Context: an optimization exercise on an open-source flow, tuned for small area, a short achievable clock period and few clock cycles per item. The choices shown serve that exercise and are no tape-out recipe.
The series may have gaps, and a smaller design here may also do less where the tests do not look.
No run shown here included a check of the RTL's function; only the layout flow was run.
Power and IR drop assume default switching activity.

==> run_1/cell_classes.png <==
Bar = 50 µm.
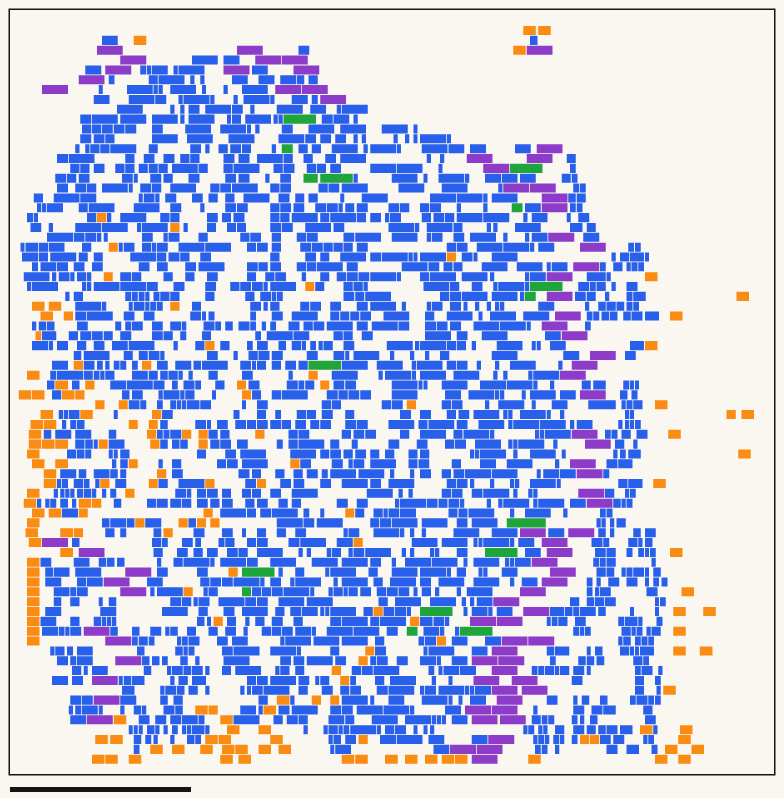
==> run_1/gate_families.png <==
Bar = 50 µm.
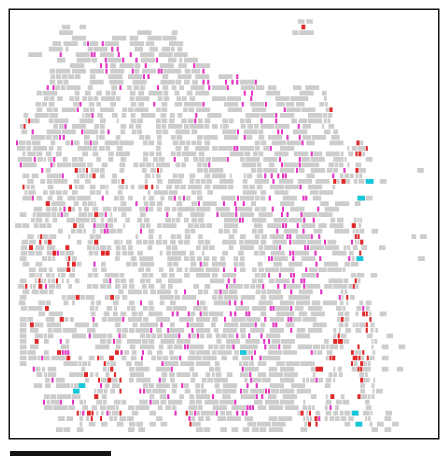
==> run_1/cts_layout.png <==
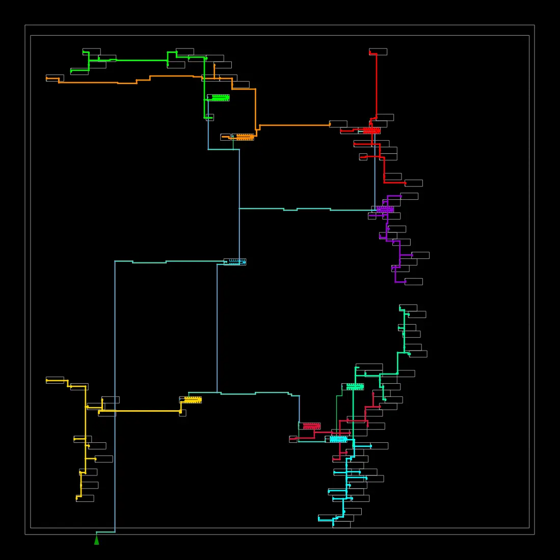
==> run_1/registers.png <==
Bar = 50 µm. Other sequential cells in the stronger gray, the rest of the logic in the fainter gray.
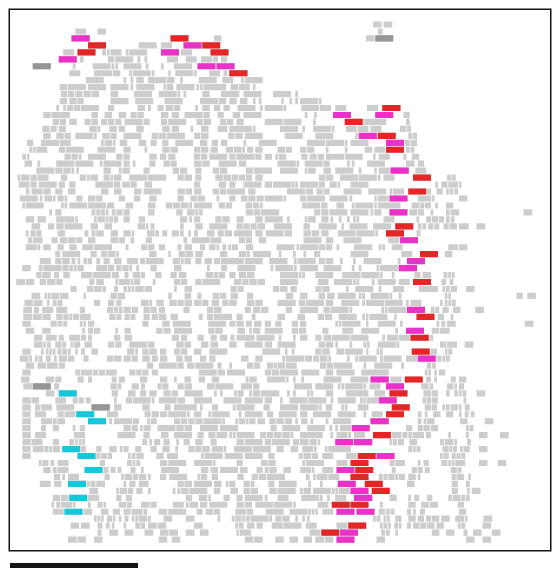
==> flow/design.v <==
module HW3_FPMUL_754SP(Clk, Rst, St, FPmplier, FPmcand, Done, Ovf, Unf, FPproduct);
	input Clk, Rst, St;
	input [31:0] FPmplier, FPmcand;
	output [31:0] FPproduct;
	output Ovf, Unf;
	output reg Done;
	reg [34:0] rx, ry;
	reg rcin, rzero, rs;
	reg [8:0] re0;
	wire one1;
	wire two2;
	wire neg3;
	wire bp4;
	wire bp5;
	wire bp6;
	wire bp7;
	wire bp8;
	wire bp9;
	wire bp10;
	wire bp11;
	wire bp12;
	wire bp13;
	wire bp14;
	wire bp15;
	wire bp16;
	wire bp17;
	wire bp18;
	wire bp19;
	wire bp20;
	wire bp21;
	wire bp22;
	wire bp23;
	wire bp24;
	wire bp25;
	wire bp26;
	wire bp27;
	wire bp28;
	wire ns29;
	wire one30;
	wire two31;
	wire neg32;
	wire bp33;
	wire bp34;
	wire bp35;
	wire bp36;
	wire bp37;
	wire bp38;
	wire bp39;
	wire bp40;
	wire bp41;
	wire bp42;
	wire bp43;
	wire bp44;
	wire bp45;
	wire bp46;
	wire bp47;
	wire bp48;
	wire bp49;
	wire bp50;
	wire bp51;
	wire bp52;
	wire bp53;
	wire bp54;
	wire bp55;
	wire bp56;
	wire bp57;
	wire ns58;
	wire one59;
	wire two60;
	wire neg61;
	wire bp62;
	wire bp63;
	wire bp64;
	wire bp65;
	wire bp66;
	wire bp67;
	wire bp68;
	wire bp69;
	wire bp70;
	wire bp71;
	wire bp72;
	wire bp73;
	wire bp74;
	wire bp75;
	wire bp76;
	wire bp77;
	wire bp78;
	wire bp79;
	wire bp80;
	wire bp81;
	wire bp82;
	wire bp83;
	wire bp84;
	wire bp85;
	wire bp86;
	wire ns87;
	wire one88;
	wire two89;
	wire neg90;
	wire bp91;
	wire bp92;
	wire bp93;
	wire bp94;
	wire bp95;
	wire bp96;
	wire bp97;
	wire bp98;
	wire bp99;
	wire bp100;
	wire bp101;
	wire bp102;
	wire bp103;
	wire bp104;
	wire bp105;
	wire bp106;
	wire bp107;
	wire bp108;
	wire bp109;
	wire bp110;
	wire bp111;
	wire bp112;
	wire bp113;
	wire bp114;
	wire bp115;
	wire ns116;
	wire one117;
	wire two118;
	wire neg119;
	wire bp120;
	wire bp121;
	wire bp122;
	wire bp123;
	wire bp124;
	wire bp125;
	wire bp126;
	wire bp127;
	wire bp128;
	wire bp129;
	wire bp130;
	wire bp131;
	wire bp132;
	wire bp133;
	wire bp134;
	wire bp135;
	wire bp136;
	wire bp137;
	wire bp138;
	wire bp139;
	wire bp140;
	wire bp141;
	wire bp142;
	wire bp143;
	wire bp144;
	wire ns145;
	wire one146;
	wire two147;
	wire neg148;
	wire bp149;
	wire bp150;
	wire bp151;
	wire bp152;
	wire bp153;
	wire bp154;
	wire bp155;
	wire bp156;
	wire bp157;
	wire bp158;
	wire bp159;
	wire bp160;
	wire bp161;
	wire bp162;
	wire bp163;
	wire bp164;
	wire bp165;
	wire bp166;
	wire bp167;
	wire bp168;
	wire bp169;
	wire bp170;
	wire bp171;
	wire bp172;
	wire bp173;
	wire ns174;
	wire one175;
	wire two176;
	wire neg177;
	wire bp178;
	wire bp179;
	wire bp180;
	wire bp181;
	wire bp182;
	wire bp183;
	wire bp184;
	wire bp185;
	wire bp186;
	wire bp187;
	wire bp188;
	wire bp189;
	wire bp190;
	wire bp191;
	wire bp192;
	wire bp193;
	wire bp194;
	wire bp195;
	wire bp196;
	wire bp197;
	wire bp198;
	wire bp199;
	wire bp200;
	wire bp201;
	wire bp202;
	wire ns203;
	wire one204;
	wire two205;
	wire neg206;
	wire bp207;
	wire bp208;
	wire bp209;
	wire bp210;
	wire bp211;
	wire bp212;
	wire bp213;
	wire bp214;
	wire bp215;
	wire bp216;
	wire bp217;
	wire bp218;
	wire bp219;
	wire bp220;
	wire bp221;
	wire bp222;
	wire bp223;
	wire bp224;
	wire bp225;
	wire bp226;
	wire bp227;
	wire bp228;
	wire bp229;
	wire bp230;
	wire bp231;
	wire ns232;
	wire one233;
	wire two234;
	wire neg235;
	wire bp236;
	wire bp237;
	wire bp238;
	wire bp239;
	wire bp240;
	wire bp241;
	wire bp242;
	wire bp243;
	wire bp244;
	wire bp245;
	wire bp246;
	wire bp247;
	wire bp248;
	wire bp249;
	wire bp250;
	wire bp251;
	wire bp252;
	wire bp253;
	wire bp254;
	wire bp255;
	wire bp256;
	wire bp257;
	wire bp258;
	wire bp259;
	wire bp260;
	wire ns261;
	wire one262;
	wire two263;
	wire neg264;
	wire bp265;
	wire bp266;
	wire bp267;
	wire bp268;
	wire bp269;
	wire bp270;
	wire bp271;
	wire bp272;
	wire bp273;
	wire bp274;
	wire bp275;
	wire bp276;
	wire bp277;
	wire bp278;
	wire bp279;
	wire bp280;
	wire bp281;
	wire bp282;
	wire bp283;
	wire bp284;
	wire bp285;
	wire bp286;
	wire bp287;
	wire bp288;
	wire bp289;
	wire ns290;
	wire one291;
	wire two292;
	wire neg293;
	wire bp294;
	wire bp295;
	wire bp296;
	wire bp297;
	wire bp298;
	wire bp299;
	wire bp300;
	wire bp301;
	wire bp302;
	wire bp303;
	wire bp304;
	wire bp305;
	wire bp306;
	wire bp307;
	wire bp308;
	wire bp309;
	wire bp310;
	wire bp311;
	wire bp312;
	wire bp313;
	wire bp314;
	wire bp315;
	wire bp316;
	wire bp317;
	wire bp318;
	wire ns319;
	wire one320;
	wire two321;
	wire neg322;
	wire bp323;
	wire bp324;
	wire bp325;
	wire bp326;
	wire bp327;
	wire bp328;
	wire bp329;
	wire bp330;
	wire bp331;
	wire bp332;
	wire bp333;
	wire bp334;
	wire bp335;
	wire bp336;
	wire bp337;
	wire bp338;
	wire bp339;
	wire bp340;
	wire bp341;
	wire bp342;
	wire bp343;
	wire bp344;
	wire bp345;
	wire bp346;
	wire bp347;
	wire ns348;
	wire s349;
	wire c350;
	wire s351;
	wire c352;
	wire s353;
	wire c354;
	wire s355;
	wire c356;
	wire s357;
	wire c358;
	wire s359;
	wire c360;
	wire s361;
	wire c362;
	wire s363;
	wire c364;
	wire s365;
	wire c366;
	wire s367;
	wire c368;
	wire s369;
	wire c370;
	wire s371;
	wire c372;
	wire s373;
	wire c374;
	wire s375;
	wire c376;
	wire s377;
	wire c378;
	wire s379;
	wire c380;
	wire s381;
	wire c382;
	wire s383;
	wire c384;
	wire s385;
	wire c386;
	wire s387;
	wire c388;
	wire s389;
	wire c390;
	wire s391;
	wire c392;
	wire s393;
	wire c394;
	wire s395;
	wire c396;
	wire s397;
	wire c398;
	wire s399;
	wire c400;
	wire s401;
	wire c402;
	wire s403;
	wire c404;
	wire s405;
	wire c406;
	wire s407;
	wire c408;
	wire s409;
	wire c410;
	wire s411;
	wire c412;
	wire s413;
	wire c414;
	wire s415;
	wire c416;
	wire s417;
	wire c418;
	wire s419;
	wire c420;
	wire s421;
	wire c422;
	wire s423;
	wire c424;
	wire s425;
	wire c426;
	wire s427;
	wire c428;
	wire s429;
	wire c430;
	wire s431;
	wire c432;
	wire s433;
	wire c434;
	wire s435;
	wire c436;
	wire s437;
	wire c438;
	wire s439;
	wire c440;
	wire s441;
	wire c442;
	wire s443;
	wire c444;
	wire s445;
	wire c446;
	wire s447;
	wire c448;
	wire s449;
	wire c450;
	wire s451;
	wire c452;
	wire s453;
	wire c454;
	wire s455;
	wire c456;
	wire s457;
	wire c458;
	wire s459;
	wire c460;
	wire s461;
	wire c462;
	wire s463;
	wire c464;
	wire s465;
	wire c466;
	wire s467;
	wire c468;
	wire s469;
	wire c470;
	wire s471;
	wire c472;
	wire s473;
	wire c474;
	wire s475;
	wire c476;
	wire s477;
	wire c478;
	wire s479;
	wire c480;
	wire s481;
	wire c482;
	wire s483;
	wire c484;
	wire s485;
	wire c486;
	wire s487;
	wire c488;
	wire s489;
	wire c490;
	wire s491;
	wire c492;
	wire s493;
	wire c494;
	wire s495;
	wire c496;
	wire s497;
	wire c498;
	wire s499;
	wire c500;
	wire s501;
	wire c502;
	wire s503;
	wire c504;
	wire s505;
	wire c506;
	wire s507;
	wire c508;
	wire s509;
	wire c510;
	wire s511;
	wire c512;
	wire s513;
	wire c514;
	wire s515;
	wire c516;
	wire s517;
	wire c518;
	wire s519;
	wire c520;
	wire s521;
	wire c522;
	wire s523;
	wire c524;
	wire s525;
	wire c526;
	wire s527;
	wire c528;
	wire s529;
	wire c530;
	wire s531;
	wire c532;
	wire s533;
	wire c534;
	wire s535;
	wire c536;
	wire s537;
	wire c538;
	wire s539;
	wire c540;
	wire s541;
	wire c542;
	wire s543;
	wire c544;
	wire s545;
	wire c546;
	wire s547;
	wire c548;
	wire s549;
	wire c550;
	wire s551;
	wire c552;
	wire s553;
	wire c554;
	wire s555;
	wire c556;
	wire s557;
	wire c558;
	wire s559;
	wire c560;
	wire s561;
	wire c562;
	wire s563;
	wire c564;
	wire s565;
	wire c566;
	wire s567;
	wire c568;
	wire s569;
	wire c570;
	wire s571;
	wire c572;
	wire s573;
	wire c574;
	wire s575;
	wire c576;
	wire s577;
	wire c578;
	wire s579;
	wire c580;
	wire s581;
	wire c582;
	wire s583;
	wire c584;
	wire s585;
	wire c586;
	wire s587;
	wire c588;
	wire s589;
	wire c590;
	wire s591;
	wire c592;
	wire s593;
	wire c594;
	wire s595;
	wire c596;
	wire s597;
	wire c598;
	wire s599;
	wire c600;
	wire s601;
	wire c602;
	wire s603;
	wire c604;
	wire s605;
	wire c606;
	wire s607;
	wire c608;
	wire s609;
	wire c610;
	wire s611;
	wire c612;
	wire s613;
	wire c614;
	wire s615;
	wire c616;
	wire s617;
	wire c618;
	wire s619;
	wire c620;
	wire s621;
	wire c622;
	wire s623;
	wire c624;
	wire s625;
	wire c626;
	wire s627;
	wire c628;
	wire s629;
	wire c630;
	wire s631;
	wire c632;
	wire s633;
	wire c634;
	wire s635;
	wire c636;
	wire s637;
	wire c638;
	wire s639;
	wire c640;
	wire s641;
	wire c642;
	wire s643;
	wire c644;
	wire s645;
	wire c646;
	wire s647;
	wire c648;
	wire s649;
	wire c650;
	wire s651;
	wire c652;
	wire s653;
	wire c654;
	wire s655;
	wire c656;
	wire s657;
	wire c658;
	wire s659;
	wire c660;
	wire s661;
	wire c662;
	wire s663;
	wire c664;
	wire s665;
	wire c666;
	wire s667;
	wire c668;
	wire s669;
	wire c670;
	wire s671;
	wire c672;
	wire s673;
	wire c674;
	wire s675;
	wire c676;
	wire s677;
	wire c678;
	wire s679;
	wire c680;
	wire s681;
	wire c682;
	wire s683;
	wire c684;
	wire s685;
	wire c686;
	wire s687;
	wire c688;
	wire s689;
	wire c690;
	wire s691;
	wire c692;
	wire s693;
	wire c694;
	wire s695;
	wire c696;
	wire s697;
	wire c698;
	wire s699;
	wire c700;
	wire s701;
	wire c702;
	wire s703;
	wire c704;
	wire s705;
	wire c706;
	wire s707;
	wire c708;
	wire s709;
	wire c710;
	wire s711;
	wire c712;
	wire s713;
	wire c714;
	wire s715;
	wire c716;
	wire s717;
	wire c718;
	wire s719;
	wire c720;
	wire s721;
	wire c722;
	wire s723;
	wire c724;
	wire s725;
	wire c726;
	wire s727;
	wire c728;
	wire s729;
	wire c730;
	wire s731;
	wire c732;
	wire s733;
	wire c734;
	wire s735;
	wire c736;
	wire s737;
	wire c738;
	wire s739;
	wire c740;
	wire s741;
	wire c742;
	wire s743;
	wire c744;
	wire s745;
	wire c746;
	wire s747;
	wire c748;
	wire s749;
	wire c750;
	wire s751;
	wire c752;
	wire s753;
	wire c754;
	wire s755;
	wire c756;
	wire s757;
	wire c758;
	wire s759;
	wire c760;
	wire s761;
	wire c762;
	wire s763;
	wire c764;
	wire s765;
	wire c766;
	wire s767;
	wire c768;
	wire s769;
	wire c770;
	wire s771;
	wire c772;
	wire s773;
	wire c774;
	wire s775;
	wire c776;
	wire s777;
	wire c778;
	wire s779;
	wire c780;
	wire s781;
	wire c782;
	wire s783;
	wire c784;
	wire s785;
	wire c786;
	wire s787;
	wire c788;
	wire s789;
	wire c790;
	wire s791;
	wire c792;
	wire s793;
	wire c794;
	wire s795;
	wire c796;
	wire s797;
	wire c798;
	wire s799;
	wire c800;
	wire s801;
	wire c802;
	wire s803;
	wire c804;
	wire s805;
	wire c806;
	wire s807;
	wire c808;
	wire s809;
	wire c810;
	wire s811;
	wire c812;
	wire s813;
	wire c814;
	wire s815;
	wire c816;
	wire s817;
	wire c818;
	wire s819;
	wire c820;
	wire s821;
	wire c822;
	wire s823;
	wire c824;
	wire s825;
	wire c826;
	wire s827;
	wire c828;
	wire s829;
	wire c830;
	wire s831;
	wire c832;
	wire s833;
	wire c834;
	wire s835;
	wire c836;
	wire s837;
	wire c838;
	wire s839;
	wire c840;
	wire s841;
	wire c842;
	wire s843;
	wire c844;
	wire s845;
	wire c846;
	wire s847;
	wire c848;
	wire s849;
	wire c850;
	wire s851;
	wire c852;
	wire s853;
	wire c854;
	wire s855;
	wire c856;
	wire s857;
	wire c858;
	wire s859;
	wire c860;
	wire s861;
	wire c862;
	wire s863;
	wire c864;
	wire s865;
	wire c866;
	wire s867;
	wire c868;
	wire s869;
	wire c870;
	wire s871;
	wire c872;
	wire s873;
	wire c874;
	wire s875;
	wire c876;
	wire s877;
	wire c878;
	wire s879;
	wire c880;
	wire s881;
	wire c882;
	wire s883;
	wire c884;
	wire s885;
	wire c886;
	wire s887;
	wire c888;
	wire s889;
	wire c890;
	wire s891;
	wire c892;
	wire s893;
	wire c894;
	wire s895;
	wire c896;
	wire s897;
	wire c898;
	wire s899;
	wire c900;
	wire s901;
	wire c902;
	wire s903;
	wire c904;
	wire s905;
	wire c906;
	wire s907;
	wire c908;
	wire s909;
	wire c910;
	wire s911;
	wire c912;
	wire s913;
	wire c914;
	wire s915;
	wire c916;
	wire s917;
	wire c918;
	wire s919;
	wire c920;
	wire s921;
	wire c922;
	wire s923;
	wire c924;
	wire s925;
	wire c926;
	wire s927;
	wire c928;
	wire s929;
	wire c930;
	wire s931;
	wire c932;
	wire s933;
	wire c934;
	wire s935;
	wire c936;
	wire s937;
	wire c938;
	wire s939;
	wire c940;
	wire s941;
	wire c942;
	wire s943;
	wire c944;
	wire g945;
	wire p946;
	wire g947;
	wire p948;
	wire g949;
	wire p950;
	wire g951;
	wire p952;
	wire g953;
	wire p954;
	wire g955;
	wire p956;
	wire g957;
	wire p958;
	wire g959;
	wire p960;
	wire g961;
	wire p962;
	wire g963;
	wire p964;
	wire g965;
	wire p966;
	wire g967;
	wire p968;
	wire g969;
	wire p970;
	wire g971;
	wire p972;
	wire g973;
	wire p974;
	wire g975;
	wire p976;
	wire g977;
	wire p978;
	wire g979;
	wire p980;
	wire g981;
	wire p982;
	wire g983;
	wire p984;
	wire g985;
	wire p986;
	wire g987;
	wire p988;
	wire g989;
	wire p990;
	wire g991;
	wire p992;
	wire g993;
	wire p994;
	wire g995;
	wire p996;
	wire g997;
	wire p998;
	wire g999;
	wire p1000;
	wire g1001;
	wire p1002;
	wire g1003;
	wire p1004;
	wire g1005;
	wire p1006;
	wire g1007;
	wire p1008;
	wire g1009;
	wire p1010;
	wire g1011;
	wire p1012;
	wire g1013;
	wire p1014;
	wire g1015;
	wire p1016;
	wire g1017;
	wire p1018;
	wire g1019;
	wire p1020;
	wire g1021;
	wire p1022;
	wire g1023;
	wire p1024;
	wire g1025;
	wire p1026;
	wire g1027;
	wire p1028;
	wire g1029;
	wire p1030;
	wire g1031;
	wire p1032;
	wire g1033;
	wire p1034;
	wire g1035;
	wire p1036;
	wire g1037;
	wire p1038;
	wire g1039;
	wire p1040;
	wire g1041;
	wire p1042;
	wire g1043;
	wire p1044;
	wire g1045;
	wire p1046;
	wire g1047;
	wire p1048;
	wire g1049;
	wire p1050;
	wire g1051;
	wire p1052;
	wire g1053;
	wire p1054;
	wire g1055;
	wire p1056;
	wire g1057;
	wire p1058;
	wire g1059;
	wire p1060;
	wire g1061;
	wire p1062;
	wire g1063;
	wire p1064;
	wire g1065;
	wire g1066;
	wire p1067;
	wire g1068;
	wire p1069;
	wire g1070;
	wire p1071;
	wire g1072;
	wire p1073;
	wire g1074;
	wire p1075;
	wire g1076;
	wire p1077;
	wire g1078;
	wire p1079;
	wire g1080;
	wire p1081;
	wire g1082;
	wire p1083;
	wire g1084;
	wire p1085;
	wire g1086;
	wire p1087;
	wire g1088;
	wire p1089;
	wire g1090;
	wire p1091;
	wire g1092;
	wire p1093;
	wire g1094;
	wire p1095;
	wire g1096;
	wire p1097;
	wire g1098;
	wire p1099;
	wire g1100;
	wire p1101;
	wire g1102;
	wire p1103;
	wire g1104;
	wire p1105;
	wire g1106;
	wire p1107;
	wire g1108;
	wire p1109;
	wire g1110;
	wire p1111;
	wire g1112;
	wire p1113;
	wire g1114;
	wire p1115;
	wire g1116;
	wire p1117;
	wire g1118;
	wire p1119;
	wire g1120;
	wire p1121;
	wire g1122;
	wire p1123;
	wire g1124;
	wire p1125;
	wire g1126;
	wire p1127;
	wire g1128;
	wire p1129;
	wire g1130;
	wire p1131;
	wire g1132;
	wire p1133;
	wire g1134;
	wire p1135;
	wire g1136;
	wire p1137;
	wire g1138;
	wire p1139;
	wire g1140;
	wire p1141;
	wire g1142;
	wire p1143;
	wire g1144;
	wire p1145;
	wire g1146;
	wire p1147;
	wire g1148;
	wire p1149;
	wire g1150;
	wire p1151;
	wire g1152;
	wire p1153;
	wire g1154;
	wire p1155;
	wire g1156;
	wire p1157;
	wire g1158;
	wire p1159;
	wire g1160;
	wire p1161;
	wire g1162;
	wire p1163;
	wire g1164;
	wire p1165;
	wire g1166;
	wire p1167;
	wire g1168;
	wire p1169;
	wire g1170;
	wire p1171;
	wire g1172;
	wire p1173;
	wire g1174;
	wire p1175;
	wire g1176;
	wire p1177;
	wire g1178;
	wire p1179;
	wire g1180;
	wire p1181;
	wire g1182;
	wire p1183;
	wire g1184;
	wire p1185;
	wire g1186;
	wire p1187;
	wire g1188;
	wire p1189;
	wire g1190;
	wire p1191;
	wire g1192;
	wire p1193;
	wire g1194;
	wire p1195;
	wire g1196;
	wire p1197;
	wire g1198;
	wire p1199;
	wire g1200;
	wire p1201;
	wire g1202;
	wire p1203;
	wire g1204;
	wire p1205;
	wire g1206;
	wire p1207;
	wire g1208;
	wire p1209;
	wire g1210;
	wire p1211;
	wire g1212;
	wire p1213;
	wire g1214;
	wire p1215;
	wire g1216;
	wire p1217;
	wire g1218;
	wire p1219;
	wire g1220;
	wire p1221;
	wire g1222;
	wire p1223;
	wire g1224;
	wire p1225;
	wire g1226;
	wire p1227;
	wire g1228;
	wire p1229;
	wire g1230;
	wire p1231;
	wire g1232;
	wire p1233;
	wire g1234;
	wire p1235;
	wire g1236;
	wire p1237;
	wire g1238;
	wire p1239;
	wire g1240;
	wire p1241;
	wire g1242;
	wire p1243;
	wire g1244;
	wire p1245;
	wire g1246;
	wire p1247;
	wire g1248;
	wire p1249;
	wire g1250;
	wire p1251;
	wire g1252;
	wire p1253;
	wire g1254;
	wire p1255;
	wire g1256;
	wire p1257;
	wire g1258;
	wire p1259;
	wire g1260;
	wire p1261;
	wire g1262;
	wire p1263;
	wire g1264;
	wire p1265;
	wire g1266;
	wire p1267;
	wire g1268;
	wire p1269;
	wire g1270;
	wire p1271;
	wire g1272;
	wire p1273;
	wire g1274;
	wire p1275;
	wire g1276;
	wire p1277;
	wire g1278;
	wire p1279;
	wire g1280;
	wire p1281;
	wire g1282;
	wire p1283;
	wire g1284;
	wire p1285;
	wire g1286;
	wire p1287;
	wire g1288;
	wire p1289;
	wire g1290;
	wire p1291;
	wire g1292;
	wire p1293;
	wire g1294;
	wire p1295;
	wire g1296;
	wire p1297;
	wire g1298;
	wire p1299;
	wire g1300;
	wire p1301;
	wire g1302;
	wire p1303;
	wire g1304;
	wire p1305;
	wire g1306;
	wire p1307;
	wire g1308;
	wire p1309;
	wire g1310;
	wire p1311;
	wire g1312;
	wire p1313;
	wire g1314;
	wire p1315;
	wire g1316;
	wire p1317;
	wire g1318;
	wire p1319;
	wire g1320;
	wire p1321;
	wire g1322;
	wire p1323;
	wire g1324;
	wire p1325;
	wire g1326;
	wire p1327;
	wire g1328;
	wire p1329;
	wire g1330;
	wire p1331;
	wire g1332;
	wire p1333;
	wire g1334;
	wire p1335;
	wire g1336;
	wire p1337;
	wire g1338;
	wire p1339;
	wire g1340;
	wire p1341;
	wire g1342;
	wire p1343;
	wire g1344;
	wire p1345;
	wire g1346;
	wire p1347;
	wire g1348;
	wire p1349;
	wire g1350;
	wire p1351;
	wire g1352;
	wire p1353;
	wire g1354;
	wire p1355;
	wire g1356;
	wire p1357;
	wire g1358;
	wire p1359;
	wire sum1360;
	wire sum1361;
	wire sum1362;
	wire sum1363;
	wire sum1364;
	wire sum1365;
	wire sum1366;
	wire sum1367;
	wire sum1368;
	wire sum1369;
	wire sum1370;
	wire sum1371;
	wire sum1372;
	wire sum1373;
	wire sum1374;
	wire sum1375;
	wire sum1376;
	wire sum1377;
	wire sum1378;
	wire sum1379;
	wire sum1380;
	wire sum1381;
	wire sum1382;
	wire sum1383;
	wire sum1384;
	assign one1 = FPmcand[0] ^ 1'b0;
	assign two2 = (FPmcand[1] & ~FPmcand[0] & ~1'b0) | (~FPmcand[1] & FPmcand[0] & 1'b0);
	assign neg3 = FPmcand[1] & ~(FPmcand[0] & 1'b0);
	assign bp4 = ((one1 & FPmplier[0])) ^ neg3;
	assign bp5 = ((one1 & FPmplier[1]) | (two2 & FPmplier[0])) ^ neg3;
	assign bp6 = ((one1 & FPmplier[2]) | (two2 & FPmplier[1])) ^ neg3;
	assign bp7 = ((one1 & FPmplier[3]) | (two2 & FPmplier[2])) ^ neg3;
	assign bp8 = ((one1 & FPmplier[4]) | (two2 & FPmplier[3])) ^ neg3;
	assign bp9 = ((one1 & FPmplier[5]) | (two2 & FPmplier[4])) ^ neg3;
	assign bp10 = ((one1 & FPmplier[6]) | (two2 & FPmplier[5])) ^ neg3;
	assign bp11 = ((one1 & FPmplier[7]) | (two2 & FPmplier[6])) ^ neg3;
	assign bp12 = ((one1 & FPmplier[8]) | (two2 & FPmplier[7])) ^ neg3;
	assign bp13 = ((one1 & FPmplier[9]) | (two2 & FPmplier[8])) ^ neg3;
	assign bp14 = ((one1 & FPmplier[10]) | (two2 & FPmplier[9])) ^ neg3;
	assign bp15 = ((one1 & FPmplier[11]) | (two2 & FPmplier[10])) ^ neg3;
	assign bp16 = ((one1 & FPmplier[12]) | (two2 & FPmplier[11])) ^ neg3;
	assign bp17 = ((one1 & FPmplier[13]) | (two2 & FPmplier[12])) ^ neg3;
	assign bp18 = ((one1 & FPmplier[14]) | (two2 & FPmplier[13])) ^ neg3;
	assign bp19 = ((one1 & FPmplier[15]) | (two2 & FPmplier[14])) ^ neg3;
	assign bp20 = ((one1 & FPmplier[16]) | (two2 & FPmplier[15])) ^ neg3;
	assign bp21 = ((one1 & FPmplier[17]) | (two2 & FPmplier[16])) ^ neg3;
	assign bp22 = ((one1 & FPmplier[18]) | (two2 & FPmplier[17])) ^ neg3;
	assign bp23 = ((one1 & FPmplier[19]) | (two2 & FPmplier[18])) ^ neg3;
	assign bp24 = ((one1 & FPmplier[20]) | (two2 & FPmplier[19])) ^ neg3;
	assign bp25 = ((one1 & FPmplier[21]) | (two2 & FPmplier[20])) ^ neg3;
	assign bp26 = ((one1 & FPmplier[22]) | (two2 & FPmplier[21])) ^ neg3;
	assign bp27 = (one1 | (two2 & FPmplier[22])) ^ neg3;
	assign bp28 = (two2) ^ neg3;
	assign ns29 = ~neg3;
	assign one30 = FPmcand[2] ^ FPmcand[1];
	assign two31 = (FPmcand[3] & ~FPmcand[2] & ~FPmcand[1]) | (~FPmcand[3] & FPmcand[2] & FPmcand[1]);
	assign neg32 = FPmcand[3] & ~(FPmcand[2] & FPmcand[1]);
	assign bp33 = ((one30 & FPmplier[0])) ^ neg32;
	assign bp34 = ((one30 & FPmplier[1]) | (two31 & FPmplier[0])) ^ neg32;
	assign bp35 = ((one30 & FPmplier[2]) | (two31 & FPmplier[1])) ^ neg32;
	assign bp36 = ((one30 & FPmplier[3]) | (two31 & FPmplier[2])) ^ neg32;
	assign bp37 = ((one30 & FPmplier[4]) | (two31 & FPmplier[3])) ^ neg32;
	assign bp38 = ((one30 & FPmplier[5]) | (two31 & FPmplier[4])) ^ neg32;
	assign bp39 = ((one30 & FPmplier[6]) | (two31 & FPmplier[5])) ^ neg32;
	assign bp40 = ((one30 & FPmplier[7]) | (two31 & FPmplier[6])) ^ neg32;
	assign bp41 = ((one30 & FPmplier[8]) | (two31 & FPmplier[7])) ^ neg32;
	assign bp42 = ((one30 & FPmplier[9]) | (two31 & FPmplier[8])) ^ neg32;
	assign bp43 = ((one30 & FPmplier[10]) | (two31 & FPmplier[9])) ^ neg32;
	assign bp44 = ((one30 & FPmplier[11]) | (two31 & FPmplier[10])) ^ neg32;
	assign bp45 = ((one30 & FPmplier[12]) | (two31 & FPmplier[11])) ^ neg32;
	assign bp46 = ((one30 & FPmplier[13]) | (two31 & FPmplier[12])) ^ neg32;
	assign bp47 = ((one30 & FPmplier[14]) | (two31 & FPmplier[13])) ^ neg32;
	assign bp48 = ((one30 & FPmplier[15]) | (two31 & FPmplier[14])) ^ neg32;
	assign bp49 = ((one30 & FPmplier[16]) | (two31 & FPmplier[15])) ^ neg32;
	assign bp50 = ((one30 & FPmplier[17]) | (two31 & FPmplier[16])) ^ neg32;
	assign bp51 = ((one30 & FPmplier[18]) | (two31 & FPmplier[17])) ^ neg32;
	assign bp52 = ((one30 & FPmplier[19]) | (two31 & FPmplier[18])) ^ neg32;
	assign bp53 = ((one30 & FPmplier[20]) | (two31 & FPmplier[19])) ^ neg32;
	assign bp54 = ((one30 & FPmplier[21]) | (two31 & FPmplier[20])) ^ neg32;
	assign bp55 = ((one30 & FPmplier[22]) | (two31 & FPmplier[21])) ^ neg32;
	assign bp56 = (one30 | (two31 & FPmplier[22])) ^ neg32;
	assign bp57 = (two31) ^ neg32;
	assign ns58 = ~neg32;
	assign one59 = FPmcand[4] ^ FPmcand[3];
	assign two60 = (FPmcand[5] & ~FPmcand[4] & ~FPmcand[3]) | (~FPmcand[5] & FPmcand[4] & FPmcand[3]);
	assign neg61 = FPmcand[5] & ~(FPmcand[4] & FPmcand[3]);
	assign bp62 = ((one59 & FPmplier[0])) ^ neg61;
	assign bp63 = ((one59 & FPmplier[1]) | (two60 & FPmplier[0])) ^ neg61;
	assign bp64 = ((one59 & FPmplier[2]) | (two60 & FPmplier[1])) ^ neg61;
	assign bp65 = ((one59 & FPmplier[3]) | (two60 & FPmplier[2])) ^ neg61;
	assign bp66 = ((one59 & FPmplier[4]) | (two60 & FPmplier[3])) ^ neg61;
	assign bp67 = ((one59 & FPmplier[5]) | (two60 & FPmplier[4])) ^ neg61;
	assign bp68 = ((one59 & FPmplier[6]) | (two60 & FPmplier[5])) ^ neg61;
	assign bp69 = ((one59 & FPmplier[7]) | (two60 & FPmplier[6])) ^ neg61;
	assign bp70 = ((one59 & FPmplier[8]) | (two60 & FPmplier[7])) ^ neg61;
	assign bp71 = ((one59 & FPmplier[9]) | (two60 & FPmplier[8])) ^ neg61;
	assign bp72 = ((one59 & FPmplier[10]) | (two60 & FPmplier[9])) ^ neg61;
	assign bp73 = ((one59 & FPmplier[11]) | (two60 & FPmplier[10])) ^ neg61;
	assign bp74 = ((one59 & FPmplier[12]) | (two60 & FPmplier[11])) ^ neg61;
	assign bp75 = ((one59 & FPmplier[13]) | (two60 & FPmplier[12])) ^ neg61;
	assign bp76 = ((one59 & FPmplier[14]) | (two60 & FPmplier[13])) ^ neg61;
	assign bp77 = ((one59 & FPmplier[15]) | (two60 & FPmplier[14])) ^ neg61;
	assign bp78 = ((one59 & FPmplier[16]) | (two60 & FPmplier[15])) ^ neg61;
	assign bp79 = ((one59 & FPmplier[17]) | (two60 & FPmplier[16])) ^ neg61;
	assign bp80 = ((one59 & FPmplier[18]) | (two60 & FPmplier[17])) ^ neg61;
	assign bp81 = ((one59 & FPmplier[19]) | (two60 & FPmplier[18])) ^ neg61;
	assign bp82 = ((one59 & FPmplier[20]) | (two60 & FPmplier[19])) ^ neg61;
	assign bp83 = ((one59 & FPmplier[21]) | (two60 & FPmplier[20])) ^ neg61;
	assign bp84 = ((one59 & FPmplier[22]) | (two60 & FPmplier[21])) ^ neg61;
	assign bp85 = (one59 | (two60 & FPmplier[22])) ^ neg61;
	assign bp86 = (two60) ^ neg61;
	assign ns87 = ~neg61;
	assign one88 = FPmcand[6] ^ FPmcand[5];
	assign two89 = (FPmcand[7] & ~FPmcand[6] & ~FPmcand[5]) | (~FPmcand[7] & FPmcand[6] & FPmcand[5]);
	assign neg90 = FPmcand[7] & ~(FPmcand[6] & FPmcand[5]);
	assign bp91 = ((one88 & FPmplier[0])) ^ neg90;
	assign bp92 = ((one88 & FPmplier[1]) | (two89 & FPmplier[0])) ^ neg90;
	assign bp93 = ((one88 & FPmplier[2]) | (two89 & FPmplier[1])) ^ neg90;
	assign bp94 = ((one88 & FPmplier[3]) | (two89 & FPmplier[2])) ^ neg90;
	assign bp95 = ((one88 & FPmplier[4]) | (two89 & FPmplier[3])) ^ neg90;
	assign bp96 = ((one88 & FPmplier[5]) | (two89 & FPmplier[4])) ^ neg90;
	assign bp97 = ((one88 & FPmplier[6]) | (two89 & FPmplier[5])) ^ neg90;
	assign bp98 = ((one88 & FPmplier[7]) | (two89 & FPmplier[6])) ^ neg90;
	assign bp99 = ((one88 & FPmplier[8]) | (two89 & FPmplier[7])) ^ neg90;
	assign bp100 = ((one88 & FPmplier[9]) | (two89 & FPmplier[8])) ^ neg90;
	assign bp101 = ((one88 & FPmplier[10]) | (two89 & FPmplier[9])) ^ neg90;
	assign bp102 = ((one88 & FPmplier[11]) | (two89 & FPmplier[10])) ^ neg90;
	assign bp103 = ((one88 & FPmplier[12]) | (two89 & FPmplier[11])) ^ neg90;
	assign bp104 = ((one88 & FPmplier[13]) | (two89 & FPmplier[12])) ^ neg90;
	assign bp105 = ((one88 & FPmplier[14]) | (two89 & FPmplier[13])) ^ neg90;
	assign bp106 = ((one88 & FPmplier[15]) | (two89 & FPmplier[14])) ^ neg90;
	assign bp107 = ((one88 & FPmplier[16]) | (two89 & FPmplier[15])) ^ neg90;
	assign bp108 = ((one88 & FPmplier[17]) | (two89 & FPmplier[16])) ^ neg90;
	assign bp109 = ((one88 & FPmplier[18]) | (two89 & FPmplier[17])) ^ neg90;
	assign bp110 = ((one88 & FPmplier[19]) | (two89 & FPmplier[18])) ^ neg90;
	assign bp111 = ((one88 & FPmplier[20]) | (two89 & FPmplier[19])) ^ neg90;
	assign bp112 = ((one88 & FPmplier[21]) | (two89 & FPmplier[20])) ^ neg90;
	assign bp113 = ((one88 & FPmplier[22]) | (two89 & FPmplier[21])) ^ neg90;
	assign bp114 = (one88 | (two89 & FPmplier[22])) ^ neg90;
	assign bp115 = (two89) ^ neg90;
	assign ns116 = ~neg90;
	assign one117 = FPmcand[8] ^ FPmcand[7];
	assign two118 = (FPmcand[9] & ~FPmcand[8] & ~FPmcand[7]) | (~FPmcand[9] & FPmcand[8] & FPmcand[7]);
	assign neg119 = FPmcand[9] & ~(FPmcand[8] & FPmcand[7]);
	assign bp120 = ((one117 & FPmplier[0])) ^ neg119;
	assign bp121 = ((one117 & FPmplier[1]) | (two118 & FPmplier[0])) ^ neg119;
	assign bp122 = ((one117 & FPmplier[2]) | (two118 & FPmplier[1])) ^ neg119;
	assign bp123 = ((one117 & FPmplier[3]) | (two118 & FPmplier[2])) ^ neg119;
	assign bp124 = ((one117 & FPmplier[4]) | (two118 & FPmplier[3])) ^ neg119;
	assign bp125 = ((one117 & FPmplier[5]) | (two118 & FPmplier[4])) ^ neg119;
	assign bp126 = ((one117 & FPmplier[6]) | (two118 & FPmplier[5])) ^ neg119;
	assign bp127 = ((one117 & FPmplier[7]) | (two118 & FPmplier[6])) ^ neg119;
	assign bp128 = ((one117 & FPmplier[8]) | (two118 & FPmplier[7])) ^ neg119;
	assign bp129 = ((one117 & FPmplier[9]) | (two118 & FPmplier[8])) ^ neg119;
	assign bp130 = ((one117 & FPmplier[10]) | (two118 & FPmplier[9])) ^ neg119;
	assign bp131 = ((one117 & FPmplier[11]) | (two118 & FPmplier[10])) ^ neg119;
	assign bp132 = ((one117 & FPmplier[12]) | (two118 & FPmplier[11])) ^ neg119;
	assign bp133 = ((one117 & FPmplier[13]) | (two118 & FPmplier[12])) ^ neg119;
	assign bp134 = ((one117 & FPmplier[14]) | (two118 & FPmplier[13])) ^ neg119;
	assign bp135 = ((one117 & FPmplier[15]) | (two118 & FPmplier[14])) ^ neg119;
	assign bp136 = ((one117 & FPmplier[16]) | (two118 & FPmplier[15])) ^ neg119;
	assign bp137 = ((one117 & FPmplier[17]) | (two118 & FPmplier[16])) ^ neg119;
	assign bp138 = ((one117 & FPmplier[18]) | (two118 & FPmplier[17])) ^ neg119;
	assign bp139 = ((one117 & FPmplier[19]) | (two118 & FPmplier[18])) ^ neg119;
	assign bp140 = ((one117 & FPmplier[20]) | (two118 & FPmplier[19])) ^ neg119;
	assign bp141 = ((one117 & FPmplier[21]) | (two118 & FPmplier[20])) ^ neg119;
	assign bp142 = ((one117 & FPmplier[22]) | (two118 & FPmplier[21])) ^ neg119;
	assign bp143 = (one117 | (two118 & FPmplier[22])) ^ neg119;
	assign bp144 = (two118) ^ neg119;
	assign ns145 = ~neg119;
	assign one146 = FPmcand[10] ^ FPmcand[9];
	assign two147 = (FPmcand[11] & ~FPmcand[10] & ~FPmcand[9]) | (~FPmcand[11] & FPmcand[10] & FPmcand[9]);
	assign neg148 = FPmcand[11] & ~(FPmcand[10] & FPmcand[9]);
	assign bp149 = ((one146 & FPmplier[0])) ^ neg148;
	assign bp150 = ((one146 & FPmplier[1]) | (two147 & FPmplier[0])) ^ neg148;
	assign bp151 = ((one146 & FPmplier[2]) | (two147 & FPmplier[1])) ^ neg148;
	assign bp152 = ((one146 & FPmplier[3]) | (two147 & FPmplier[2])) ^ neg148;
	assign bp153 = ((one146 & FPmplier[4]) | (two147 & FPmplier[3])) ^ neg148;
	assign bp154 = ((one146 & FPmplier[5]) | (two147 & FPmplier[4])) ^ neg148;
	assign bp155 = ((one146 & FPmplier[6]) | (two147 & FPmplier[5])) ^ neg148;
	assign bp156 = ((one146 & FPmplier[7]) | (two147 & FPmplier[6])) ^ neg148;
	assign bp157 = ((one146 & FPmplier[8]) | (two147 & FPmplier[7])) ^ neg148;
	assign bp158 = ((one146 & FPmplier[9]) | (two147 & FPmplier[8])) ^ neg148;
	assign bp159 = ((one146 & FPmplier[10]) | (two147 & FPmplier[9])) ^ neg148;
	assign bp160 = ((one146 & FPmplier[11]) | (two147 & FPmplier[10])) ^ neg148;
	assign bp161 = ((one146 & FPmplier[12]) | (two147 & FPmplier[11])) ^ neg148;
	assign bp162 = ((one146 & FPmplier[13]) | (two147 & FPmplier[12])) ^ neg148;
	assign bp163 = ((one146 & FPmplier[14]) | (two147 & FPmplier[13])) ^ neg148;
	assign bp164 = ((one146 & FPmplier[15]) | (two147 & FPmplier[14])) ^ neg148;
	assign bp165 = ((one146 & FPmplier[16]) | (two147 & FPmplier[15])) ^ neg148;
	assign bp166 = ((one146 & FPmplier[17]) | (two147 & FPmplier[16])) ^ neg148;
	assign bp167 = ((one146 & FPmplier[18]) | (two147 & FPmplier[17])) ^ neg148;
	assign bp168 = ((one146 & FPmplier[19]) | (two147 & FPmplier[18])) ^ neg148;
	assign bp169 = ((one146 & FPmplier[20]) | (two147 & FPmplier[19])) ^ neg148;
	assign bp170 = ((one146 & FPmplier[21]) | (two147 & FPmplier[20])) ^ neg148;
	assign bp171 = ((one146 & FPmplier[22]) | (two147 & FPmplier[21])) ^ neg148;
	assign bp172 = (one146 | (two147 & FPmplier[22])) ^ neg148;
	assign bp173 = (two147) ^ neg148;
	assign ns174 = ~neg148;
	assign one175 = FPmcand[12] ^ FPmcand[11];
	assign two176 = (FPmcand[13] & ~FPmcand[12] & ~FPmcand[11]) | (~FPmcand[13] & FPmcand[12] & FPmcand[11]);
	assign neg177 = FPmcand[13] & ~(FPmcand[12] & FPmcand[11]);
	assign bp178 = ((one175 & FPmplier[0])) ^ neg177;
	assign bp179 = ((one175 & FPmplier[1]) | (two176 & FPmplier[0])) ^ neg177;
	assign bp180 = ((one175 & FPmplier[2]) | (two176 & FPmplier[1])) ^ neg177;
	assign bp181 = ((one175 & FPmplier[3]) | (two176 & FPmplier[2])) ^ neg177;
	assign bp182 = ((one175 & FPmplier[4]) | (two176 & FPmplier[3])) ^ neg177;
	assign bp183 = ((one175 & FPmplier[5]) | (two176 & FPmplier[4])) ^ neg177;
	assign bp184 = ((one175 & FPmplier[6]) | (two176 & FPmplier[5])) ^ neg177;
	assign bp185 = ((one175 & FPmplier[7]) | (two176 & FPmplier[6])) ^ neg177;
	assign bp186 = ((one175 & FPmplier[8]) | (two176 & FPmplier[7])) ^ neg177;
	assign bp187 = ((one175 & FPmplier[9]) | (two176 & FPmplier[8])) ^ neg177;
	assign bp188 = ((one175 & FPmplier[10]) | (two176 & FPmplier[9])) ^ neg177;
	assign bp189 = ((one175 & FPmplier[11]) | (two176 & FPmplier[10])) ^ neg177;
	assign bp190 = ((one175 & FPmplier[12]) | (two176 & FPmplier[11])) ^ neg177;
	assign bp191 = ((one175 & FPmplier[13]) | (two176 & FPmplier[12])) ^ neg177;
	assign bp192 = ((one175 & FPmplier[14]) | (two176 & FPmplier[13])) ^ neg177;
	assign bp193 = ((one175 & FPmplier[15]) | (two176 & FPmplier[14])) ^ neg177;
	assign bp194 = ((one175 & FPmplier[16]) | (two176 & FPmplier[15])) ^ neg177;
	assign bp195 = ((one175 & FPmplier[17]) | (two176 & FPmplier[16])) ^ neg177;
	assign bp196 = ((one175 & FPmplier[18]) | (two176 & FPmplier[17])) ^ neg177;
	assign bp197 = ((one175 & FPmplier[19]) | (two176 & FPmplier[18])) ^ neg177;
	assign bp198 = ((one175 & FPmplier[20]) | (two176 & FPmplier[19])) ^ neg177;
	assign bp199 = ((one175 & FPmplier[21]) | (two176 & FPmplier[20])) ^ neg177;
	assign bp200 = ((one175 & FPmplier[22]) | (two176 & FPmplier[21])) ^ neg177;
	assign bp201 = (one175 | (two176 & FPmplier[22])) ^ neg177;
	assign bp202 = (two176) ^ neg177;
	assign ns203 = ~neg177;
	assign one204 = FPmcand[14] ^ FPmcand[13];
	assign two205 = (FPmcand[15] & ~FPmcand[14] & ~FPmcand[13]) | (~FPmcand[15] & FPmcand[14] & FPmcand[13]);
	assign neg206 = FPmcand[15] & ~(FPmcand[14] & FPmcand[13]);
	assign bp207 = ((one204 & FPmplier[0])) ^ neg206;
	assign bp208 = ((one204 & FPmplier[1]) | (two205 & FPmplier[0])) ^ neg206;
	assign bp209 = ((one204 & FPmplier[2]) | (two205 & FPmplier[1])) ^ neg206;
	assign bp210 = ((one204 & FPmplier[3]) | (two205 & FPmplier[2])) ^ neg206;
	assign bp211 = ((one204 & FPmplier[4]) | (two205 & FPmplier[3])) ^ neg206;
	assign bp212 = ((one204 & FPmplier[5]) | (two205 & FPmplier[4])) ^ neg206;
	assign bp213 = ((one204 & FPmplier[6]) | (two205 & FPmplier[5])) ^ neg206;
	assign bp214 = ((one204 & FPmplier[7]) | (two205 & FPmplier[6])) ^ neg206;
	assign bp215 = ((one204 & FPmplier[8]) | (two205 & FPmplier[7])) ^ neg206;
	assign bp216 = ((one204 & FPmplier[9]) | (two205 & FPmplier[8])) ^ neg206;
	assign bp217 = ((one204 & FPmplier[10]) | (two205 & FPmplier[9])) ^ neg206;
	assign bp218 = ((one204 & FPmplier[11]) | (two205 & FPmplier[10])) ^ neg206;
	assign bp219 = ((one204 & FPmplier[12]) | (two205 & FPmplier[11])) ^ neg206;
	assign bp220 = ((one204 & FPmplier[13]) | (two205 & FPmplier[12])) ^ neg206;
	assign bp221 = ((one204 & FPmplier[14]) | (two205 & FPmplier[13])) ^ neg206;
	assign bp222 = ((one204 & FPmplier[15]) | (two205 & FPmplier[14])) ^ neg206;
	assign bp223 = ((one204 & FPmplier[16]) | (two205 & FPmplier[15])) ^ neg206;
	assign bp224 = ((one204 & FPmplier[17]) | (two205 & FPmplier[16])) ^ neg206;
	assign bp225 = ((one204 & FPmplier[18]) | (two205 & FPmplier[17])) ^ neg206;
	assign bp226 = ((one204 & FPmplier[19]) | (two205 & FPmplier[18])) ^ neg206;
	assign bp227 = ((one204 & FPmplier[20]) | (two205 & FPmplier[19])) ^ neg206;
	assign bp228 = ((one204 & FPmplier[21]) | (two205 & FPmplier[20])) ^ neg206;
	assign bp229 = ((one204 & FPmplier[22]) | (two205 & FPmplier[21])) ^ neg206;
	assign bp230 = (one204 | (two205 & FPmplier[22])) ^ neg206;
	assign bp231 = (two205) ^ neg206;
	assign ns232 = ~neg206;
	assign one233 = FPmcand[16] ^ FPmcand[15];
	assign two234 = (FPmcand[17] & ~FPmcand[16] & ~FPmcand[15]) | (~FPmcand[17] & FPmcand[16] & FPmcand[15]);
	assign neg235 = FPmcand[17] & ~(FPmcand[16] & FPmcand[15]);
	assign bp236 = ((one233 & FPmplier[0])) ^ neg235;
	assign bp237 = ((one233 & FPmplier[1]) | (two234 & FPmplier[0])) ^ neg235;
	assign bp238 = ((one233 & FPmplier[2]) | (two234 & FPmplier[1])) ^ neg235;
	assign bp239 = ((one233 & FPmplier[3]) | (two234 & FPmplier[2])) ^ neg235;
	assign bp240 = ((one233 & FPmplier[4]) | (two234 & FPmplier[3])) ^ neg235;
	assign bp241 = ((one233 & FPmplier[5]) | (two234 & FPmplier[4])) ^ neg235;
	assign bp242 = ((one233 & FPmplier[6]) | (two234 & FPmplier[5])) ^ neg235;
	assign bp243 = ((one233 & FPmplier[7]) | (two234 & FPmplier[6])) ^ neg235;
	assign bp244 = ((one233 & FPmplier[8]) | (two234 & FPmplier[7])) ^ neg235;
	assign bp245 = ((one233 & FPmplier[9]) | (two234 & FPmplier[8])) ^ neg235;
	assign bp246 = ((one233 & FPmplier[10]) | (two234 & FPmplier[9])) ^ neg235;
	assign bp247 = ((one233 & FPmplier[11]) | (two234 & FPmplier[10])) ^ neg235;
	assign bp248 = ((one233 & FPmplier[12]) | (two234 & FPmplier[11])) ^ neg235;
	assign bp249 = ((one233 & FPmplier[13]) | (two234 & FPmplier[12])) ^ neg235;
	assign bp250 = ((one233 & FPmplier[14]) | (two234 & FPmplier[13])) ^ neg235;
	assign bp251 = ((one233 & FPmplier[15]) | (two234 & FPmplier[14])) ^ neg235;
	assign bp252 = ((one233 & FPmplier[16]) | (two234 & FPmplier[15])) ^ neg235;
	assign bp253 = ((one233 & FPmplier[17]) | (two234 & FPmplier[16])) ^ neg235;
	assign bp254 = ((one233 & FPmplier[18]) | (two234 & FPmplier[17])) ^ neg235;
	assign bp255 = ((one233 & FPmplier[19]) | (two234 & FPmplier[18])) ^ neg235;
	assign bp256 = ((one233 & FPmplier[20]) | (two234 & FPmplier[19])) ^ neg235;
	assign bp257 = ((one233 & FPmplier[21]) | (two234 & FPmplier[20])) ^ neg235;
	assign bp258 = ((one233 & FPmplier[22]) | (two234 & FPmplier[21])) ^ neg235;
	assign bp259 = (one233 | (two234 & FPmplier[22])) ^ neg235;
	assign bp260 = (two234) ^ neg235;
	assign ns261 = ~neg235;
	assign one262 = FPmcand[18] ^ FPmcand[17];
	assign two263 = (FPmcand[19] & ~FPmcand[18] & ~FPmcand[17]) | (~FPmcand[19] & FPmcand[18] & FPmcand[17]);
	assign neg264 = FPmcand[19] & ~(FPmcand[18] & FPmcand[17]);
	assign bp265 = ((one262 & FPmplier[0])) ^ neg264;
	assign bp266 = ((one262 & FPmplier[1]) | (two263 & FPmplier[0])) ^ neg264;
	assign bp267 = ((one262 & FPmplier[2]) | (two263 & FPmplier[1])) ^ neg264;
	assign bp268 = ((one262 & FPmplier[3]) | (two263 & FPmplier[2])) ^ neg264;
	assign bp269 = ((one262 & FPmplier[4]) | (two263 & FPmplier[3])) ^ neg264;
	assign bp270 = ((one262 & FPmplier[5]) | (two263 & FPmplier[4])) ^ neg264;
	assign bp271 = ((one262 & FPmplier[6]) | (two263 & FPmplier[5])) ^ neg264;
	assign bp272 = ((one262 & FPmplier[7]) | (two263 & FPmplier[6])) ^ neg264;
	assign bp273 = ((one262 & FPmplier[8]) | (two263 & FPmplier[7])) ^ neg264;
	assign bp274 = ((one262 & FPmplier[9]) | (two263 & FPmplier[8])) ^ neg264;
	assign bp275 = ((one262 & FPmplier[10]) | (two263 & FPmplier[9])) ^ neg264;
	assign bp276 = ((one262 & FPmplier[11]) | (two263 & FPmplier[10])) ^ neg264;
	assign bp277 = ((one262 & FPmplier[12]) | (two263 & FPmplier[11])) ^ neg264;
	assign bp278 = ((one262 & FPmplier[13]) | (two263 & FPmplier[12])) ^ neg264;
	assign bp279 = ((one262 & FPmplier[14]) | (two263 & FPmplier[13])) ^ neg264;
	assign bp280 = ((one262 & FPmplier[15]) | (two263 & FPmplier[14])) ^ neg264;
	assign bp281 = ((one262 & FPmplier[16]) | (two263 & FPmplier[15])) ^ neg264;
	assign bp282 = ((one262 & FPmplier[17]) | (two263 & FPmplier[16])) ^ neg264;
	assign bp283 = ((one262 & FPmplier[18]) | (two263 & FPmplier[17])) ^ neg264;
	assign bp284 = ((one262 & FPmplier[19]) | (two263 & FPmplier[18])) ^ neg264;
	assign bp285 = ((one262 & FPmplier[20]) | (two263 & FPmplier[19])) ^ neg264;
	assign bp286 = ((one262 & FPmplier[21]) | (two263 & FPmplier[20])) ^ neg264;
	assign bp287 = ((one262 & FPmplier[22]) | (two263 & FPmplier[21])) ^ neg264;
	assign bp288 = (one262 | (two263 & FPmplier[22])) ^ neg264;
	assign bp289 = (two263) ^ neg264;
	assign ns290 = ~neg264;
	assign one291 = FPmcand[20] ^ FPmcand[19];
	assign two292 = (FPmcand[21] & ~FPmcand[20] & ~FPmcand[19]) | (~FPmcand[21] & FPmcand[20] & FPmcand[19]);
	assign neg293 = FPmcand[21] & ~(FPmcand[20] & FPmcand[19]);
	assign bp294 = ((one291 & FPmplier[0])) ^ neg293;
	assign bp295 = ((one291 & FPmplier[1]) | (two292 & FPmplier[0])) ^ neg293;
	assign bp296 = ((one291 & FPmplier[2]) | (two292 & FPmplier[1])) ^ neg293;
	assign bp297 = ((one291 & FPmplier[3]) | (two292 & FPmplier[2])) ^ neg293;
	assign bp298 = ((one291 & FPmplier[4]) | (two292 & FPmplier[3])) ^ neg293;
	assign bp299 = ((one291 & FPmplier[5]) | (two292 & FPmplier[4])) ^ neg293;
	assign bp300 = ((one291 & FPmplier[6]) | (two292 & FPmplier[5])) ^ neg293;
	assign bp301 = ((one291 & FPmplier[7]) | (two292 & FPmplier[6])) ^ neg293;
	assign bp302 = ((one291 & FPmplier[8]) | (two292 & FPmplier[7])) ^ neg293;
	assign bp303 = ((one291 & FPmplier[9]) | (two292 & FPmplier[8])) ^ neg293;
	assign bp304 = ((one291 & FPmplier[10]) | (two292 & FPmplier[9])) ^ neg293;
	assign bp305 = ((one291 & FPmplier[11]) | (two292 & FPmplier[10])) ^ neg293;
	assign bp306 = ((one291 & FPmplier[12]) | (two292 & FPmplier[11])) ^ neg293;
	assign bp307 = ((one291 & FPmplier[13]) | (two292 & FPmplier[12])) ^ neg293;
	assign bp308 = ((one291 & FPmplier[14]) | (two292 & FPmplier[13])) ^ neg293;
	assign bp309 = ((one291 & FPmplier[15]) | (two292 & FPmplier[14])) ^ neg293;
	assign bp310 = ((one291 & FPmplier[16]) | (two292 & FPmplier[15])) ^ neg293;
	assign bp311 = ((one291 & FPmplier[17]) | (two292 & FPmplier[16])) ^ neg293;
	assign bp312 = ((one291 & FPmplier[18]) | (two292 & FPmplier[17])) ^ neg293;
	assign bp313 = ((one291 & FPmplier[19]) | (two292 & FPmplier[18])) ^ neg293;
	assign bp314 = ((one291 & FPmplier[20]) | (two292 & FPmplier[19])) ^ neg293;
	assign bp315 = ((one291 & FPmplier[21]) | (two292 & FPmplier[20])) ^ neg293;
	assign bp316 = ((one291 & FPmplier[22]) | (two292 & FPmplier[21])) ^ neg293;
	assign bp317 = (one291 | (two292 & FPmplier[22])) ^ neg293;
	assign bp318 = (two292) ^ neg293;
	assign ns319 = ~neg293;
	assign one320 = FPmcand[22] ^ FPmcand[21];
	assign two321 = ~FPmcand[22] & ~FPmcand[21];
	assign neg322 = ~(FPmcand[22] & FPmcand[21]);
	assign bp323 = ((one320 & FPmplier[0])) ^ neg322;
	assign bp324 = ((one320 & FPmplier[1]) | (two321 & FPmplier[0])) ^ neg322;
	assign bp325 = ((one320 & FPmplier[2]) | (two321 & FPmplier[1])) ^ neg322;
	assign bp326 = ((one320 & FPmplier[3]) | (two321 & FPmplier[2])) ^ neg322;
	assign bp327 = ((one320 & FPmplier[4]) | (two321 & FPmplier[3])) ^ neg322;
	assign bp328 = ((one320 & FPmplier[5]) | (two321 & FPmplier[4])) ^ neg322;
	assign bp329 = ((one320 & FPmplier[6]) | (two321 & FPmplier[5])) ^ neg322;
	assign bp330 = ((one320 & FPmplier[7]) | (two321 & FPmplier[6])) ^ neg322;
	assign bp331 = ((one320 & FPmplier[8]) | (two321 & FPmplier[7])) ^ neg322;
	assign bp332 = ((one320 & FPmplier[9]) | (two321 & FPmplier[8])) ^ neg322;
	assign bp333 = ((one320 & FPmplier[10]) | (two321 & FPmplier[9])) ^ neg322;
	assign bp334 = ((one320 & FPmplier[11]) | (two321 & FPmplier[10])) ^ neg322;
	assign bp335 = ((one320 & FPmplier[12]) | (two321 & FPmplier[11])) ^ neg322;
	assign bp336 = ((one320 & FPmplier[13]) | (two321 & FPmplier[12])) ^ neg322;
	assign bp337 = ((one320 & FPmplier[14]) | (two321 & FPmplier[13])) ^ neg322;
	assign bp338 = ((one320 & FPmplier[15]) | (two321 & FPmplier[14])) ^ neg322;
	assign bp339 = ((one320 & FPmplier[16]) | (two321 & FPmplier[15])) ^ neg322;
	assign bp340 = ((one320 & FPmplier[17]) | (two321 & FPmplier[16])) ^ neg322;
	assign bp341 = ((one320 & FPmplier[18]) | (two321 & FPmplier[17])) ^ neg322;
	assign bp342 = ((one320 & FPmplier[19]) | (two321 & FPmplier[18])) ^ neg322;
	assign bp343 = ((one320 & FPmplier[20]) | (two321 & FPmplier[19])) ^ neg322;
	assign bp344 = ((one320 & FPmplier[21]) | (two321 & FPmplier[20])) ^ neg322;
	assign bp345 = ((one320 & FPmplier[22]) | (two321 & FPmplier[21])) ^ neg322;
	assign bp346 = (one320 | (two321 & FPmplier[22])) ^ neg322;
	assign bp347 = (two321) ^ neg322;
	assign ns348 = ~neg322;
	assign s349 = neg32 ^ bp6;
	assign c350 = neg32 & bp6;
	assign s351 = bp7 ^ bp34;
	assign c352 = bp7 & bp34;
	assign s353 = neg61 ^ bp8 ^ bp35;
	assign c354 = (neg61 & bp8) | (neg61 & bp35) | (bp8 & bp35);
	assign s355 = bp62 ^ c352;
	assign c356 = bp62 & c352;
	assign s357 = bp9 ^ bp36 ^ bp63;
	assign c358 = (bp9 & bp36) | (bp9 & bp63) | (bp36 & bp63);
	assign s359 = c354 ^ c356;
	assign c360 = c354 & c356;
	assign s361 = neg90 ^ bp10 ^ bp37;
	assign c362 = (neg90 & bp10) | (neg90 & bp37) | (bp10 & bp37);
	assign s363 = bp64 ^ bp91 ^ c358;
	assign c364 = (bp64 & bp91) | (bp64 & c358) | (bp91 & c358);
	assign s365 = s361 ^ c360;
	assign c366 = s361 & c360;
	assign s367 = bp11 ^ bp38 ^ bp65;
	assign c368 = (bp11 & bp38) | (bp11 & bp65) | (bp38 & bp65);
	assign s369 = bp92 ^ c362 ^ s367;
	assign c370 = (bp92 & c362) | (bp92 & s367) | (c362 & s367);
	assign s371 = c364 ^ c366;
	assign c372 = c364 & c366;
	assign s373 = neg119 ^ bp12 ^ bp39;
	assign c374 = (neg119 & bp12) | (neg119 & bp39) | (bp12 & bp39);
	assign s375 = bp66 ^ bp93 ^ bp120;
	assign c376 = (bp66 & bp93) | (bp66 & bp120) | (bp93 & bp120);
	assign s377 = c368 ^ s373 ^ s375;
	assign c378 = (c368 & s373) | (c368 & s375) | (s373 & s375);
	assign s379 = c370 ^ s377;
	assign c380 = c370 & s377;
	assign s381 = bp13 ^ bp40 ^ bp67;
	assign c382 = (bp13 & bp40) | (bp13 & bp67) | (bp40 & bp67);
	assign s383 = bp94 ^ bp121 ^ c374;
	assign c384 = (bp94 & bp121) | (bp94 & c374) | (bp121 & c374);
	assign s385 = c376 ^ s381 ^ c378;
	assign c386 = (c376 & s381) | (c376 & c378) | (s381 & c378);
	assign s387 = s383 ^ c380;
	assign c388 = s383 & c380;
	assign s389 = neg148 ^ bp14 ^ bp41;
	assign c390 = (neg148 & bp14) | (neg148 & bp41) | (bp14 & bp41);
	assign s391 = bp68 ^ bp95 ^ bp122;
	assign c392 = (bp68 & bp95) | (bp68 & bp122) | (bp95 & bp122);
	assign s393 = bp149 ^ c382 ^ s389;
	assign c394 = (bp149 & c382) | (bp149 & s389) | (c382 & s389);
	assign s395 = s391 ^ c384 ^ s393;
	assign c396 = (s391 & c384) | (s391 & s393) | (c384 & s393);
	assign s397 = c386 ^ c388;
	assign c398 = c386 & c388;
	assign s399 = bp15 ^ bp42 ^ bp69;
	assign c400 = (bp15 & bp42) | (bp15 & bp69) | (bp42 & bp69);
	assign s401 = bp96 ^ bp123 ^ bp150;
	assign c402 = (bp96 & bp123) | (bp96 & bp150) | (bp123 & bp150);
	assign s403 = c390 ^ c392 ^ s399;
	assign c404 = (c390 & c392) | (c390 & s399) | (c392 & s399);
	assign s405 = s401 ^ c394 ^ s403;
	assign c406 = (s401 & c394) | (s401 & s403) | (c394 & s403);
	assign s407 = c396 ^ s405;
	assign c408 = c396 & s405;
	assign s409 = neg177 ^ bp16 ^ bp43;
	assign c410 = (neg177 & bp16) | (neg177 & bp43) | (bp16 & bp43);
	assign s411 = bp70 ^ bp97 ^ bp124;
	assign c412 = (bp70 & bp97) | (bp70 & bp124) | (bp97 & bp124);
	assign s413 = bp151 ^ bp178 ^ c400;
	assign c414 = (bp151 & bp178) | (bp151 & c400) | (bp178 & c400);
	assign s415 = c402 ^ s409 ^ s411;
	assign c416 = (c402 & s409) | (c402 & s411) | (s409 & s411);
	assign s417 = c404 ^ s413 ^ s415;
	assign c418 = (c404 & s413) | (c404 & s415) | (s413 & s415);
	assign s419 = c406 ^ s417;
	assign c420 = c406 & s417;
	assign s421 = bp17 ^ bp44 ^ bp71;
	assign c422 = (bp17 & bp44) | (bp17 & bp71) | (bp44 & bp71);
	assign s423 = bp98 ^ bp125 ^ bp152;
	assign c424 = (bp98 & bp125) | (bp98 & bp152) | (bp125 & bp152);
	assign s425 = bp179 ^ c410 ^ c412;
	assign c426 = (bp179 & c410) | (bp179 & c412) | (c410 & c412);
	assign s427 = s421 ^ s423 ^ c414;
	assign c428 = (s421 & s423) | (s421 & c414) | (s423 & c414);
	assign s429 = c416 ^ s425 ^ s427;
	assign c430 = (c416 & s425) | (c416 & s427) | (s425 & s427);
	assign s431 = c418 ^ c420;
	assign c432 = c418 & c420;
	assign s433 = neg206 ^ bp18 ^ bp45;
	assign c434 = (neg206 & bp18) | (neg206 & bp45) | (bp18 & bp45);
	assign s435 = bp72 ^ bp99 ^ bp126;
	assign c436 = (bp72 & bp99) | (bp72 & bp126) | (bp99 & bp126);
	assign s437 = bp153 ^ bp180 ^ bp207;
	assign c438 = (bp153 & bp180) | (bp153 & bp207) | (bp180 & bp207);
	assign s439 = c422 ^ c424 ^ s433;
	assign c440 = (c422 & c424) | (c422 & s433) | (c424 & s433);
	assign s441 = s435 ^ s437 ^ c426;
	assign c442 = (s435 & s437) | (s435 & c426) | (s437 & c426);
	assign s443 = s439 ^ c428 ^ s441;
	assign c444 = (s439 & c428) | (s439 & s441) | (c428 & s441);
	assign s445 = c430 ^ s443;
	assign c446 = c430 & s443;
	assign s447 = bp19 ^ bp46 ^ bp73;
	assign c448 = (bp19 & bp46) | (bp19 & bp73) | (bp46 & bp73);
	assign s449 = bp100 ^ bp127 ^ bp154;
	assign c450 = (bp100 & bp127) | (bp100 & bp154) | (bp127 & bp154);
	assign s451 = bp181 ^ bp208 ^ c434;
	assign c452 = (bp181 & bp208) | (bp181 & c434) | (bp208 & c434);
	assign s453 = c436 ^ c438 ^ s447;
	assign c454 = (c436 & c438) | (c436 & s447) | (c438 & s447);
	assign s455 = s449 ^ c440 ^ s451;
	assign c456 = (s449 & c440) | (s449 & s451) | (c440 & s451);
	assign s457 = s453 ^ c442 ^ s455;
	assign c458 = (s453 & c442) | (s453 & s455) | (c442 & s455);
	assign s459 = c444 ^ s457;
	assign c460 = c444 & s457;
	assign s461 = neg235 ^ bp20 ^ bp47;
	assign c462 = (neg235 & bp20) | (neg235 & bp47) | (bp20 & bp47);
	assign s463 = bp74 ^ bp101 ^ bp128;
	assign c464 = (bp74 & bp101) | (bp74 & bp128) | (bp101 & bp128);
	assign s465 = bp155 ^ bp182 ^ bp209;
	assign c466 = (bp155 & bp182) | (bp155 & bp209) | (bp182 & bp209);
	assign s467 = bp236 ^ c448 ^ c450;
	assign c468 = (bp236 & c448) | (bp236 & c450) | (c448 & c450);
	assign s469 = s461 ^ s463 ^ s465;
	assign c470 = (s461 & s463) | (s461 & s465) | (s463 & s465);
	assign s471 = c452 ^ c454 ^ s467;
	assign c472 = (c452 & c454) | (c452 & s467) | (c454 & s467);
	assign s473 = s469 ^ c456 ^ s471;
	assign c474 = (s469 & c456) | (s469 & s471) | (c456 & s471);
	assign s475 = c458 ^ s473;
	assign c476 = c458 & s473;
	assign s477 = bp21 ^ bp48 ^ bp75;
	assign c478 = (bp21 & bp48) | (bp21 & bp75) | (bp48 & bp75);
	assign s479 = bp102 ^ bp129 ^ bp156;
	assign c480 = (bp102 & bp129) | (bp102 & bp156) | (bp129 & bp156);
	assign s481 = bp183 ^ bp210 ^ bp237;
	assign c482 = (bp183 & bp210) | (bp183 & bp237) | (bp210 & bp237);
	assign s483 = c462 ^ c464 ^ c466;
	assign c484 = (c462 & c464) | (c462 & c466) | (c464 & c466);
	assign s485 = s477 ^ s479 ^ s481;
	assign c486 = (s477 & s479) | (s477 & s481) | (s479 & s481);
	assign s487 = c468 ^ c470 ^ s483;
	assign c488 = (c468 & c470) | (c468 & s483) | (c470 & s483);
	assign s489 = s485 ^ c472 ^ s487;
	assign c490 = (s485 & c472) | (s485 & s487) | (c472 & s487);
	assign s491 = c474 ^ s489;
	assign c492 = c474 & s489;
	assign s493 = neg264 ^ bp22 ^ bp49;
	assign c494 = (neg264 & bp22) | (neg264 & bp49) | (bp22 & bp49);
	assign s495 = bp76 ^ bp103 ^ bp130;
	assign c496 = (bp76 & bp103) | (bp76 & bp130) | (bp103 & bp130);
	assign s497 = bp157 ^ bp184 ^ bp211;
	assign c498 = (bp157 & bp184) | (bp157 & bp211) | (bp184 & bp211);
	assign s499 = bp238 ^ bp265 ^ c478;
	assign c500 = (bp238 & bp265) | (bp238 & c478) | (bp265 & c478);
	assign s501 = c480 ^ c482 ^ s493;
	assign c502 = (c480 & c482) | (c480 & s493) | (c482 & s493);
	assign s503 = s495 ^ s497 ^ c484;
	assign c504 = (s495 & s497) | (s495 & c484) | (s497 & c484);
	assign s505 = c486 ^ s499 ^ s501;
	assign c506 = (c486 & s499) | (c486 & s501) | (s499 & s501);
	assign s507 = c488 ^ s503 ^ s505;
	assign c508 = (c488 & s503) | (c488 & s505) | (s503 & s505);
	assign s509 = c490 ^ s507;
	assign c510 = c490 & s507;
	assign s511 = bp23 ^ bp50 ^ bp77;
	assign c512 = (bp23 & bp50) | (bp23 & bp77) | (bp50 & bp77);
	assign s513 = bp104 ^ bp131 ^ bp158;
	assign c514 = (bp104 & bp131) | (bp104 & bp158) | (bp131 & bp158);
	assign s515 = bp185 ^ bp212 ^ bp239;
	assign c516 = (bp185 & bp212) | (bp185 & bp239) | (bp212 & bp239);
	assign s517 = bp266 ^ c494 ^ c496;
	assign c518 = (bp266 & c494) | (bp266 & c496) | (c494 & c496);
	assign s519 = c498 ^ s511 ^ s513;
	assign c520 = (c498 & s511) | (c498 & s513) | (s511 & s513);
	assign s521 = s515 ^ c500 ^ c502;
	assign c522 = (s515 & c500) | (s515 & c502) | (c500 & c502);
	assign s523 = s517 ^ s519 ^ c504;
	assign c524 = (s517 & s519) | (s517 & c504) | (s519 & c504);
	assign s525 = c506 ^ s521 ^ s523;
	assign c526 = (c506 & s521) | (c506 & s523) | (s521 & s523);
	assign s527 = c508 ^ s525;
	assign c528 = c508 & s525;
	assign s529 = neg293 ^ bp24 ^ bp51;
	assign c530 = (neg293 & bp24) | (neg293 & bp51) | (bp24 & bp51);
	assign s531 = bp78 ^ bp105 ^ bp132;
	assign c532 = (bp78 & bp105) | (bp78 & bp132) | (bp105 & bp132);
	assign s533 = bp159 ^ bp186 ^ bp213;
	assign c534 = (bp159 & bp186) | (bp159 & bp213) | (bp186 & bp213);
	assign s535 = bp240 ^ bp267 ^ bp294;
	assign c536 = (bp240 & bp267) | (bp240 & bp294) | (bp267 & bp294);
	assign s537 = c512 ^ c514 ^ c516;
	assign c538 = (c512 & c514) | (c512 & c516) | (c514 & c516);
	assign s539 = s529 ^ s531 ^ s533;
	assign c540 = (s529 & s531) | (s529 & s533) | (s531 & s533);
	assign s541 = s535 ^ c518 ^ c520;
	assign c542 = (s535 & c518) | (s535 & c520) | (c518 & c520);
	assign s543 = s537 ^ s539 ^ c522;
	assign c544 = (s537 & s539) | (s537 & c522) | (s539 & c522);
	assign s545 = s541 ^ c524 ^ s543;
	assign c546 = (s541 & c524) | (s541 & s543) | (c524 & s543);
	assign s547 = c526 ^ s545;
	assign c548 = c526 & s545;
	assign s549 = bp25 ^ bp52 ^ bp79;
	assign c550 = (bp25 & bp52) | (bp25 & bp79) | (bp52 & bp79);
	assign s551 = bp106 ^ bp133 ^ bp160;
	assign c552 = (bp106 & bp133) | (bp106 & bp160) | (bp133 & bp160);
	assign s553 = bp187 ^ bp214 ^ bp241;
	assign c554 = (bp187 & bp214) | (bp187 & bp241) | (bp214 & bp241);
	assign s555 = bp268 ^ bp295 ^ c530;
	assign c556 = (bp268 & bp295) | (bp268 & c530) | (bp295 & c530);
	assign s557 = c532 ^ c534 ^ c536;
	assign c558 = (c532 & c534) | (c532 & c536) | (c534 & c536);
	assign s559 = s549 ^ s551 ^ s553;
	assign c560 = (s549 & s551) | (s549 & s553) | (s551 & s553);
	assign s561 = c538 ^ c540 ^ s555;
	assign c562 = (c538 & c540) | (c538 & s555) | (c540 & s555);
	assign s563 = s557 ^ s559 ^ c542;
	assign c564 = (s557 & s559) | (s557 & c542) | (s559 & c542);
	assign s565 = s561 ^ c544 ^ s563;
	assign c566 = (s561 & c544) | (s561 & s563) | (c544 & s563);
	assign s567 = c546 ^ s565;
	assign c568 = c546 & s565;
	assign s569 = neg322 ^ bp26 ^ bp53;
	assign c570 = (neg322 & bp26) | (neg322 & bp53) | (bp26 & bp53);
	assign s571 = bp80 ^ bp107 ^ bp134;
	assign c572 = (bp80 & bp107) | (bp80 & bp134) | (bp107 & bp134);
	assign s573 = bp161 ^ bp188 ^ bp215;
	assign c574 = (bp161 & bp188) | (bp161 & bp215) | (bp188 & bp215);
	assign s575 = bp242 ^ bp269 ^ bp296;
	assign c576 = (bp242 & bp269) | (bp242 & bp296) | (bp269 & bp296);
	assign s577 = bp323 ^ c550 ^ c552;
	assign c578 = (bp323 & c550) | (bp323 & c552) | (c550 & c552);
	assign s579 = c554 ^ s569 ^ s571;
	assign c580 = (c554 & s569) | (c554 & s571) | (s569 & s571);
	assign s581 = s573 ^ s575 ^ c556;
	assign c582 = (s573 & s575) | (s573 & c556) | (s575 & c556);
	assign s583 = c558 ^ c560 ^ s577;
	assign c584 = (c558 & c560) | (c558 & s577) | (c560 & s577);
	assign s585 = s579 ^ c562 ^ s581;
	assign c586 = (s579 & c562) | (s579 & s581) | (c562 & s581);
	assign s587 = s583 ^ c564 ^ s585;
	assign c588 = (s583 & c564) | (s583 & s585) | (c564 & s585);
	assign s589 = c566 ^ s587;
	assign c590 = c566 & s587;
	assign s591 = bp27 ^ bp54 ^ bp81;
	assign c592 = (bp27 & bp54) | (bp27 & bp81) | (bp54 & bp81);
	assign s593 = bp108 ^ bp135 ^ bp162;
	assign c594 = (bp108 & bp135) | (bp108 & bp162) | (bp135 & bp162);
	assign s595 = bp189 ^ bp216 ^ bp243;
	assign c596 = (bp189 & bp216) | (bp189 & bp243) | (bp216 & bp243);
	assign s597 = bp270 ^ bp297 ^ bp324;
	assign c598 = (bp270 & bp297) | (bp270 & bp324) | (bp297 & bp324);
	assign s599 = c570 ^ c572 ^ c574;
	assign c600 = (c570 & c572) | (c570 & c574) | (c572 & c574);
	assign s601 = c576 ^ s591 ^ s593;
	assign c602 = (c576 & s591) | (c576 & s593) | (s591 & s593);
	assign s603 = s595 ^ s597 ^ c578;
	assign c604 = (s595 & s597) | (s595 & c578) | (s597 & c578);
	assign s605 = c580 ^ s599 ^ s601;
	assign c606 = (c580 & s599) | (c580 & s601) | (s599 & s601);
	assign s607 = c582 ^ c584 ^ s603;
	assign c608 = (c582 & c584) | (c582 & s603) | (c584 & s603);
	assign s609 = s605 ^ c586 ^ s607;
	assign c610 = (s605 & c586) | (s605 & s607) | (c586 & s607);
	assign s611 = c588 ^ s609;
	assign c612 = c588 & s609;
	assign s613 = FPmplier[0] ^ bp28 ^ bp55;
	assign c614 = (FPmplier[0] & bp28) | (FPmplier[0] & bp55) | (bp28 & bp55);
	assign s615 = bp82 ^ bp109 ^ bp136;
	assign c616 = (bp82 & bp109) | (bp82 & bp136) | (bp109 & bp136);
	assign s617 = bp163 ^ bp190 ^ bp217;
	assign c618 = (bp163 & bp190) | (bp163 & bp217) | (bp190 & bp217);
	assign s619 = bp244 ^ bp271 ^ bp298;
	assign c620 = (bp244 & bp271) | (bp244 & bp298) | (bp271 & bp298);
	assign s621 = bp325 ^ c592 ^ c594;
	assign c622 = (bp325 & c592) | (bp325 & c594) | (c592 & c594);
	assign s623 = c596 ^ c598 ^ s613;
	assign c624 = (c596 & c598) | (c596 & s613) | (c598 & s613);
	assign s625 = s615 ^ s617 ^ s619;
	assign c626 = (s615 & s617) | (s615 & s619) | (s617 & s619);
	assign s627 = c600 ^ c602 ^ s621;
	assign c628 = (c600 & c602) | (c600 & s621) | (c602 & s621);
	assign s629 = s623 ^ s625 ^ c604;
	assign c630 = (s623 & s625) | (s623 & c604) | (s625 & c604);
	assign s631 = c606 ^ s627 ^ c608;
	assign c632 = (c606 & s627) | (c606 & c608) | (s627 & c608);
	assign s633 = s629 ^ c610 ^ s631;
	assign c634 = (s629 & c610) | (s629 & s631) | (c610 & s631);
	assign s635 = FPmplier[1] ^ 1'b1 ^ ns29;
	assign c636 = (FPmplier[1] & 1'b1) | (FPmplier[1] & ns29) | (1'b1 & ns29);
	assign s637 = bp56 ^ bp83 ^ bp110;
	assign c638 = (bp56 & bp83) | (bp56 & bp110) | (bp83 & bp110);
	assign s639 = bp137 ^ bp164 ^ bp191;
	assign c640 = (bp137 & bp164) | (bp137 & bp191) | (bp164 & bp191);
	assign s641 = bp218 ^ bp245 ^ bp272;
	assign c642 = (bp218 & bp245) | (bp218 & bp272) | (bp245 & bp272);
	assign s643 = bp299 ^ bp326 ^ s635;
	assign c644 = (bp299 & bp326) | (bp299 & s635) | (bp326 & s635);
	assign s645 = c614 ^ c616 ^ c618;
	assign c646 = (c614 & c616) | (c614 & c618) | (c616 & c618);
	assign s647 = c620 ^ s637 ^ s639;
	assign c648 = (c620 & s637) | (c620 & s639) | (s637 & s639);
	assign s649 = s641 ^ s643 ^ c622;
	assign c650 = (s641 & s643) | (s641 & c622) | (s643 & c622);
	assign s651 = c624 ^ c626 ^ s645;
	assign c652 = (c624 & c626) | (c624 & s645) | (c626 & s645);
	assign s653 = s647 ^ c628 ^ s649;
	assign c654 = (s647 & c628) | (s647 & s649) | (c628 & s649);
	assign s655 = s651 ^ c630 ^ s653;
	assign c656 = (s651 & c630) | (s651 & s653) | (c630 & s653);
	assign s657 = c632 ^ s655;
	assign c658 = c632 & s655;
	assign s659 = FPmplier[2] ^ 1'b1 ^ bp57;
	assign c660 = (FPmplier[2] & 1'b1) | (FPmplier[2] & bp57) | (1'b1 & bp57);
	assign s661 = bp84 ^ bp111 ^ bp138;
	assign c662 = (bp84 & bp111) | (bp84 & bp138) | (bp111 & bp138);
	assign s663 = bp165 ^ bp192 ^ bp219;
	assign c664 = (bp165 & bp192) | (bp165 & bp219) | (bp192 & bp219);
	assign s665 = bp246 ^ bp273 ^ bp300;
	assign c666 = (bp246 & bp273) | (bp246 & bp300) | (bp273 & bp300);
	assign s667 = bp327 ^ c636 ^ c638;
	assign c668 = (bp327 & c636) | (bp327 & c638) | (c636 & c638);
	assign s669 = c640 ^ c642 ^ s659;
	assign c670 = (c640 & c642) | (c640 & s659) | (c642 & s659);
	assign s671 = s661 ^ s663 ^ s665;
	assign c672 = (s661 & s663) | (s661 & s665) | (s663 & s665);
	assign s673 = c644 ^ c646 ^ c648;
	assign c674 = (c644 & c646) | (c644 & c648) | (c646 & c648);
	assign s675 = s667 ^ s669 ^ s671;
	assign c676 = (s667 & s669) | (s667 & s671) | (s669 & s671);
	assign s677 = c650 ^ c652 ^ s673;
	assign c678 = (c650 & c652) | (c650 & s673) | (c652 & s673);
	assign s679 = s675 ^ c654 ^ s677;
	assign c680 = (s675 & c654) | (s675 & s677) | (c654 & s677);
	assign s681 = c656 ^ s679;
	assign c682 = c656 & s679;
	assign s683 = FPmplier[3] ^ ns58 ^ bp85;
	assign c684 = (FPmplier[3] & ns58) | (FPmplier[3] & bp85) | (ns58 & bp85);
	assign s685 = bp112 ^ bp139 ^ bp166;
	assign c686 = (bp112 & bp139) | (bp112 & bp166) | (bp139 & bp166);
	assign s687 = bp193 ^ bp220 ^ bp247;
	assign c688 = (bp193 & bp220) | (bp193 & bp247) | (bp220 & bp247);
	assign s689 = bp274 ^ bp301 ^ bp328;
	assign c690 = (bp274 & bp301) | (bp274 & bp328) | (bp301 & bp328);
	assign s691 = c660 ^ c662 ^ c664;
	assign c692 = (c660 & c662) | (c660 & c664) | (c662 & c664);
	assign s693 = c666 ^ s683 ^ s685;
	assign c694 = (c666 & s683) | (c666 & s685) | (s683 & s685);
	assign s695 = s687 ^ s689 ^ c668;
	assign c696 = (s687 & s689) | (s687 & c668) | (s689 & c668);
	assign s697 = c670 ^ c672 ^ s691;
	assign c698 = (c670 & c672) | (c670 & s691) | (c672 & s691);
	assign s699 = s693 ^ c674 ^ s695;
	assign c700 = (s693 & c674) | (s693 & s695) | (c674 & s695);
	assign s701 = c676 ^ s697 ^ c678;
	assign c702 = (c676 & s697) | (c676 & c678) | (s697 & c678);
	assign s703 = s699 ^ c680 ^ s701;
	assign c704 = (s699 & c680) | (s699 & s701) | (c680 & s701);
	assign s705 = FPmplier[4] ^ 1'b1 ^ bp86;
	assign c706 = (FPmplier[4] & 1'b1) | (FPmplier[4] & bp86) | (1'b1 & bp86);
	assign s707 = bp113 ^ bp140 ^ bp167;
	assign c708 = (bp113 & bp140) | (bp113 & bp167) | (bp140 & bp167);
	assign s709 = bp194 ^ bp221 ^ bp248;
	assign c710 = (bp194 & bp221) | (bp194 & bp248) | (bp221 & bp248);
	assign s711 = bp275 ^ bp302 ^ bp329;
	assign c712 = (bp275 & bp302) | (bp275 & bp329) | (bp302 & bp329);
	assign s713 = c684 ^ c686 ^ c688;
	assign c714 = (c684 & c686) | (c684 & c688) | (c686 & c688);
	assign s715 = c690 ^ s705 ^ s707;
	assign c716 = (c690 & s705) | (c690 & s707) | (s705 & s707);
	assign s717 = s709 ^ s711 ^ c692;
	assign c718 = (s709 & s711) | (s709 & c692) | (s711 & c692);
	assign s719 = c694 ^ s713 ^ s715;
	assign c720 = (c694 & s713) | (c694 & s715) | (s713 & s715);
	assign s721 = c696 ^ c698 ^ s717;
	assign c722 = (c696 & c698) | (c696 & s717) | (c698 & s717);
	assign s723 = s719 ^ c700 ^ s721;
	assign c724 = (s719 & c700) | (s719 & s721) | (c700 & s721);
	assign s725 = c702 ^ s723;
	assign c726 = c702 & s723;
	assign s727 = FPmplier[5] ^ ns87 ^ bp114;
	assign c728 = (FPmplier[5] & ns87) | (FPmplier[5] & bp114) | (ns87 & bp114);
	assign s729 = bp141 ^ bp168 ^ bp195;
	assign c730 = (bp141 & bp168) | (bp141 & bp195) | (bp168 & bp195);
	assign s731 = bp222 ^ bp249 ^ bp276;
	assign c732 = (bp222 & bp249) | (bp222 & bp276) | (bp249 & bp276);
	assign s733 = bp303 ^ bp330 ^ c706;
	assign c734 = (bp303 & bp330) | (bp303 & c706) | (bp330 & c706);
	assign s735 = c708 ^ c710 ^ c712;
	assign c736 = (c708 & c710) | (c708 & c712) | (c710 & c712);
	assign s737 = s727 ^ s729 ^ s731;
	assign c738 = (s727 & s729) | (s727 & s731) | (s729 & s731);
	assign s739 = c714 ^ c716 ^ s733;
	assign c740 = (c714 & c716) | (c714 & s733) | (c716 & s733);
	assign s741 = s735 ^ s737 ^ c718;
	assign c742 = (s735 & s737) | (s735 & c718) | (s737 & c718);
	assign s743 = c720 ^ s739 ^ c722;
	assign c744 = (c720 & s739) | (c720 & c722) | (s739 & c722);
	assign s745 = s741 ^ c724 ^ s743;
	assign c746 = (s741 & c724) | (s741 & s743) | (c724 & s743);
	assign s747 = FPmplier[6] ^ 1'b1 ^ bp115;
	assign c748 = (FPmplier[6] & 1'b1) | (FPmplier[6] & bp115) | (1'b1 & bp115);
	assign s749 = bp142 ^ bp169 ^ bp196;
	assign c750 = (bp142 & bp169) | (bp142 & bp196) | (bp169 & bp196);
	assign s751 = bp223 ^ bp250 ^ bp277;
	assign c752 = (bp223 & bp250) | (bp223 & bp277) | (bp250 & bp277);
	assign s753 = bp304 ^ bp331 ^ c728;
	assign c754 = (bp304 & bp331) | (bp304 & c728) | (bp331 & c728);
	assign s755 = c730 ^ c732 ^ s747;
	assign c756 = (c730 & c732) | (c730 & s747) | (c732 & s747);
	assign s757 = s749 ^ s751 ^ c734;
	assign c758 = (s749 & s751) | (s749 & c734) | (s751 & c734);
	assign s759 = c736 ^ c738 ^ s753;
	assign c760 = (c736 & c738) | (c736 & s753) | (c738 & s753);
	assign s761 = s755 ^ c740 ^ s757;
	assign c762 = (s755 & c740) | (s755 & s757) | (c740 & s757);
	assign s763 = s759 ^ c742 ^ s761;
	assign c764 = (s759 & c742) | (s759 & s761) | (c742 & s761);
	assign s765 = c744 ^ s763;
	assign c766 = c744 & s763;
	assign s767 = FPmplier[7] ^ ns116 ^ bp143;
	assign c768 = (FPmplier[7] & ns116) | (FPmplier[7] & bp143) | (ns116 & bp143);
	assign s769 = bp170 ^ bp197 ^ bp224;
	assign c770 = (bp170 & bp197) | (bp170 & bp224) | (bp197 & bp224);
	assign s771 = bp251 ^ bp278 ^ bp305;
	assign c772 = (bp251 & bp278) | (bp251 & bp305) | (bp278 & bp305);
	assign s773 = bp332 ^ c748 ^ c750;
	assign c774 = (bp332 & c748) | (bp332 & c750) | (c748 & c750);
	assign s775 = c752 ^ s767 ^ s769;
	assign c776 = (c752 & s767) | (c752 & s769) | (s767 & s769);
	assign s777 = s771 ^ c754 ^ c756;
	assign c778 = (s771 & c754) | (s771 & c756) | (c754 & c756);
	assign s779 = s773 ^ s775 ^ c758;
	assign c780 = (s773 & s775) | (s773 & c758) | (s775 & c758);
	assign s781 = c760 ^ s777 ^ c762;
	assign c782 = (c760 & s777) | (c760 & c762) | (s777 & c762);
	assign s783 = s779 ^ c764 ^ s781;
	assign c784 = (s779 & c764) | (s779 & s781) | (c764 & s781);
	assign s785 = FPmplier[8] ^ 1'b1 ^ bp144;
	assign c786 = (FPmplier[8] & 1'b1) | (FPmplier[8] & bp144) | (1'b1 & bp144);
	assign s787 = bp171 ^ bp198 ^ bp225;
	assign c788 = (bp171 & bp198) | (bp171 & bp225) | (bp198 & bp225);
	assign s789 = bp252 ^ bp279 ^ bp306;
	assign c790 = (bp252 & bp279) | (bp252 & bp306) | (bp279 & bp306);
	assign s791 = bp333 ^ c768 ^ c770;
	assign c792 = (bp333 & c768) | (bp333 & c770) | (c768 & c770);
	assign s793 = c772 ^ s785 ^ s787;
	assign c794 = (c772 & s785) | (c772 & s787) | (s785 & s787);
	assign s795 = s789 ^ c774 ^ c776;
	assign c796 = (s789 & c774) | (s789 & c776) | (c774 & c776);
	assign s797 = s791 ^ s793 ^ c778;
	assign c798 = (s791 & s793) | (s791 & c778) | (s793 & c778);
	assign s799 = s795 ^ c780 ^ s797;
	assign c800 = (s795 & c780) | (s795 & s797) | (c780 & s797);
	assign s801 = c782 ^ s799;
	assign c802 = c782 & s799;
	assign s803 = FPmplier[9] ^ ns145 ^ bp172;
	assign c804 = (FPmplier[9] & ns145) | (FPmplier[9] & bp172) | (ns145 & bp172);
	assign s805 = bp199 ^ bp226 ^ bp253;
	assign c806 = (bp199 & bp226) | (bp199 & bp253) | (bp226 & bp253);
	assign s807 = bp280 ^ bp307 ^ bp334;
	assign c808 = (bp280 & bp307) | (bp280 & bp334) | (bp307 & bp334);
	assign s809 = c786 ^ c788 ^ c790;
	assign c810 = (c786 & c788) | (c786 & c790) | (c788 & c790);
	assign s811 = s803 ^ s805 ^ s807;
	assign c812 = (s803 & s805) | (s803 & s807) | (s805 & s807);
	assign s813 = c792 ^ c794 ^ s809;
	assign c814 = (c792 & c794) | (c792 & s809) | (c794 & s809);
	assign s815 = s811 ^ c796 ^ s813;
	assign c816 = (s811 & c796) | (s811 & s813) | (c796 & s813);
	assign s817 = c798 ^ s815 ^ c800;
	assign c818 = (c798 & s815) | (c798 & c800) | (s815 & c800);
	assign s819 = FPmplier[10] ^ 1'b1 ^ bp173;
	assign c820 = (FPmplier[10] & 1'b1) | (FPmplier[10] & bp173) | (1'b1 & bp173);
	assign s821 = bp200 ^ bp227 ^ bp254;
	assign c822 = (bp200 & bp227) | (bp200 & bp254) | (bp227 & bp254);
	assign s823 = bp281 ^ bp308 ^ bp335;
	assign c824 = (bp281 & bp308) | (bp281 & bp335) | (bp308 & bp335);
	assign s825 = c804 ^ c806 ^ c808;
	assign c826 = (c804 & c806) | (c804 & c808) | (c806 & c808);
	assign s827 = s819 ^ s821 ^ s823;
	assign c828 = (s819 & s821) | (s819 & s823) | (s821 & s823);
	assign s829 = c810 ^ c812 ^ s825;
	assign c830 = (c810 & c812) | (c810 & s825) | (c812 & s825);
	assign s831 = s827 ^ c814 ^ s829;
	assign c832 = (s827 & c814) | (s827 & s829) | (c814 & s829);
	assign s833 = c816 ^ s831;
	assign c834 = c816 & s831;
	assign s835 = FPmplier[11] ^ ns174 ^ bp201;
	assign c836 = (FPmplier[11] & ns174) | (FPmplier[11] & bp201) | (ns174 & bp201);
	assign s837 = bp228 ^ bp255 ^ bp282;
	assign c838 = (bp228 & bp255) | (bp228 & bp282) | (bp255 & bp282);
	assign s839 = bp309 ^ bp336 ^ c820;
	assign c840 = (bp309 & bp336) | (bp309 & c820) | (bp336 & c820);
	assign s841 = c822 ^ c824 ^ s835;
	assign c842 = (c822 & c824) | (c822 & s835) | (c824 & s835);
	assign s843 = s837 ^ c826 ^ c828;
	assign c844 = (s837 & c826) | (s837 & c828) | (c826 & c828);
	assign s845 = s839 ^ s841 ^ c830;
	assign c846 = (s839 & s841) | (s839 & c830) | (s841 & c830);
	assign s847 = s843 ^ c832 ^ s845;
	assign c848 = (s843 & c832) | (s843 & s845) | (c832 & s845);
	assign s849 = FPmplier[12] ^ 1'b1 ^ bp202;
	assign c850 = (FPmplier[12] & 1'b1) | (FPmplier[12] & bp202) | (1'b1 & bp202);
	assign s851 = bp229 ^ bp256 ^ bp283;
	assign c852 = (bp229 & bp256) | (bp229 & bp283) | (bp256 & bp283);
	assign s853 = bp310 ^ bp337 ^ c836;
	assign c854 = (bp310 & bp337) | (bp310 & c836) | (bp337 & c836);
	assign s855 = c838 ^ s849 ^ s851;
	assign c856 = (c838 & s849) | (c838 & s851) | (s849 & s851);
	assign s857 = c840 ^ c842 ^ s853;
	assign c858 = (c840 & c842) | (c840 & s853) | (c842 & s853);
	assign s859 = s855 ^ c844 ^ s857;
	assign c860 = (s855 & c844) | (s855 & s857) | (c844 & s857);
	assign s861 = c846 ^ s859;
	assign c862 = c846 & s859;
	assign s863 = FPmplier[13] ^ ns203 ^ bp230;
	assign c864 = (FPmplier[13] & ns203) | (FPmplier[13] & bp230) | (ns203 & bp230);
	assign s865 = bp257 ^ bp284 ^ bp311;
	assign c866 = (bp257 & bp284) | (bp257 & bp311) | (bp284 & bp311);
	assign s867 = bp338 ^ c850 ^ c852;
	assign c868 = (bp338 & c850) | (bp338 & c852) | (c850 & c852);
	assign s869 = s863 ^ s865 ^ c854;
	assign c870 = (s863 & s865) | (s863 & c854) | (s865 & c854);
	assign s871 = c856 ^ s867 ^ c858;
	assign c872 = (c856 & s867) | (c856 & c858) | (s867 & c858);
	assign s873 = s869 ^ c860 ^ s871;
	assign c874 = (s869 & c860) | (s869 & s871) | (c860 & s871);
	assign s875 = FPmplier[14] ^ 1'b1 ^ bp231;
	assign c876 = (FPmplier[14] & 1'b1) | (FPmplier[14] & bp231) | (1'b1 & bp231);
	assign s877 = bp258 ^ bp285 ^ bp312;
	assign c878 = (bp258 & bp285) | (bp258 & bp312) | (bp285 & bp312);
	assign s879 = bp339 ^ c864 ^ c866;
	assign c880 = (bp339 & c864) | (bp339 & c866) | (c864 & c866);
	assign s881 = s875 ^ s877 ^ c868;
	assign c882 = (s875 & s877) | (s875 & c868) | (s877 & c868);
	assign s883 = s879 ^ c870 ^ s881;
	assign c884 = (s879 & c870) | (s879 & s881) | (c870 & s881);
	assign s885 = c872 ^ s883;
	assign c886 = c872 & s883;
	assign s887 = FPmplier[15] ^ ns232 ^ bp259;
	assign c888 = (FPmplier[15] & ns232) | (FPmplier[15] & bp259) | (ns232 & bp259);
	assign s889 = bp286 ^ bp313 ^ bp340;
	assign c890 = (bp286 & bp313) | (bp286 & bp340) | (bp313 & bp340);
	assign s891 = c876 ^ c878 ^ s887;
	assign c892 = (c876 & c878) | (c876 & s887) | (c878 & s887);
	assign s893 = s889 ^ c880 ^ s891;
	assign c894 = (s889 & c880) | (s889 & s891) | (c880 & s891);
	assign s895 = c882 ^ s893 ^ c884;
	assign c896 = (c882 & s893) | (c882 & c884) | (s893 & c884);
	assign s897 = FPmplier[16] ^ 1'b1 ^ bp260;
	assign c898 = (FPmplier[16] & 1'b1) | (FPmplier[16] & bp260) | (1'b1 & bp260);
	assign s899 = bp287 ^ bp314 ^ bp341;
	assign c900 = (bp287 & bp314) | (bp287 & bp341) | (bp314 & bp341);
	assign s901 = c888 ^ c890 ^ s897;
	assign c902 = (c888 & c890) | (c888 & s897) | (c890 & s897);
	assign s903 = s899 ^ c892 ^ s901;
	assign c904 = (s899 & c892) | (s899 & s901) | (c892 & s901);
	assign s905 = c894 ^ s903;
	assign c906 = c894 & s903;
	assign s907 = FPmplier[17] ^ ns261 ^ bp288;
	assign c908 = (FPmplier[17] & ns261) | (FPmplier[17] & bp288) | (ns261 & bp288);
	assign s909 = bp315 ^ bp342 ^ c898;
	assign c910 = (bp315 & bp342) | (bp315 & c898) | (bp342 & c898);
	assign s911 = c900 ^ s907 ^ c902;
	assign c912 = (c900 & s907) | (c900 & c902) | (s907 & c902);
	assign s913 = s909 ^ c904 ^ s911;
	assign c914 = (s909 & c904) | (s909 & s911) | (c904 & s911);
	assign s915 = FPmplier[18] ^ 1'b1 ^ bp289;
	assign c916 = (FPmplier[18] & 1'b1) | (FPmplier[18] & bp289) | (1'b1 & bp289);
	assign s917 = bp316 ^ bp343 ^ c908;
	assign c918 = (bp316 & bp343) | (bp316 & c908) | (bp343 & c908);
	assign s919 = s915 ^ c910 ^ s917;
	assign c920 = (s915 & c910) | (s915 & s917) | (c910 & s917);
	assign s921 = c912 ^ s919;
	assign c922 = c912 & s919;
	assign s923 = FPmplier[19] ^ ns290 ^ bp317;
	assign c924 = (FPmplier[19] & ns290) | (FPmplier[19] & bp317) | (ns290 & bp317);
	assign s925 = bp344 ^ c916 ^ s923;
	assign c926 = (bp344 & c916) | (bp344 & s923) | (c916 & s923);
	assign s927 = c918 ^ s925 ^ c920;
	assign c928 = (c918 & s925) | (c918 & c920) | (s925 & c920);
	assign s929 = FPmplier[20] ^ 1'b1 ^ bp318;
	assign c930 = (FPmplier[20] & 1'b1) | (FPmplier[20] & bp318) | (1'b1 & bp318);
	assign s931 = bp345 ^ c924 ^ s929;
	assign c932 = (bp345 & c924) | (bp345 & s929) | (c924 & s929);
	assign s933 = c926 ^ s931;
	assign c934 = c926 & s931;
	assign s935 = FPmplier[21] ^ ns319 ^ bp346;
	assign c936 = (FPmplier[21] & ns319) | (FPmplier[21] & bp346) | (ns319 & bp346);
	assign s937 = c930 ^ s935 ^ c932;
	assign c938 = (c930 & s935) | (c930 & c932) | (s935 & c932);
	assign s939 = FPmplier[22] ^ 1'b1 ^ bp347;
	assign c940 = (FPmplier[22] & 1'b1) | (FPmplier[22] & bp347) | (1'b1 & bp347);
	assign s941 = c936 ^ s939;
	assign c942 = c936 & s939;
	assign s943 = 1'b1 ^ ns348 ^ c940;
	assign c944 = (1'b1 & ns348) | (1'b1 & c940) | (ns348 & c940);
	assign g945 = neg3 & bp4;
	assign p946 = neg3 | bp4;
	assign g947 = bp5 & 1'b0;
	assign p948 = bp5 | 1'b0;
	assign g949 = bp33 & s349;
	assign p950 = bp33 | s349;
	assign g951 = c350 & s351;
	assign p952 = c350 | s351;
	assign g953 = s353 & s355;
	assign p954 = s353 | s355;
	assign g955 = s357 & s359;
	assign p956 = s357 | s359;
	assign g957 = s363 & s365;
	assign p958 = s363 | s365;
	assign g959 = s369 & s371;
	assign p960 = s369 | s371;
	assign g961 = c372 & s379;
	assign p962 = c372 | s379;
	assign g963 = s385 & s387;
	assign p964 = s385 | s387;
	assign g965 = s395 & s397;
	assign p966 = s395 | s397;
	assign g967 = c398 & s407;
	assign p968 = c398 | s407;
	assign g969 = c408 & s419;
	assign p970 = c408 | s419;
	assign g971 = g949 | (p950 & g947);
	assign p972 = p950 & p948;
	assign g973 = g971 | (p972 & g945);
	assign p974 = p972 & p946;
	assign g975 = g955 | (p956 & g953);
	assign p976 = p956 & p954;
	assign g977 = g975 | (p976 & g951);
	assign p978 = p976 & p952;
	assign g979 = g977 | (p978 & g973);
	assign p980 = p978 & p974;
	assign g981 = g961 | (p962 & g959);
	assign p982 = p962 & p960;
	assign g983 = g981 | (p982 & g957);
	assign p984 = p982 & p958;
	assign g985 = g965 | (p966 & g963);
	assign p986 = p966 & p964;
	assign g987 = g969 | (p970 & g967);
	assign p988 = p970 & p968;
	assign g989 = g987 | (p988 & g985);
	assign p990 = p988 & p986;
	assign g991 = g989 | (p990 & g983);
	assign p992 = p990 & p984;
	assign g993 = g991 | (p992 & g979);
	assign p994 = p992 & p980;
	assign g995 = s429 & s431;
	assign p996 = s429 ^ s431;
	assign g997 = c432 & s445;
	assign p998 = c432 ^ s445;
	assign g999 = c446 & s459;
	assign p1000 = c446 ^ s459;
	assign g1001 = c460 & s475;
	assign p1002 = c460 ^ s475;
	assign g1003 = c476 & s491;
	assign p1004 = c476 ^ s491;
	assign g1005 = c492 & s509;
	assign p1006 = c492 ^ s509;
	assign g1007 = c510 & s527;
	assign p1008 = c510 ^ s527;
	assign g1009 = c528 & s547;
	assign p1010 = c528 ^ s547;
	assign g1011 = c548 & s567;
	assign p1012 = c548 ^ s567;
	assign g1013 = c568 & s589;
	assign p1014 = c568 ^ s589;
	assign g1015 = c590 & s611;
	assign p1016 = c590 ^ s611;
	assign g1017 = c612 & s633;
	assign p1018 = c612 ^ s633;
	assign g1019 = c634 & s657;
	assign p1020 = c634 ^ s657;
	assign g1021 = c658 & s681;
	assign p1022 = c658 ^ s681;
	assign g1023 = c682 & s703;
	assign p1024 = c682 ^ s703;
	assign g1025 = s725 & c704;
	assign p1026 = s725 ^ c704;
	assign g1027 = c726 & s745;
	assign p1028 = c726 ^ s745;
	assign g1029 = c746 & s765;
	assign p1030 = c746 ^ s765;
	assign g1031 = c766 & s783;
	assign p1032 = c766 ^ s783;
	assign g1033 = c784 & s801;
	assign p1034 = c784 ^ s801;
	assign g1035 = c802 & s817;
	assign p1036 = c802 ^ s817;
	assign g1037 = s833 & c818;
	assign p1038 = s833 ^ c818;
	assign g1039 = c834 & s847;
	assign p1040 = c834 ^ s847;
	assign g1041 = c848 & s861;
	assign p1042 = c848 ^ s861;
	assign g1043 = c862 & s873;
	assign p1044 = c862 ^ s873;
	assign g1045 = s885 & c874;
	assign p1046 = s885 ^ c874;
	assign g1047 = c886 & s895;
	assign p1048 = c886 ^ s895;
	assign g1049 = s905 & c896;
	assign p1050 = s905 ^ c896;
	assign g1051 = c906 & s913;
	assign p1052 = c906 ^ s913;
	assign g1053 = s921 & c914;
	assign p1054 = s921 ^ c914;
	assign g1055 = c922 & s927;
	assign p1056 = c922 ^ s927;
	assign g1057 = s933 & c928;
	assign p1058 = s933 ^ c928;
	assign g1059 = c934 & s937;
	assign p1060 = c934 ^ s937;
	assign g1061 = s941 & c938;
	assign p1062 = s941 ^ c938;
	assign g1063 = c942 & s943;
	assign p1064 = c942 ^ s943;
	assign g1065 = rx[0] | (ry[0] & rcin);
	assign g1066 = rx[1] | (ry[1] & g1065);
	assign p1067 = ry[1] & ry[0];
	assign g1068 = rx[2] | (ry[2] & rx[1]);
	assign p1069 = ry[2] & ry[1];
	assign g1070 = rx[3] | (ry[3] & rx[2]);
	assign p1071 = ry[3] & ry[2];
	assign g1072 = rx[4] | (ry[4] & rx[3]);
	assign p1073 = ry[4] & ry[3];
	assign g1074 = rx[5] | (ry[5] & rx[4]);
	assign p1075 = ry[5] & ry[4];
	assign g1076 = rx[6] | (ry[6] & rx[5]);
	assign p1077 = ry[6] & ry[5];
	assign g1078 = rx[7] | (ry[7] & rx[6]);
	assign p1079 = ry[7] & ry[6];
	assign g1080 = rx[8] | (ry[8] & rx[7]);
	assign p1081 = ry[8] & ry[7];
	assign g1082 = rx[9] | (ry[9] & rx[8]);
	assign p1083 = ry[9] & ry[8];
	assign g1084 = rx[10] | (ry[10] & rx[9]);
	assign p1085 = ry[10] & ry[9];
	assign g1086 = rx[11] | (ry[11] & rx[10]);
	assign p1087 = ry[11] & ry[10];
	assign g1088 = rx[12] | (ry[12] & rx[11]);
	assign p1089 = ry[12] & ry[11];
	assign g1090 = rx[13] | (ry[13] & rx[12]);
	assign p1091 = ry[13] & ry[12];
	assign g1092 = rx[14] | (ry[14] & rx[13]);
	assign p1093 = ry[14] & ry[13];
	assign g1094 = rx[15] | (ry[15] & rx[14]);
	assign p1095 = ry[15] & ry[14];
	assign g1096 = rx[16] | (ry[16] & rx[15]);
	assign p1097 = ry[16] & ry[15];
	assign g1098 = rx[17] | (ry[17] & rx[16]);
	assign p1099 = ry[17] & ry[16];
	assign g1100 = rx[18] | (ry[18] & rx[17]);
	assign p1101 = ry[18] & ry[17];
	assign g1102 = rx[19] | (ry[19] & rx[18]);
	assign p1103 = ry[19] & ry[18];
	assign g1104 = rx[20] | (ry[20] & rx[19]);
	assign p1105 = ry[20] & ry[19];
	assign g1106 = rx[21] | (ry[21] & rx[20]);
	assign p1107 = ry[21] & ry[20];
	assign g1108 = rx[22] | (ry[22] & rx[21]);
	assign p1109 = ry[22] & ry[21];
	assign g1110 = rx[23] | (ry[23] & rx[22]);
	assign p1111 = ry[23] & ry[22];
	assign g1112 = rx[24] | (ry[24] & rx[23]);
	assign p1113 = ry[24] & ry[23];
	assign g1114 = rx[25] | (ry[25] & rx[24]);
	assign p1115 = ry[25] & ry[24];
	assign g1116 = rx[26] | (ry[26] & rx[25]);
	assign p1117 = ry[26] & ry[25];
	assign g1118 = rx[27] | (ry[27] & rx[26]);
	assign p1119 = ry[27] & ry[26];
	assign g1120 = rx[28] | (ry[28] & rx[27]);
	assign p1121 = ry[28] & ry[27];
	assign g1122 = rx[29] | (ry[29] & rx[28]);
	assign p1123 = ry[29] & ry[28];
	assign g1124 = rx[30] | (ry[30] & rx[29]);
	assign p1125 = ry[30] & ry[29];
	assign g1126 = rx[31] | (ry[31] & rx[30]);
	assign p1127 = ry[31] & ry[30];
	assign g1128 = rx[32] | (ry[32] & rx[31]);
	assign p1129 = ry[32] & ry[31];
	assign g1130 = rx[33] | (ry[33] & rx[32]);
	assign p1131 = ry[33] & ry[32];
	assign g1132 = rx[34] | (ry[34] & rx[33]);
	assign p1133 = ry[34] & ry[33];
	assign g1134 = g1068 | (p1069 & g1065);
	assign p1135 = p1069 & ry[0];
	assign g1136 = g1070 | (p1071 & g1066);
	assign p1137 = p1071 & p1067;
	assign g1138 = g1072 | (p1073 & g1068);
	assign p1139 = p1073 & p1069;
	assign g1140 = g1074 | (p1075 & g1070);
	assign p1141 = p1075 & p1071;
	assign g1142 = g1076 | (p1077 & g1072);
	assign p1143 = p1077 & p1073;
	assign g1144 = g1078 | (p1079 & g1074);
	assign p1145 = p1079 & p1075;
	assign g1146 = g1080 | (p1081 & g1076);
	assign p1147 = p1081 & p1077;
	assign g1148 = g1082 | (p1083 & g1078);
	assign p1149 = p1083 & p1079;
	assign g1150 = g1084 | (p1085 & g1080);
	assign p1151 = p1085 & p1081;
	assign g1152 = g1086 | (p1087 & g1082);
	assign p1153 = p1087 & p1083;
	assign g1154 = g1088 | (p1089 & g1084);
	assign p1155 = p1089 & p1085;
	assign g1156 = g1090 | (p1091 & g1086);
	assign p1157 = p1091 & p1087;
	assign g1158 = g1092 | (p1093 & g1088);
	assign p1159 = p1093 & p1089;
	assign g1160 = g1094 | (p1095 & g1090);
	assign p1161 = p1095 & p1091;
	assign g1162 = g1096 | (p1097 & g1092);
	assign p1163 = p1097 & p1093;
	assign g1164 = g1098 | (p1099 & g1094);
	assign p1165 = p1099 & p1095;
	assign g1166 = g1100 | (p1101 & g1096);
	assign p1167 = p1101 & p1097;
	assign g1168 = g1102 | (p1103 & g1098);
	assign p1169 = p1103 & p1099;
	assign g1170 = g1104 | (p1105 & g1100);
	assign p1171 = p1105 & p1101;
	assign g1172 = g1106 | (p1107 & g1102);
	assign p1173 = p1107 & p1103;
	assign g1174 = g1108 | (p1109 & g1104);
	assign p1175 = p1109 & p1105;
	assign g1176 = g1110 | (p1111 & g1106);
	assign p1177 = p1111 & p1107;
	assign g1178 = g1112 | (p1113 & g1108);
	assign p1179 = p1113 & p1109;
	assign g1180 = g1114 | (p1115 & g1110);
	assign p1181 = p1115 & p1111;
	assign g1182 = g1116 | (p1117 & g1112);
	assign p1183 = p1117 & p1113;
	assign g1184 = g1118 | (p1119 & g1114);
	assign p1185 = p1119 & p1115;
	assign g1186 = g1120 | (p1121 & g1116);
	assign p1187 = p1121 & p1117;
	assign g1188 = g1122 | (p1123 & g1118);
	assign p1189 = p1123 & p1119;
	assign g1190 = g1124 | (p1125 & g1120);
	assign p1191 = p1125 & p1121;
	assign g1192 = g1126 | (p1127 & g1122);
	assign p1193 = p1127 & p1123;
	assign g1194 = g1128 | (p1129 & g1124);
	assign p1195 = p1129 & p1125;
	assign g1196 = g1130 | (p1131 & g1126);
	assign p1197 = p1131 & p1127;
	assign g1198 = g1132 | (p1133 & g1128);
	assign p1199 = p1133 & p1129;
	assign g1200 = g1138 | (p1139 & g1065);
	assign p1201 = p1139 & ry[0];
	assign g1202 = g1140 | (p1141 & g1066);
	assign p1203 = p1141 & p1067;
	assign g1204 = g1142 | (p1143 & g1134);
	assign p1205 = p1143 & p1135;
	assign g1206 = g1144 | (p1145 & g1136);
	assign p1207 = p1145 & p1137;
	assign g1208 = g1146 | (p1147 & g1138);
	assign p1209 = p1147 & p1139;
	assign g1210 = g1148 | (p1149 & g1140);
	assign p1211 = p1149 & p1141;
	assign g1212 = g1150 | (p1151 & g1142);
	assign p1213 = p1151 & p1143;
	assign g1214 = g1152 | (p1153 & g1144);
	assign p1215 = p1153 & p1145;
	assign g1216 = g1154 | (p1155 & g1146);
	assign p1217 = p1155 & p1147;
	assign g1218 = g1156 | (p1157 & g1148);
	assign p1219 = p1157 & p1149;
	assign g1220 = g1158 | (p1159 & g1150);
	assign p1221 = p1159 & p1151;
	assign g1222 = g1160 | (p1161 & g1152);
	assign p1223 = p1161 & p1153;
	assign g1224 = g1162 | (p1163 & g1154);
	assign p1225 = p1163 & p1155;
	assign g1226 = g1164 | (p1165 & g1156);
	assign p1227 = p1165 & p1157;
	assign g1228 = g1166 | (p1167 & g1158);
	assign p1229 = p1167 & p1159;
	assign g1230 = g1168 | (p1169 & g1160);
	assign p1231 = p1169 & p1161;
	assign g1232 = g1170 | (p1171 & g1162);
	assign p1233 = p1171 & p1163;
	assign g1234 = g1172 | (p1173 & g1164);
	assign p1235 = p1173 & p1165;
	assign g1236 = g1174 | (p1175 & g1166);
	assign p1237 = p1175 & p1167;
	assign g1238 = g1176 | (p1177 & g1168);
	assign p1239 = p1177 & p1169;
	assign g1240 = g1178 | (p1179 & g1170);
	assign p1241 = p1179 & p1171;
	assign g1242 = g1180 | (p1181 & g1172);
	assign p1243 = p1181 & p1173;
	assign g1244 = g1182 | (p1183 & g1174);
	assign p1245 = p1183 & p1175;
	assign g1246 = g1184 | (p1185 & g1176);
	assign p1247 = p1185 & p1177;
	assign g1248 = g1186 | (p1187 & g1178);
	assign p1249 = p1187 & p1179;
	assign g1250 = g1188 | (p1189 & g1180);
	assign p1251 = p1189 & p1181;
	assign g1252 = g1190 | (p1191 & g1182);
	assign p1253 = p1191 & p1183;
	assign g1254 = g1192 | (p1193 & g1184);
	assign p1255 = p1193 & p1185;
	assign g1256 = g1194 | (p1195 & g1186);
	assign p1257 = p1195 & p1187;
	assign g1258 = g1196 | (p1197 & g1188);
	assign p1259 = p1197 & p1189;
	assign g1260 = g1198 | (p1199 & g1190);
	assign p1261 = p1199 & p1191;
	assign g1262 = g1208 | (p1209 & g1065);
	assign p1263 = p1209 & ry[0];
	assign g1264 = g1210 | (p1211 & g1066);
	assign p1265 = p1211 & p1067;
	assign g1266 = g1212 | (p1213 & g1134);
	assign p1267 = p1213 & p1135;
	assign g1268 = g1214 | (p1215 & g1136);
	assign p1269 = p1215 & p1137;
	assign g1270 = g1216 | (p1217 & g1200);
	assign p1271 = p1217 & p1201;
	assign g1272 = g1218 | (p1219 & g1202);
	assign p1273 = p1219 & p1203;
	assign g1274 = g1220 | (p1221 & g1204);
	assign p1275 = p1221 & p1205;
	assign g1276 = g1222 | (p1223 & g1206);
	assign p1277 = p1223 & p1207;
	assign g1278 = g1224 | (p1225 & g1208);
	assign p1279 = p1225 & p1209;
	assign g1280 = g1226 | (p1227 & g1210);
	assign p1281 = p1227 & p1211;
	assign g1282 = g1228 | (p1229 & g1212);
	assign p1283 = p1229 & p1213;
	assign g1284 = g1230 | (p1231 & g1214);
	assign p1285 = p1231 & p1215;
	assign g1286 = g1232 | (p1233 & g1216);
	assign p1287 = p1233 & p1217;
	assign g1288 = g1234 | (p1235 & g1218);
	assign p1289 = p1235 & p1219;
	assign g1290 = g1236 | (p1237 & g1220);
	assign p1291 = p1237 & p1221;
	assign g1292 = g1238 | (p1239 & g1222);
	assign p1293 = p1239 & p1223;
	assign g1294 = g1240 | (p1241 & g1224);
	assign p1295 = p1241 & p1225;
	assign g1296 = g1242 | (p1243 & g1226);
	assign p1297 = p1243 & p1227;
	assign g1298 = g1244 | (p1245 & g1228);
	assign p1299 = p1245 & p1229;
	assign g1300 = g1246 | (p1247 & g1230);
	assign p1301 = p1247 & p1231;
	assign g1302 = g1248 | (p1249 & g1232);
	assign p1303 = p1249 & p1233;
	assign g1304 = g1250 | (p1251 & g1234);
	assign p1305 = p1251 & p1235;
	assign g1306 = g1252 | (p1253 & g1236);
	assign p1307 = p1253 & p1237;
	assign g1308 = g1254 | (p1255 & g1238);
	assign p1309 = p1255 & p1239;
	assign g1310 = g1256 | (p1257 & g1240);
	assign p1311 = p1257 & p1241;
	assign g1312 = g1258 | (p1259 & g1242);
	assign p1313 = p1259 & p1243;
	assign g1314 = g1260 | (p1261 & g1244);
	assign p1315 = p1261 & p1245;
	assign g1316 = g1278 | (p1279 & g1065);
	assign p1317 = p1279 & ry[0];
	assign g1318 = g1280 | (p1281 & g1066);
	assign p1319 = p1281 & p1067;
	assign g1320 = g1282 | (p1283 & g1134);
	assign p1321 = p1283 & p1135;
	assign g1322 = g1284 | (p1285 & g1136);
	assign p1323 = p1285 & p1137;
	assign g1324 = g1286 | (p1287 & g1200);
	assign p1325 = p1287 & p1201;
	assign g1326 = g1288 | (p1289 & g1202);
	assign p1327 = p1289 & p1203;
	assign g1328 = g1290 | (p1291 & g1204);
	assign p1329 = p1291 & p1205;
	assign g1330 = g1292 | (p1293 & g1206);
	assign p1331 = p1293 & p1207;
	assign g1332 = g1294 | (p1295 & g1262);
	assign p1333 = p1295 & p1263;
	assign g1334 = g1296 | (p1297 & g1264);
	assign p1335 = p1297 & p1265;
	assign g1336 = g1298 | (p1299 & g1266);
	assign p1337 = p1299 & p1267;
	assign g1338 = g1300 | (p1301 & g1268);
	assign p1339 = p1301 & p1269;
	assign g1340 = g1302 | (p1303 & g1270);
	assign p1341 = p1303 & p1271;
	assign g1342 = g1304 | (p1305 & g1272);
	assign p1343 = p1305 & p1273;
	assign g1344 = g1306 | (p1307 & g1274);
	assign p1345 = p1307 & p1275;
	assign g1346 = g1308 | (p1309 & g1276);
	assign p1347 = p1309 & p1277;
	assign g1348 = g1310 | (p1311 & g1278);
	assign p1349 = p1311 & p1279;
	assign g1350 = g1312 | (p1313 & g1280);
	assign p1351 = p1313 & p1281;
	assign g1352 = g1314 | (p1315 & g1282);
	assign p1353 = p1315 & p1283;
	assign g1354 = g1348 | (p1349 & g1065);
	assign p1355 = p1349 & ry[0];
	assign g1356 = g1350 | (p1351 & g1066);
	assign p1357 = p1351 & p1067;
	assign g1358 = g1352 | (p1353 & g1134);
	assign p1359 = p1353 & p1135;
	assign sum1360 = ry[10] ^ g1264;
	assign sum1361 = ry[11] ^ g1266;
	assign sum1362 = ry[12] ^ g1268;
	assign sum1363 = ry[13] ^ g1270;
	assign sum1364 = ry[14] ^ g1272;
	assign sum1365 = ry[15] ^ g1274;
	assign sum1366 = ry[16] ^ g1276;
	assign sum1367 = ry[17] ^ g1316;
	assign sum1368 = ry[18] ^ g1318;
	assign sum1369 = ry[19] ^ g1320;
	assign sum1370 = ry[20] ^ g1322;
	assign sum1371 = ry[21] ^ g1324;
	assign sum1372 = ry[22] ^ g1326;
	assign sum1373 = ry[23] ^ g1328;
	assign sum1374 = ry[24] ^ g1330;
	assign sum1375 = ry[25] ^ g1332;
	assign sum1376 = ry[26] ^ g1334;
	assign sum1377 = ry[27] ^ g1336;
	assign sum1378 = ry[28] ^ g1338;
	assign sum1379 = ry[29] ^ g1340;
	assign sum1380 = ry[30] ^ g1342;
	assign sum1381 = ry[31] ^ g1344;
	assign sum1382 = ry[32] ^ g1346;
	assign sum1383 = ry[33] ^ g1354;
	assign sum1384 = ry[34] ^ g1356;
	wire [34:0] nx = {g1063, g1061, g1059, g1057, g1055, g1053, g1051, g1049, g1047, g1045, g1043, g1041, g1039, g1037, g1035, g1033, g1031, g1029, g1027, g1025, g1023, g1021, g1019, g1017, g1015, g1013, g1011, g1009, g1007, g1005, g1003, g1001, g999, g997, g995};
	wire [34:0] ny = {p1064, p1062, p1060, p1058, p1056, p1054, p1052, p1050, p1048, p1046, p1044, p1042, p1040, p1038, p1036, p1034, p1032, p1030, p1028, p1026, p1024, p1022, p1020, p1018, p1016, p1014, p1012, p1010, p1008, p1006, p1004, p1002, p1000, p998, p996};
	always @ (posedge Clk) begin
		Done <= St & ~Rst;
		rx <= nx;
		ry <= ny;
		rcin <= g993;
		rzero <= (FPmplier == 32'b0) || (FPmcand == 32'b0);
		rs <= FPmplier[31] ^ FPmcand[31];
		re0 <= {1'b0, FPmplier[30:23]} + {1'b0, FPmcand[30:23]} - 9'd127;
	end
	wire [47:23] m = {sum1384, sum1383, sum1382, sum1381, sum1380, sum1379, sum1378, sum1377, sum1376, sum1375, sum1374, sum1373, sum1372, sum1371, sum1370, sum1369, sum1368, sum1367, sum1366, sum1365, sum1364, sum1363, sum1362, sum1361, sum1360};
	wire [8:0] re1 = re0 + 9'd1;
	wire [8:0] E = rzero ? 9'd0 : (m[47] ? re1 : re0);
	assign Ovf = (E > 9'd254);
	assign Unf = (E == 9'd0);
	assign FPproduct = {rs, E[7:0], m[47] ? m[46:24] : m[45:23]};
endmodule
==> flow/run.sh <==
#!/bin/bash
# synth_recipe.tcl (not shown) runs the flow's synth.tcl, then flattens the netlist and writes it again
# the make line also repeats each setting of config.mk as NAME=value (left out here)
make -C /OpenROAD-flow-scripts/flow DESIGN_CONFIG=/design/flow/config.mk WORK_HOME=/design/flow/orfs CLKGATE_MAP_FILE= SYNTH_SCRIPT=/design/flow/synth_recipe.tcl finish
==> flow/config.mk <==
export PLATFORM = sky130hd
export DESIGN_NAME = HW3_FPMUL_754SP
export DESIGN_NICKNAME = HW3_FPMUL_754SP
export VERILOG_FILES = /design/flow/design.v
export SDC_FILE = /design/flow/constraint.sdc
export NUM_CORES = 4
export LEC_CHECK = 0
export CAP_MARGIN = 20
export CORE_MARGIN = 2
export CORE_UTILIZATION = 40
export SLEW_MARGIN = 20
==> flow/constraint.sdc <==
create_clock -name core_clock -period 8.6 [get_ports {Clk}]
set_input_delay 1.7200 -clock core_clock [delete_from_list [all_inputs] [get_ports {Clk}]]
set_output_delay 1.7200 -clock core_clock [all_outputs]
set_load 0.01 [all_outputs]
==> metrics.md, run 1 <==
| Metric | Value |
|---|---|
| Transition at the pin with the smallest max-transition slack | 1120 ps |
| Commonest cells after routing, fill and taps aside | xnor2_1, inv_1, fa_1 |
| Crit. Startpoint | FPmcand[1] |
| Synth Area in Compound Gates | 18.8% |
| FMAX | 144 MHz |
| CP Buf/Inv Count | 4 |
| Combinational family with the most area after synthesis | adder cells |
| Worst slew slack as a fraction of its limit | 24.8% |
| Required arrival time at the worst endpoint | 8870 ps |
| Number of instances in the placed design | 2460 |
| WP depth | 14 |
| Most used cell, CP | fa_1 |
| CTS Hold Buffers Added | 0 |
| Share of cells above drive strength 1 | 5.37% |
| Arrival @ worst endpoint | 7240 ps |
| Root buffer selected by CTS | clkbuf_16 |
| Worst-case clock buffer depth | 2 |
| Resize count post-CTS | 0 |
| Initial core utilization | 40.7% |
| Critical path launch point type | primary input |
| Number of antenna violations at the first check in global routing | 0 |
| Cells traversed along the worst timing path | buf_2, ha_1, nand2b_1, inv_2, xnor2_1, fa_1, inv_1, fa_1, fa_1, fa_1, inv_1, fa_1, ha_1, ha_1 |
| Number of enable flip-flop cells after synthesis | 0 |
| Clock-pin slew of the registers on the worst-case setup and hold paths | 70 ps |
| Netlist area before placement | 17100 µm² |
| Final nets | 2359 |
| Maximum number of pins on one net before global-route repair | 36 |
| Vias/cell | 5.80 |
| Die area | 44500 µm² |
| Peak per-stage delay on the critical path | 670 ps |
| Count of input and output buffers | 101 |
| Status | finished clean |
| Non-CTS inverters | 287 |
| DP HPWL | 43600 µm |
| Multi-Input Combinational | 1385 |
| Xor/xnor cell area share of the yosys netlist | 16.5% |
| Num tapcells | 539 |
| Area fraction in and, or, nand and nor cells after synthesis | 7.01% |
| Multiplexer area fraction after synthesis | 0.482% |
| Category of the critical setup timing path | in2reg |
| Setup repair after global routing missed its margin | false |
| Critical path destination | ry[7] |
| Leak pwr | 7.99 nW |
| Max-area cell class | multi-input gates |
| Placer congestion estimate | 0.970 |
| Multi-input gate area in the final layout | 13700 µm² |
| Height of the die | 211 µm |
| Crit. End Element | flip-flop |
| Path class of the lowest-slack min-delay path | in2reg |
| Synthesized area divided by synthesized cell count | 8.88 µm² |
| Adder-cell share of the synthesized area | 37.4% |
| Period utilization | 81.0% |
| Max FO, Critical Path | 35 |
| Gate family responsible for the most delay along the worst path | adder cells |
| Critical-path cell with the highest stage delay | buf_2 |
| Synth Flop Type | dfxtp_1 |
| Cells after synthesis | 1930 |
| Main area contributors after synthesis | fa_1, xnor2_1, a22oi_1, dfxtp_1, ha_1 |
| Layout clock area frac | 1.63% |
| Source of the worst hold timing path | Rst |
Notes on cell_classes.png above:
[all other logic] blue | cells: 1672
[flip-flops] purple | cells: 82
[clock drivers and dummy loads] green | cells: 16
[other buffers and delay cells] orange | cells: 167
post-route core utilization: 45.0%
Core Box Area: 42100 µm²
number of core rows: 75

Notes on gate_families.png above:
[multiplexers] cyan | cells: 8
[NOR gates] red | cells: 107
[inverters] magenta | cells: 287
most common cell after layout, fill and taps aside: xnor2_1
multi-input gate share of total cell area: 72.5%
final std cells w/o fill: 2476

Notes on cts_layout.png above:
final sequential cell count: 82
clock buffer count from CTS: 9

Notes on registers.png above:
[`rx`] red | placed flops: 34
[`ry`] magenta | placed flops: 35
[`re0`] cyan | placed flops: 9 | where: lower left
fraction of standard cell area that is sequential: 8.67%
sequential cell area: 1640 µm²

==> run 1: report_power, final <==
part           leakage [nW]  internal (mW)  switching, mW
Clock                 0.149          0.230          0.185
Sequential            0.685          0.716          0.202
Combinational          7.16           2.86           3.46
Total                  7.99           3.81           3.85
==> run 1: layer usage <==
layer | vias to the layer above | track usage [%] | part of all wire [%] | wire length, µm
met5 | - | 0 | 0 | 0
met4 | 0 | 10.4 | 4.1 | 2280
met3 | 135 | 5.77 | 10 | 5650
met2 | 782 | 39.2 | 44 | 24400
met1 | 7052 | 34.7 | 42 | 23700
li1 | 6401 | - | - | -
==> run 1: per-stage QoR <==
| stage | hold slack, ps | setup WS (ps) | utilization (%) | cell area [µm²] |
|---|---|---|---|---|
| final | 1880 | 1630 | 45.0 | 18900 |
| after global routing | 1910 | 1410 | 45.0 | 18900 |
| after CTS | 1870 | 1650 | 45.0 | 18900 |
| after detailed placement | 2260 | 1230 | 44.2 | 18600 |
| after global placement | 2250 | 1330 | 44.2 | 18600 |
| after floorplan | 1790 | 2330 | - | 17100 |
==> run 1: flip-flops by register name, indices dropped and copies added (netlist names) <==
name / cells
ry: 35
rx: 34
re0: 9
Done: 1
rcin: 1
rs: 1
rzero: 1
==> run_1/final_all.png <==
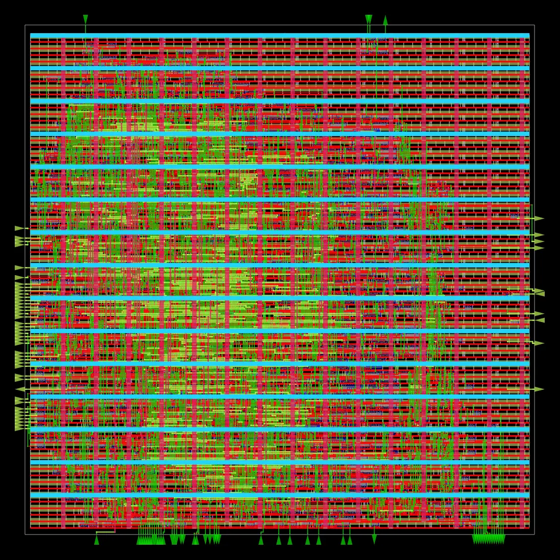

## Run 2: large edit since run 1, in outline
flow/design.v: 2795 -> 3055 lines; modules unchanged: 0
  HW3_FPMUL_754SP: edited, 2795 -> 3055 lines
==> run_2/final_all.png <==
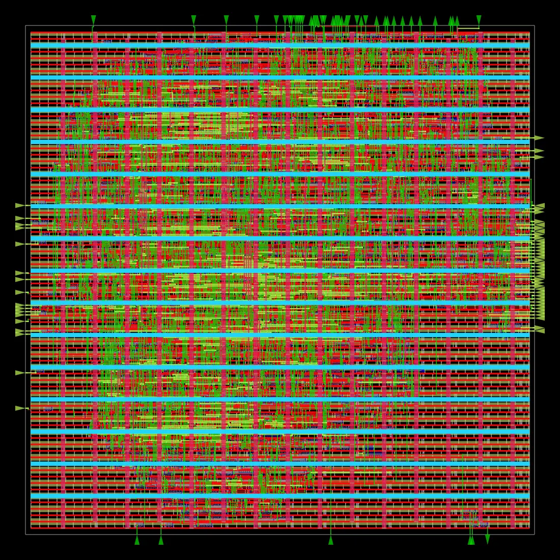
Detailed Route WL: 57500 µm
I/O pin total: 102
final instance area: 19700 µm²

==> run_2/cts_layout.png <==
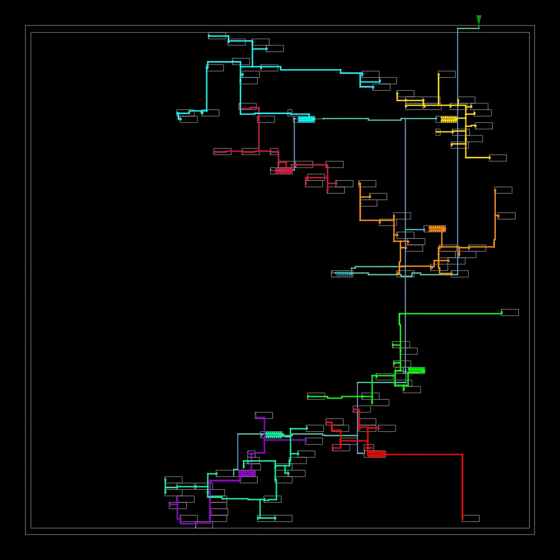
final sequential cell count: 105
CTS H-tree lvls: 3
root buffer selected by CTS: clkbuf_16

==> run_2/met3.png <==
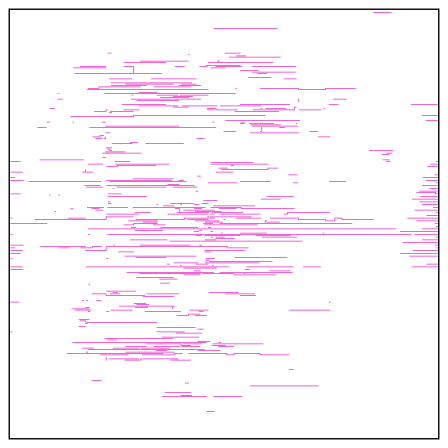
main direction: horizontal
nets with wire on the layer: 234
share of all routed wire: 9.3%
wire length on this layer: 5330 µm
via count: 14600
met3 Resource Use GR: 5.34%

==> metrics.md, run 2 <==
| Metric | Value |
|---|---|
| Share of cells above drive strength 1 | 6.27% |
| Multi-input gate share of total cell area | 70.9% |
| Vias in the first global route | 14900 |
| Final nets | 2428 |
| Height of the die | 215 µm |
| Cell Int Power | 4.11 mW |
| Sequential cell area | 2100 µm² |
| Vias/cell | 5.64 |
| DRT Pass-1 Iters | 8 |
| Post-layout worst setup margin | 1770 ps |
| Core Box Area | 44100 µm² |
| Cells after synthesis | 1981 |
| CP Buf/Inv Count | 5 |
| Distinct cell type count of the synthesized netlist | 70 |
| Seq pwr share | 13.5% |
| Number of instances in the placed design | 2571 |
| Post-route core utilization | 44.7% |
| Transition at the pin with the smallest max-transition slack | 1170 ps |
| Required arrival time at the worst endpoint | 8860 ps |
| Main area contributors after synthesis | fa_1, xnor2_1, dfxtp_1, a22oi_1, ha_1 |
| First-pass GRT wire length | 89300 µm |
| Max FO, Critical Path | 14 |
| Register with the most flip-flops | ry |
| Number of core rows | 77 |
| Resize count post-CTS | 0 |
| Clock buffer count from CTS | 9 |
| Commonest cells after routing, fill and taps aside | inv_1, xnor2_1, fa_1 |
| Total of clock buffers placed in the layout | 10 |
| Non-CTS inverters | 286 |
| Proportion of power drawn by the clock network | 5.1% |
| Leak pwr | 8.34 nW |
| Path class of the lowest-slack min-delay path | in2reg |
| P_seq | 1.12 mW |
| Number of enable flip-flop cells after synthesis | 0 |
| Ys Warns | 1 |
| CTS Hold Buffers Added | 0 |
| Crit. Startpoint | FPmcand[13] |
| Final std cells w/o fill | 2587 |
| Power consumed by combinational cells | 6.74 mW |
| Count of input and output buffers | 101 |
| Cells traversed along the worst timing path | clkdlybuf4s50_1, nand2_1, o21ai_1, buf_4, a22oi_1, xnor2_1, fa_1, fa_1, inv_1, fa_1, inv_1, fa_1, fa_1, fa_1, inv_1, ha_1 |
| Arrival @ worst endpoint | 7090 ps |
| Category of the critical setup timing path | in2reg |
| Num tapcells | 592 |
| Multi-Input Combinational | 1417 |
| Largest area contributor in the synthesized netlist | fa_1 |
| 1st-iter DRT viols | 1516 |
| Initial core utilization | 40.4% |
| Critical path launch point type | primary input |
| Total number of clock tree sinks | 105 |
| Maximum number of pins on one net before global-route repair | 50 |
| Critical-path cell with the highest stage delay | o21ai_1 |
| Worst slew slack as a fraction of its limit | 22.0% |
| Netlist area before placement | 17800 µm² |
| Reported net switching power | 4.17 mW |
| FMAX | 146 MHz |
| Source of the worst hold timing path | Rst |
| Placer congestion estimate | 0.968 |
| Status | finished clean |
| Clock-pin slew of the registers on the worst-case setup and hold paths | 70 ps |
| Synthesized area divided by synthesized cell count | 9.00 µm² |
| Synth Flop Type | dfxtp_1 |
| Die area | 46300 µm² |
| Power dissipated in the clock network | 0.421 mW |
| Number of max-slew violations in the final report | 0 |
| Number of antenna violations at the first check in global routing | 0 |
| Fraction of standard cell area that is sequential | 10.7% |
| Tightest hold margin | 1880 ps |
| Worst-case clock buffer depth | 2 |
| Gate family responsible for the most delay along the worst path | adder cells |
| Max-area cell class | multi-input gates |
| Placed cell area | 19400 µm² |
| Registers with the most flip-flops | ry: 47 flops, rx: 44 flops, re0: 9 flops |
| DP HPWL | 45000 µm |
| Worst setup slack after placement | 1440 ps |
| Combinational Power Share | 81.4% |
| Switch share | 50.3% |
| Fin crit period | 6830 ps |
| DR DRC count | 0 |
| Syn-to-layout area delta | 10.5% |
| Most used cell, CP | fa_1 |
| Setup repair after global routing missed its margin | false |
| Layout clock area frac | 1.45% |
| Heaviest power group | combinational cells |
| Multi-input gate area in the final layout | 14000 µm² |
| Peak per-stage delay on the critical path | 780 ps |
| Period utilization | 79.4% |
| Largest register FFs | 47 |
| Crit. End Element | flip-flop |
-- run 2: changes by cell type in the layout (fill, tap and decap cells not counted), moves of 6 or more --
cell	before	now
a21oi_1	80	62
a221oi_1	6	0
dfxtp_1	82	105
ha_1	108	119
mux2i_1	6	13
nand2_1	63	83
nand2b_1	10	18
nand3_1	10	23
nor3_1	23	12
o21a_1	3	9
o21ai_0	18	53
o21bai_1	11	5
o31ai_1	10	3
xor2_1	37	29
-- run 2: path summary, 6_finish.rpt --
check / end / slack, ps / depth (start not counted)
min: Done / 1880 / 2
max: ry[29] / 1770 / 16
-- run 2: cell families (layout without fill, tap and decap cells) --
family | after synthesis | in the layout | synth area share, %
compound gates | 457 | 457 | 18.0
fa+ha+maj | 371 | 371 | 36.6
xor+xnor | 314 | 314 | 15.5
flops | 105 | 105 | 11.8
simple gates | 260 | 260 | 7.26
buf+inv | 459 | 473 | 9.91
mux | 15 | 15 | 0.856
-- run 2: per-layer routing --
layer	global-route usage [%]	part of all wire, %
met1	34.5	43
met4	8.21	3.2
met2	39.8	45
met3	5.34	9.3
met5	0	0

## port drivers added, routing unchanged
In the flow no input, the clock included, has a driving cell. The finished layouts below were timed again as built, in two steps. Step 1 assumes that a clkbuf_16 drives the clock port and a buf_2 every other input. Step 2 adds t to the input delays and takes it off the output delays; t is the mean of the earliest and latest rising clock arrival at the registers after step 1. Input paths then give back, and output paths get back, about the clock's delay inside the block. Slacks: ideal ports / drivers / drivers and shift; pairs: ideal ports / drivers.
run	shift t [ns]	setup WS [ns]	hold WS [ns]	latest minus earliest clock arrival (ns)	worst register clock-pin slew, ns
run 1	0.427	1.632 / 1.661 / 1.233	1.875 / 1.842 / 2.270	0.014 / 0.015	0.07 / 0.07
run 2	0.431	1.772 / 1.801 / 1.369	1.885 / 1.853 / 2.284	0.019 / 0.019	0.09 / 0.09
After both steps every run listed still meets setup and hold. The setup slack of run 2, which loses most, moves by +0.029 ns with the drivers and by -0.403 ns with both steps.
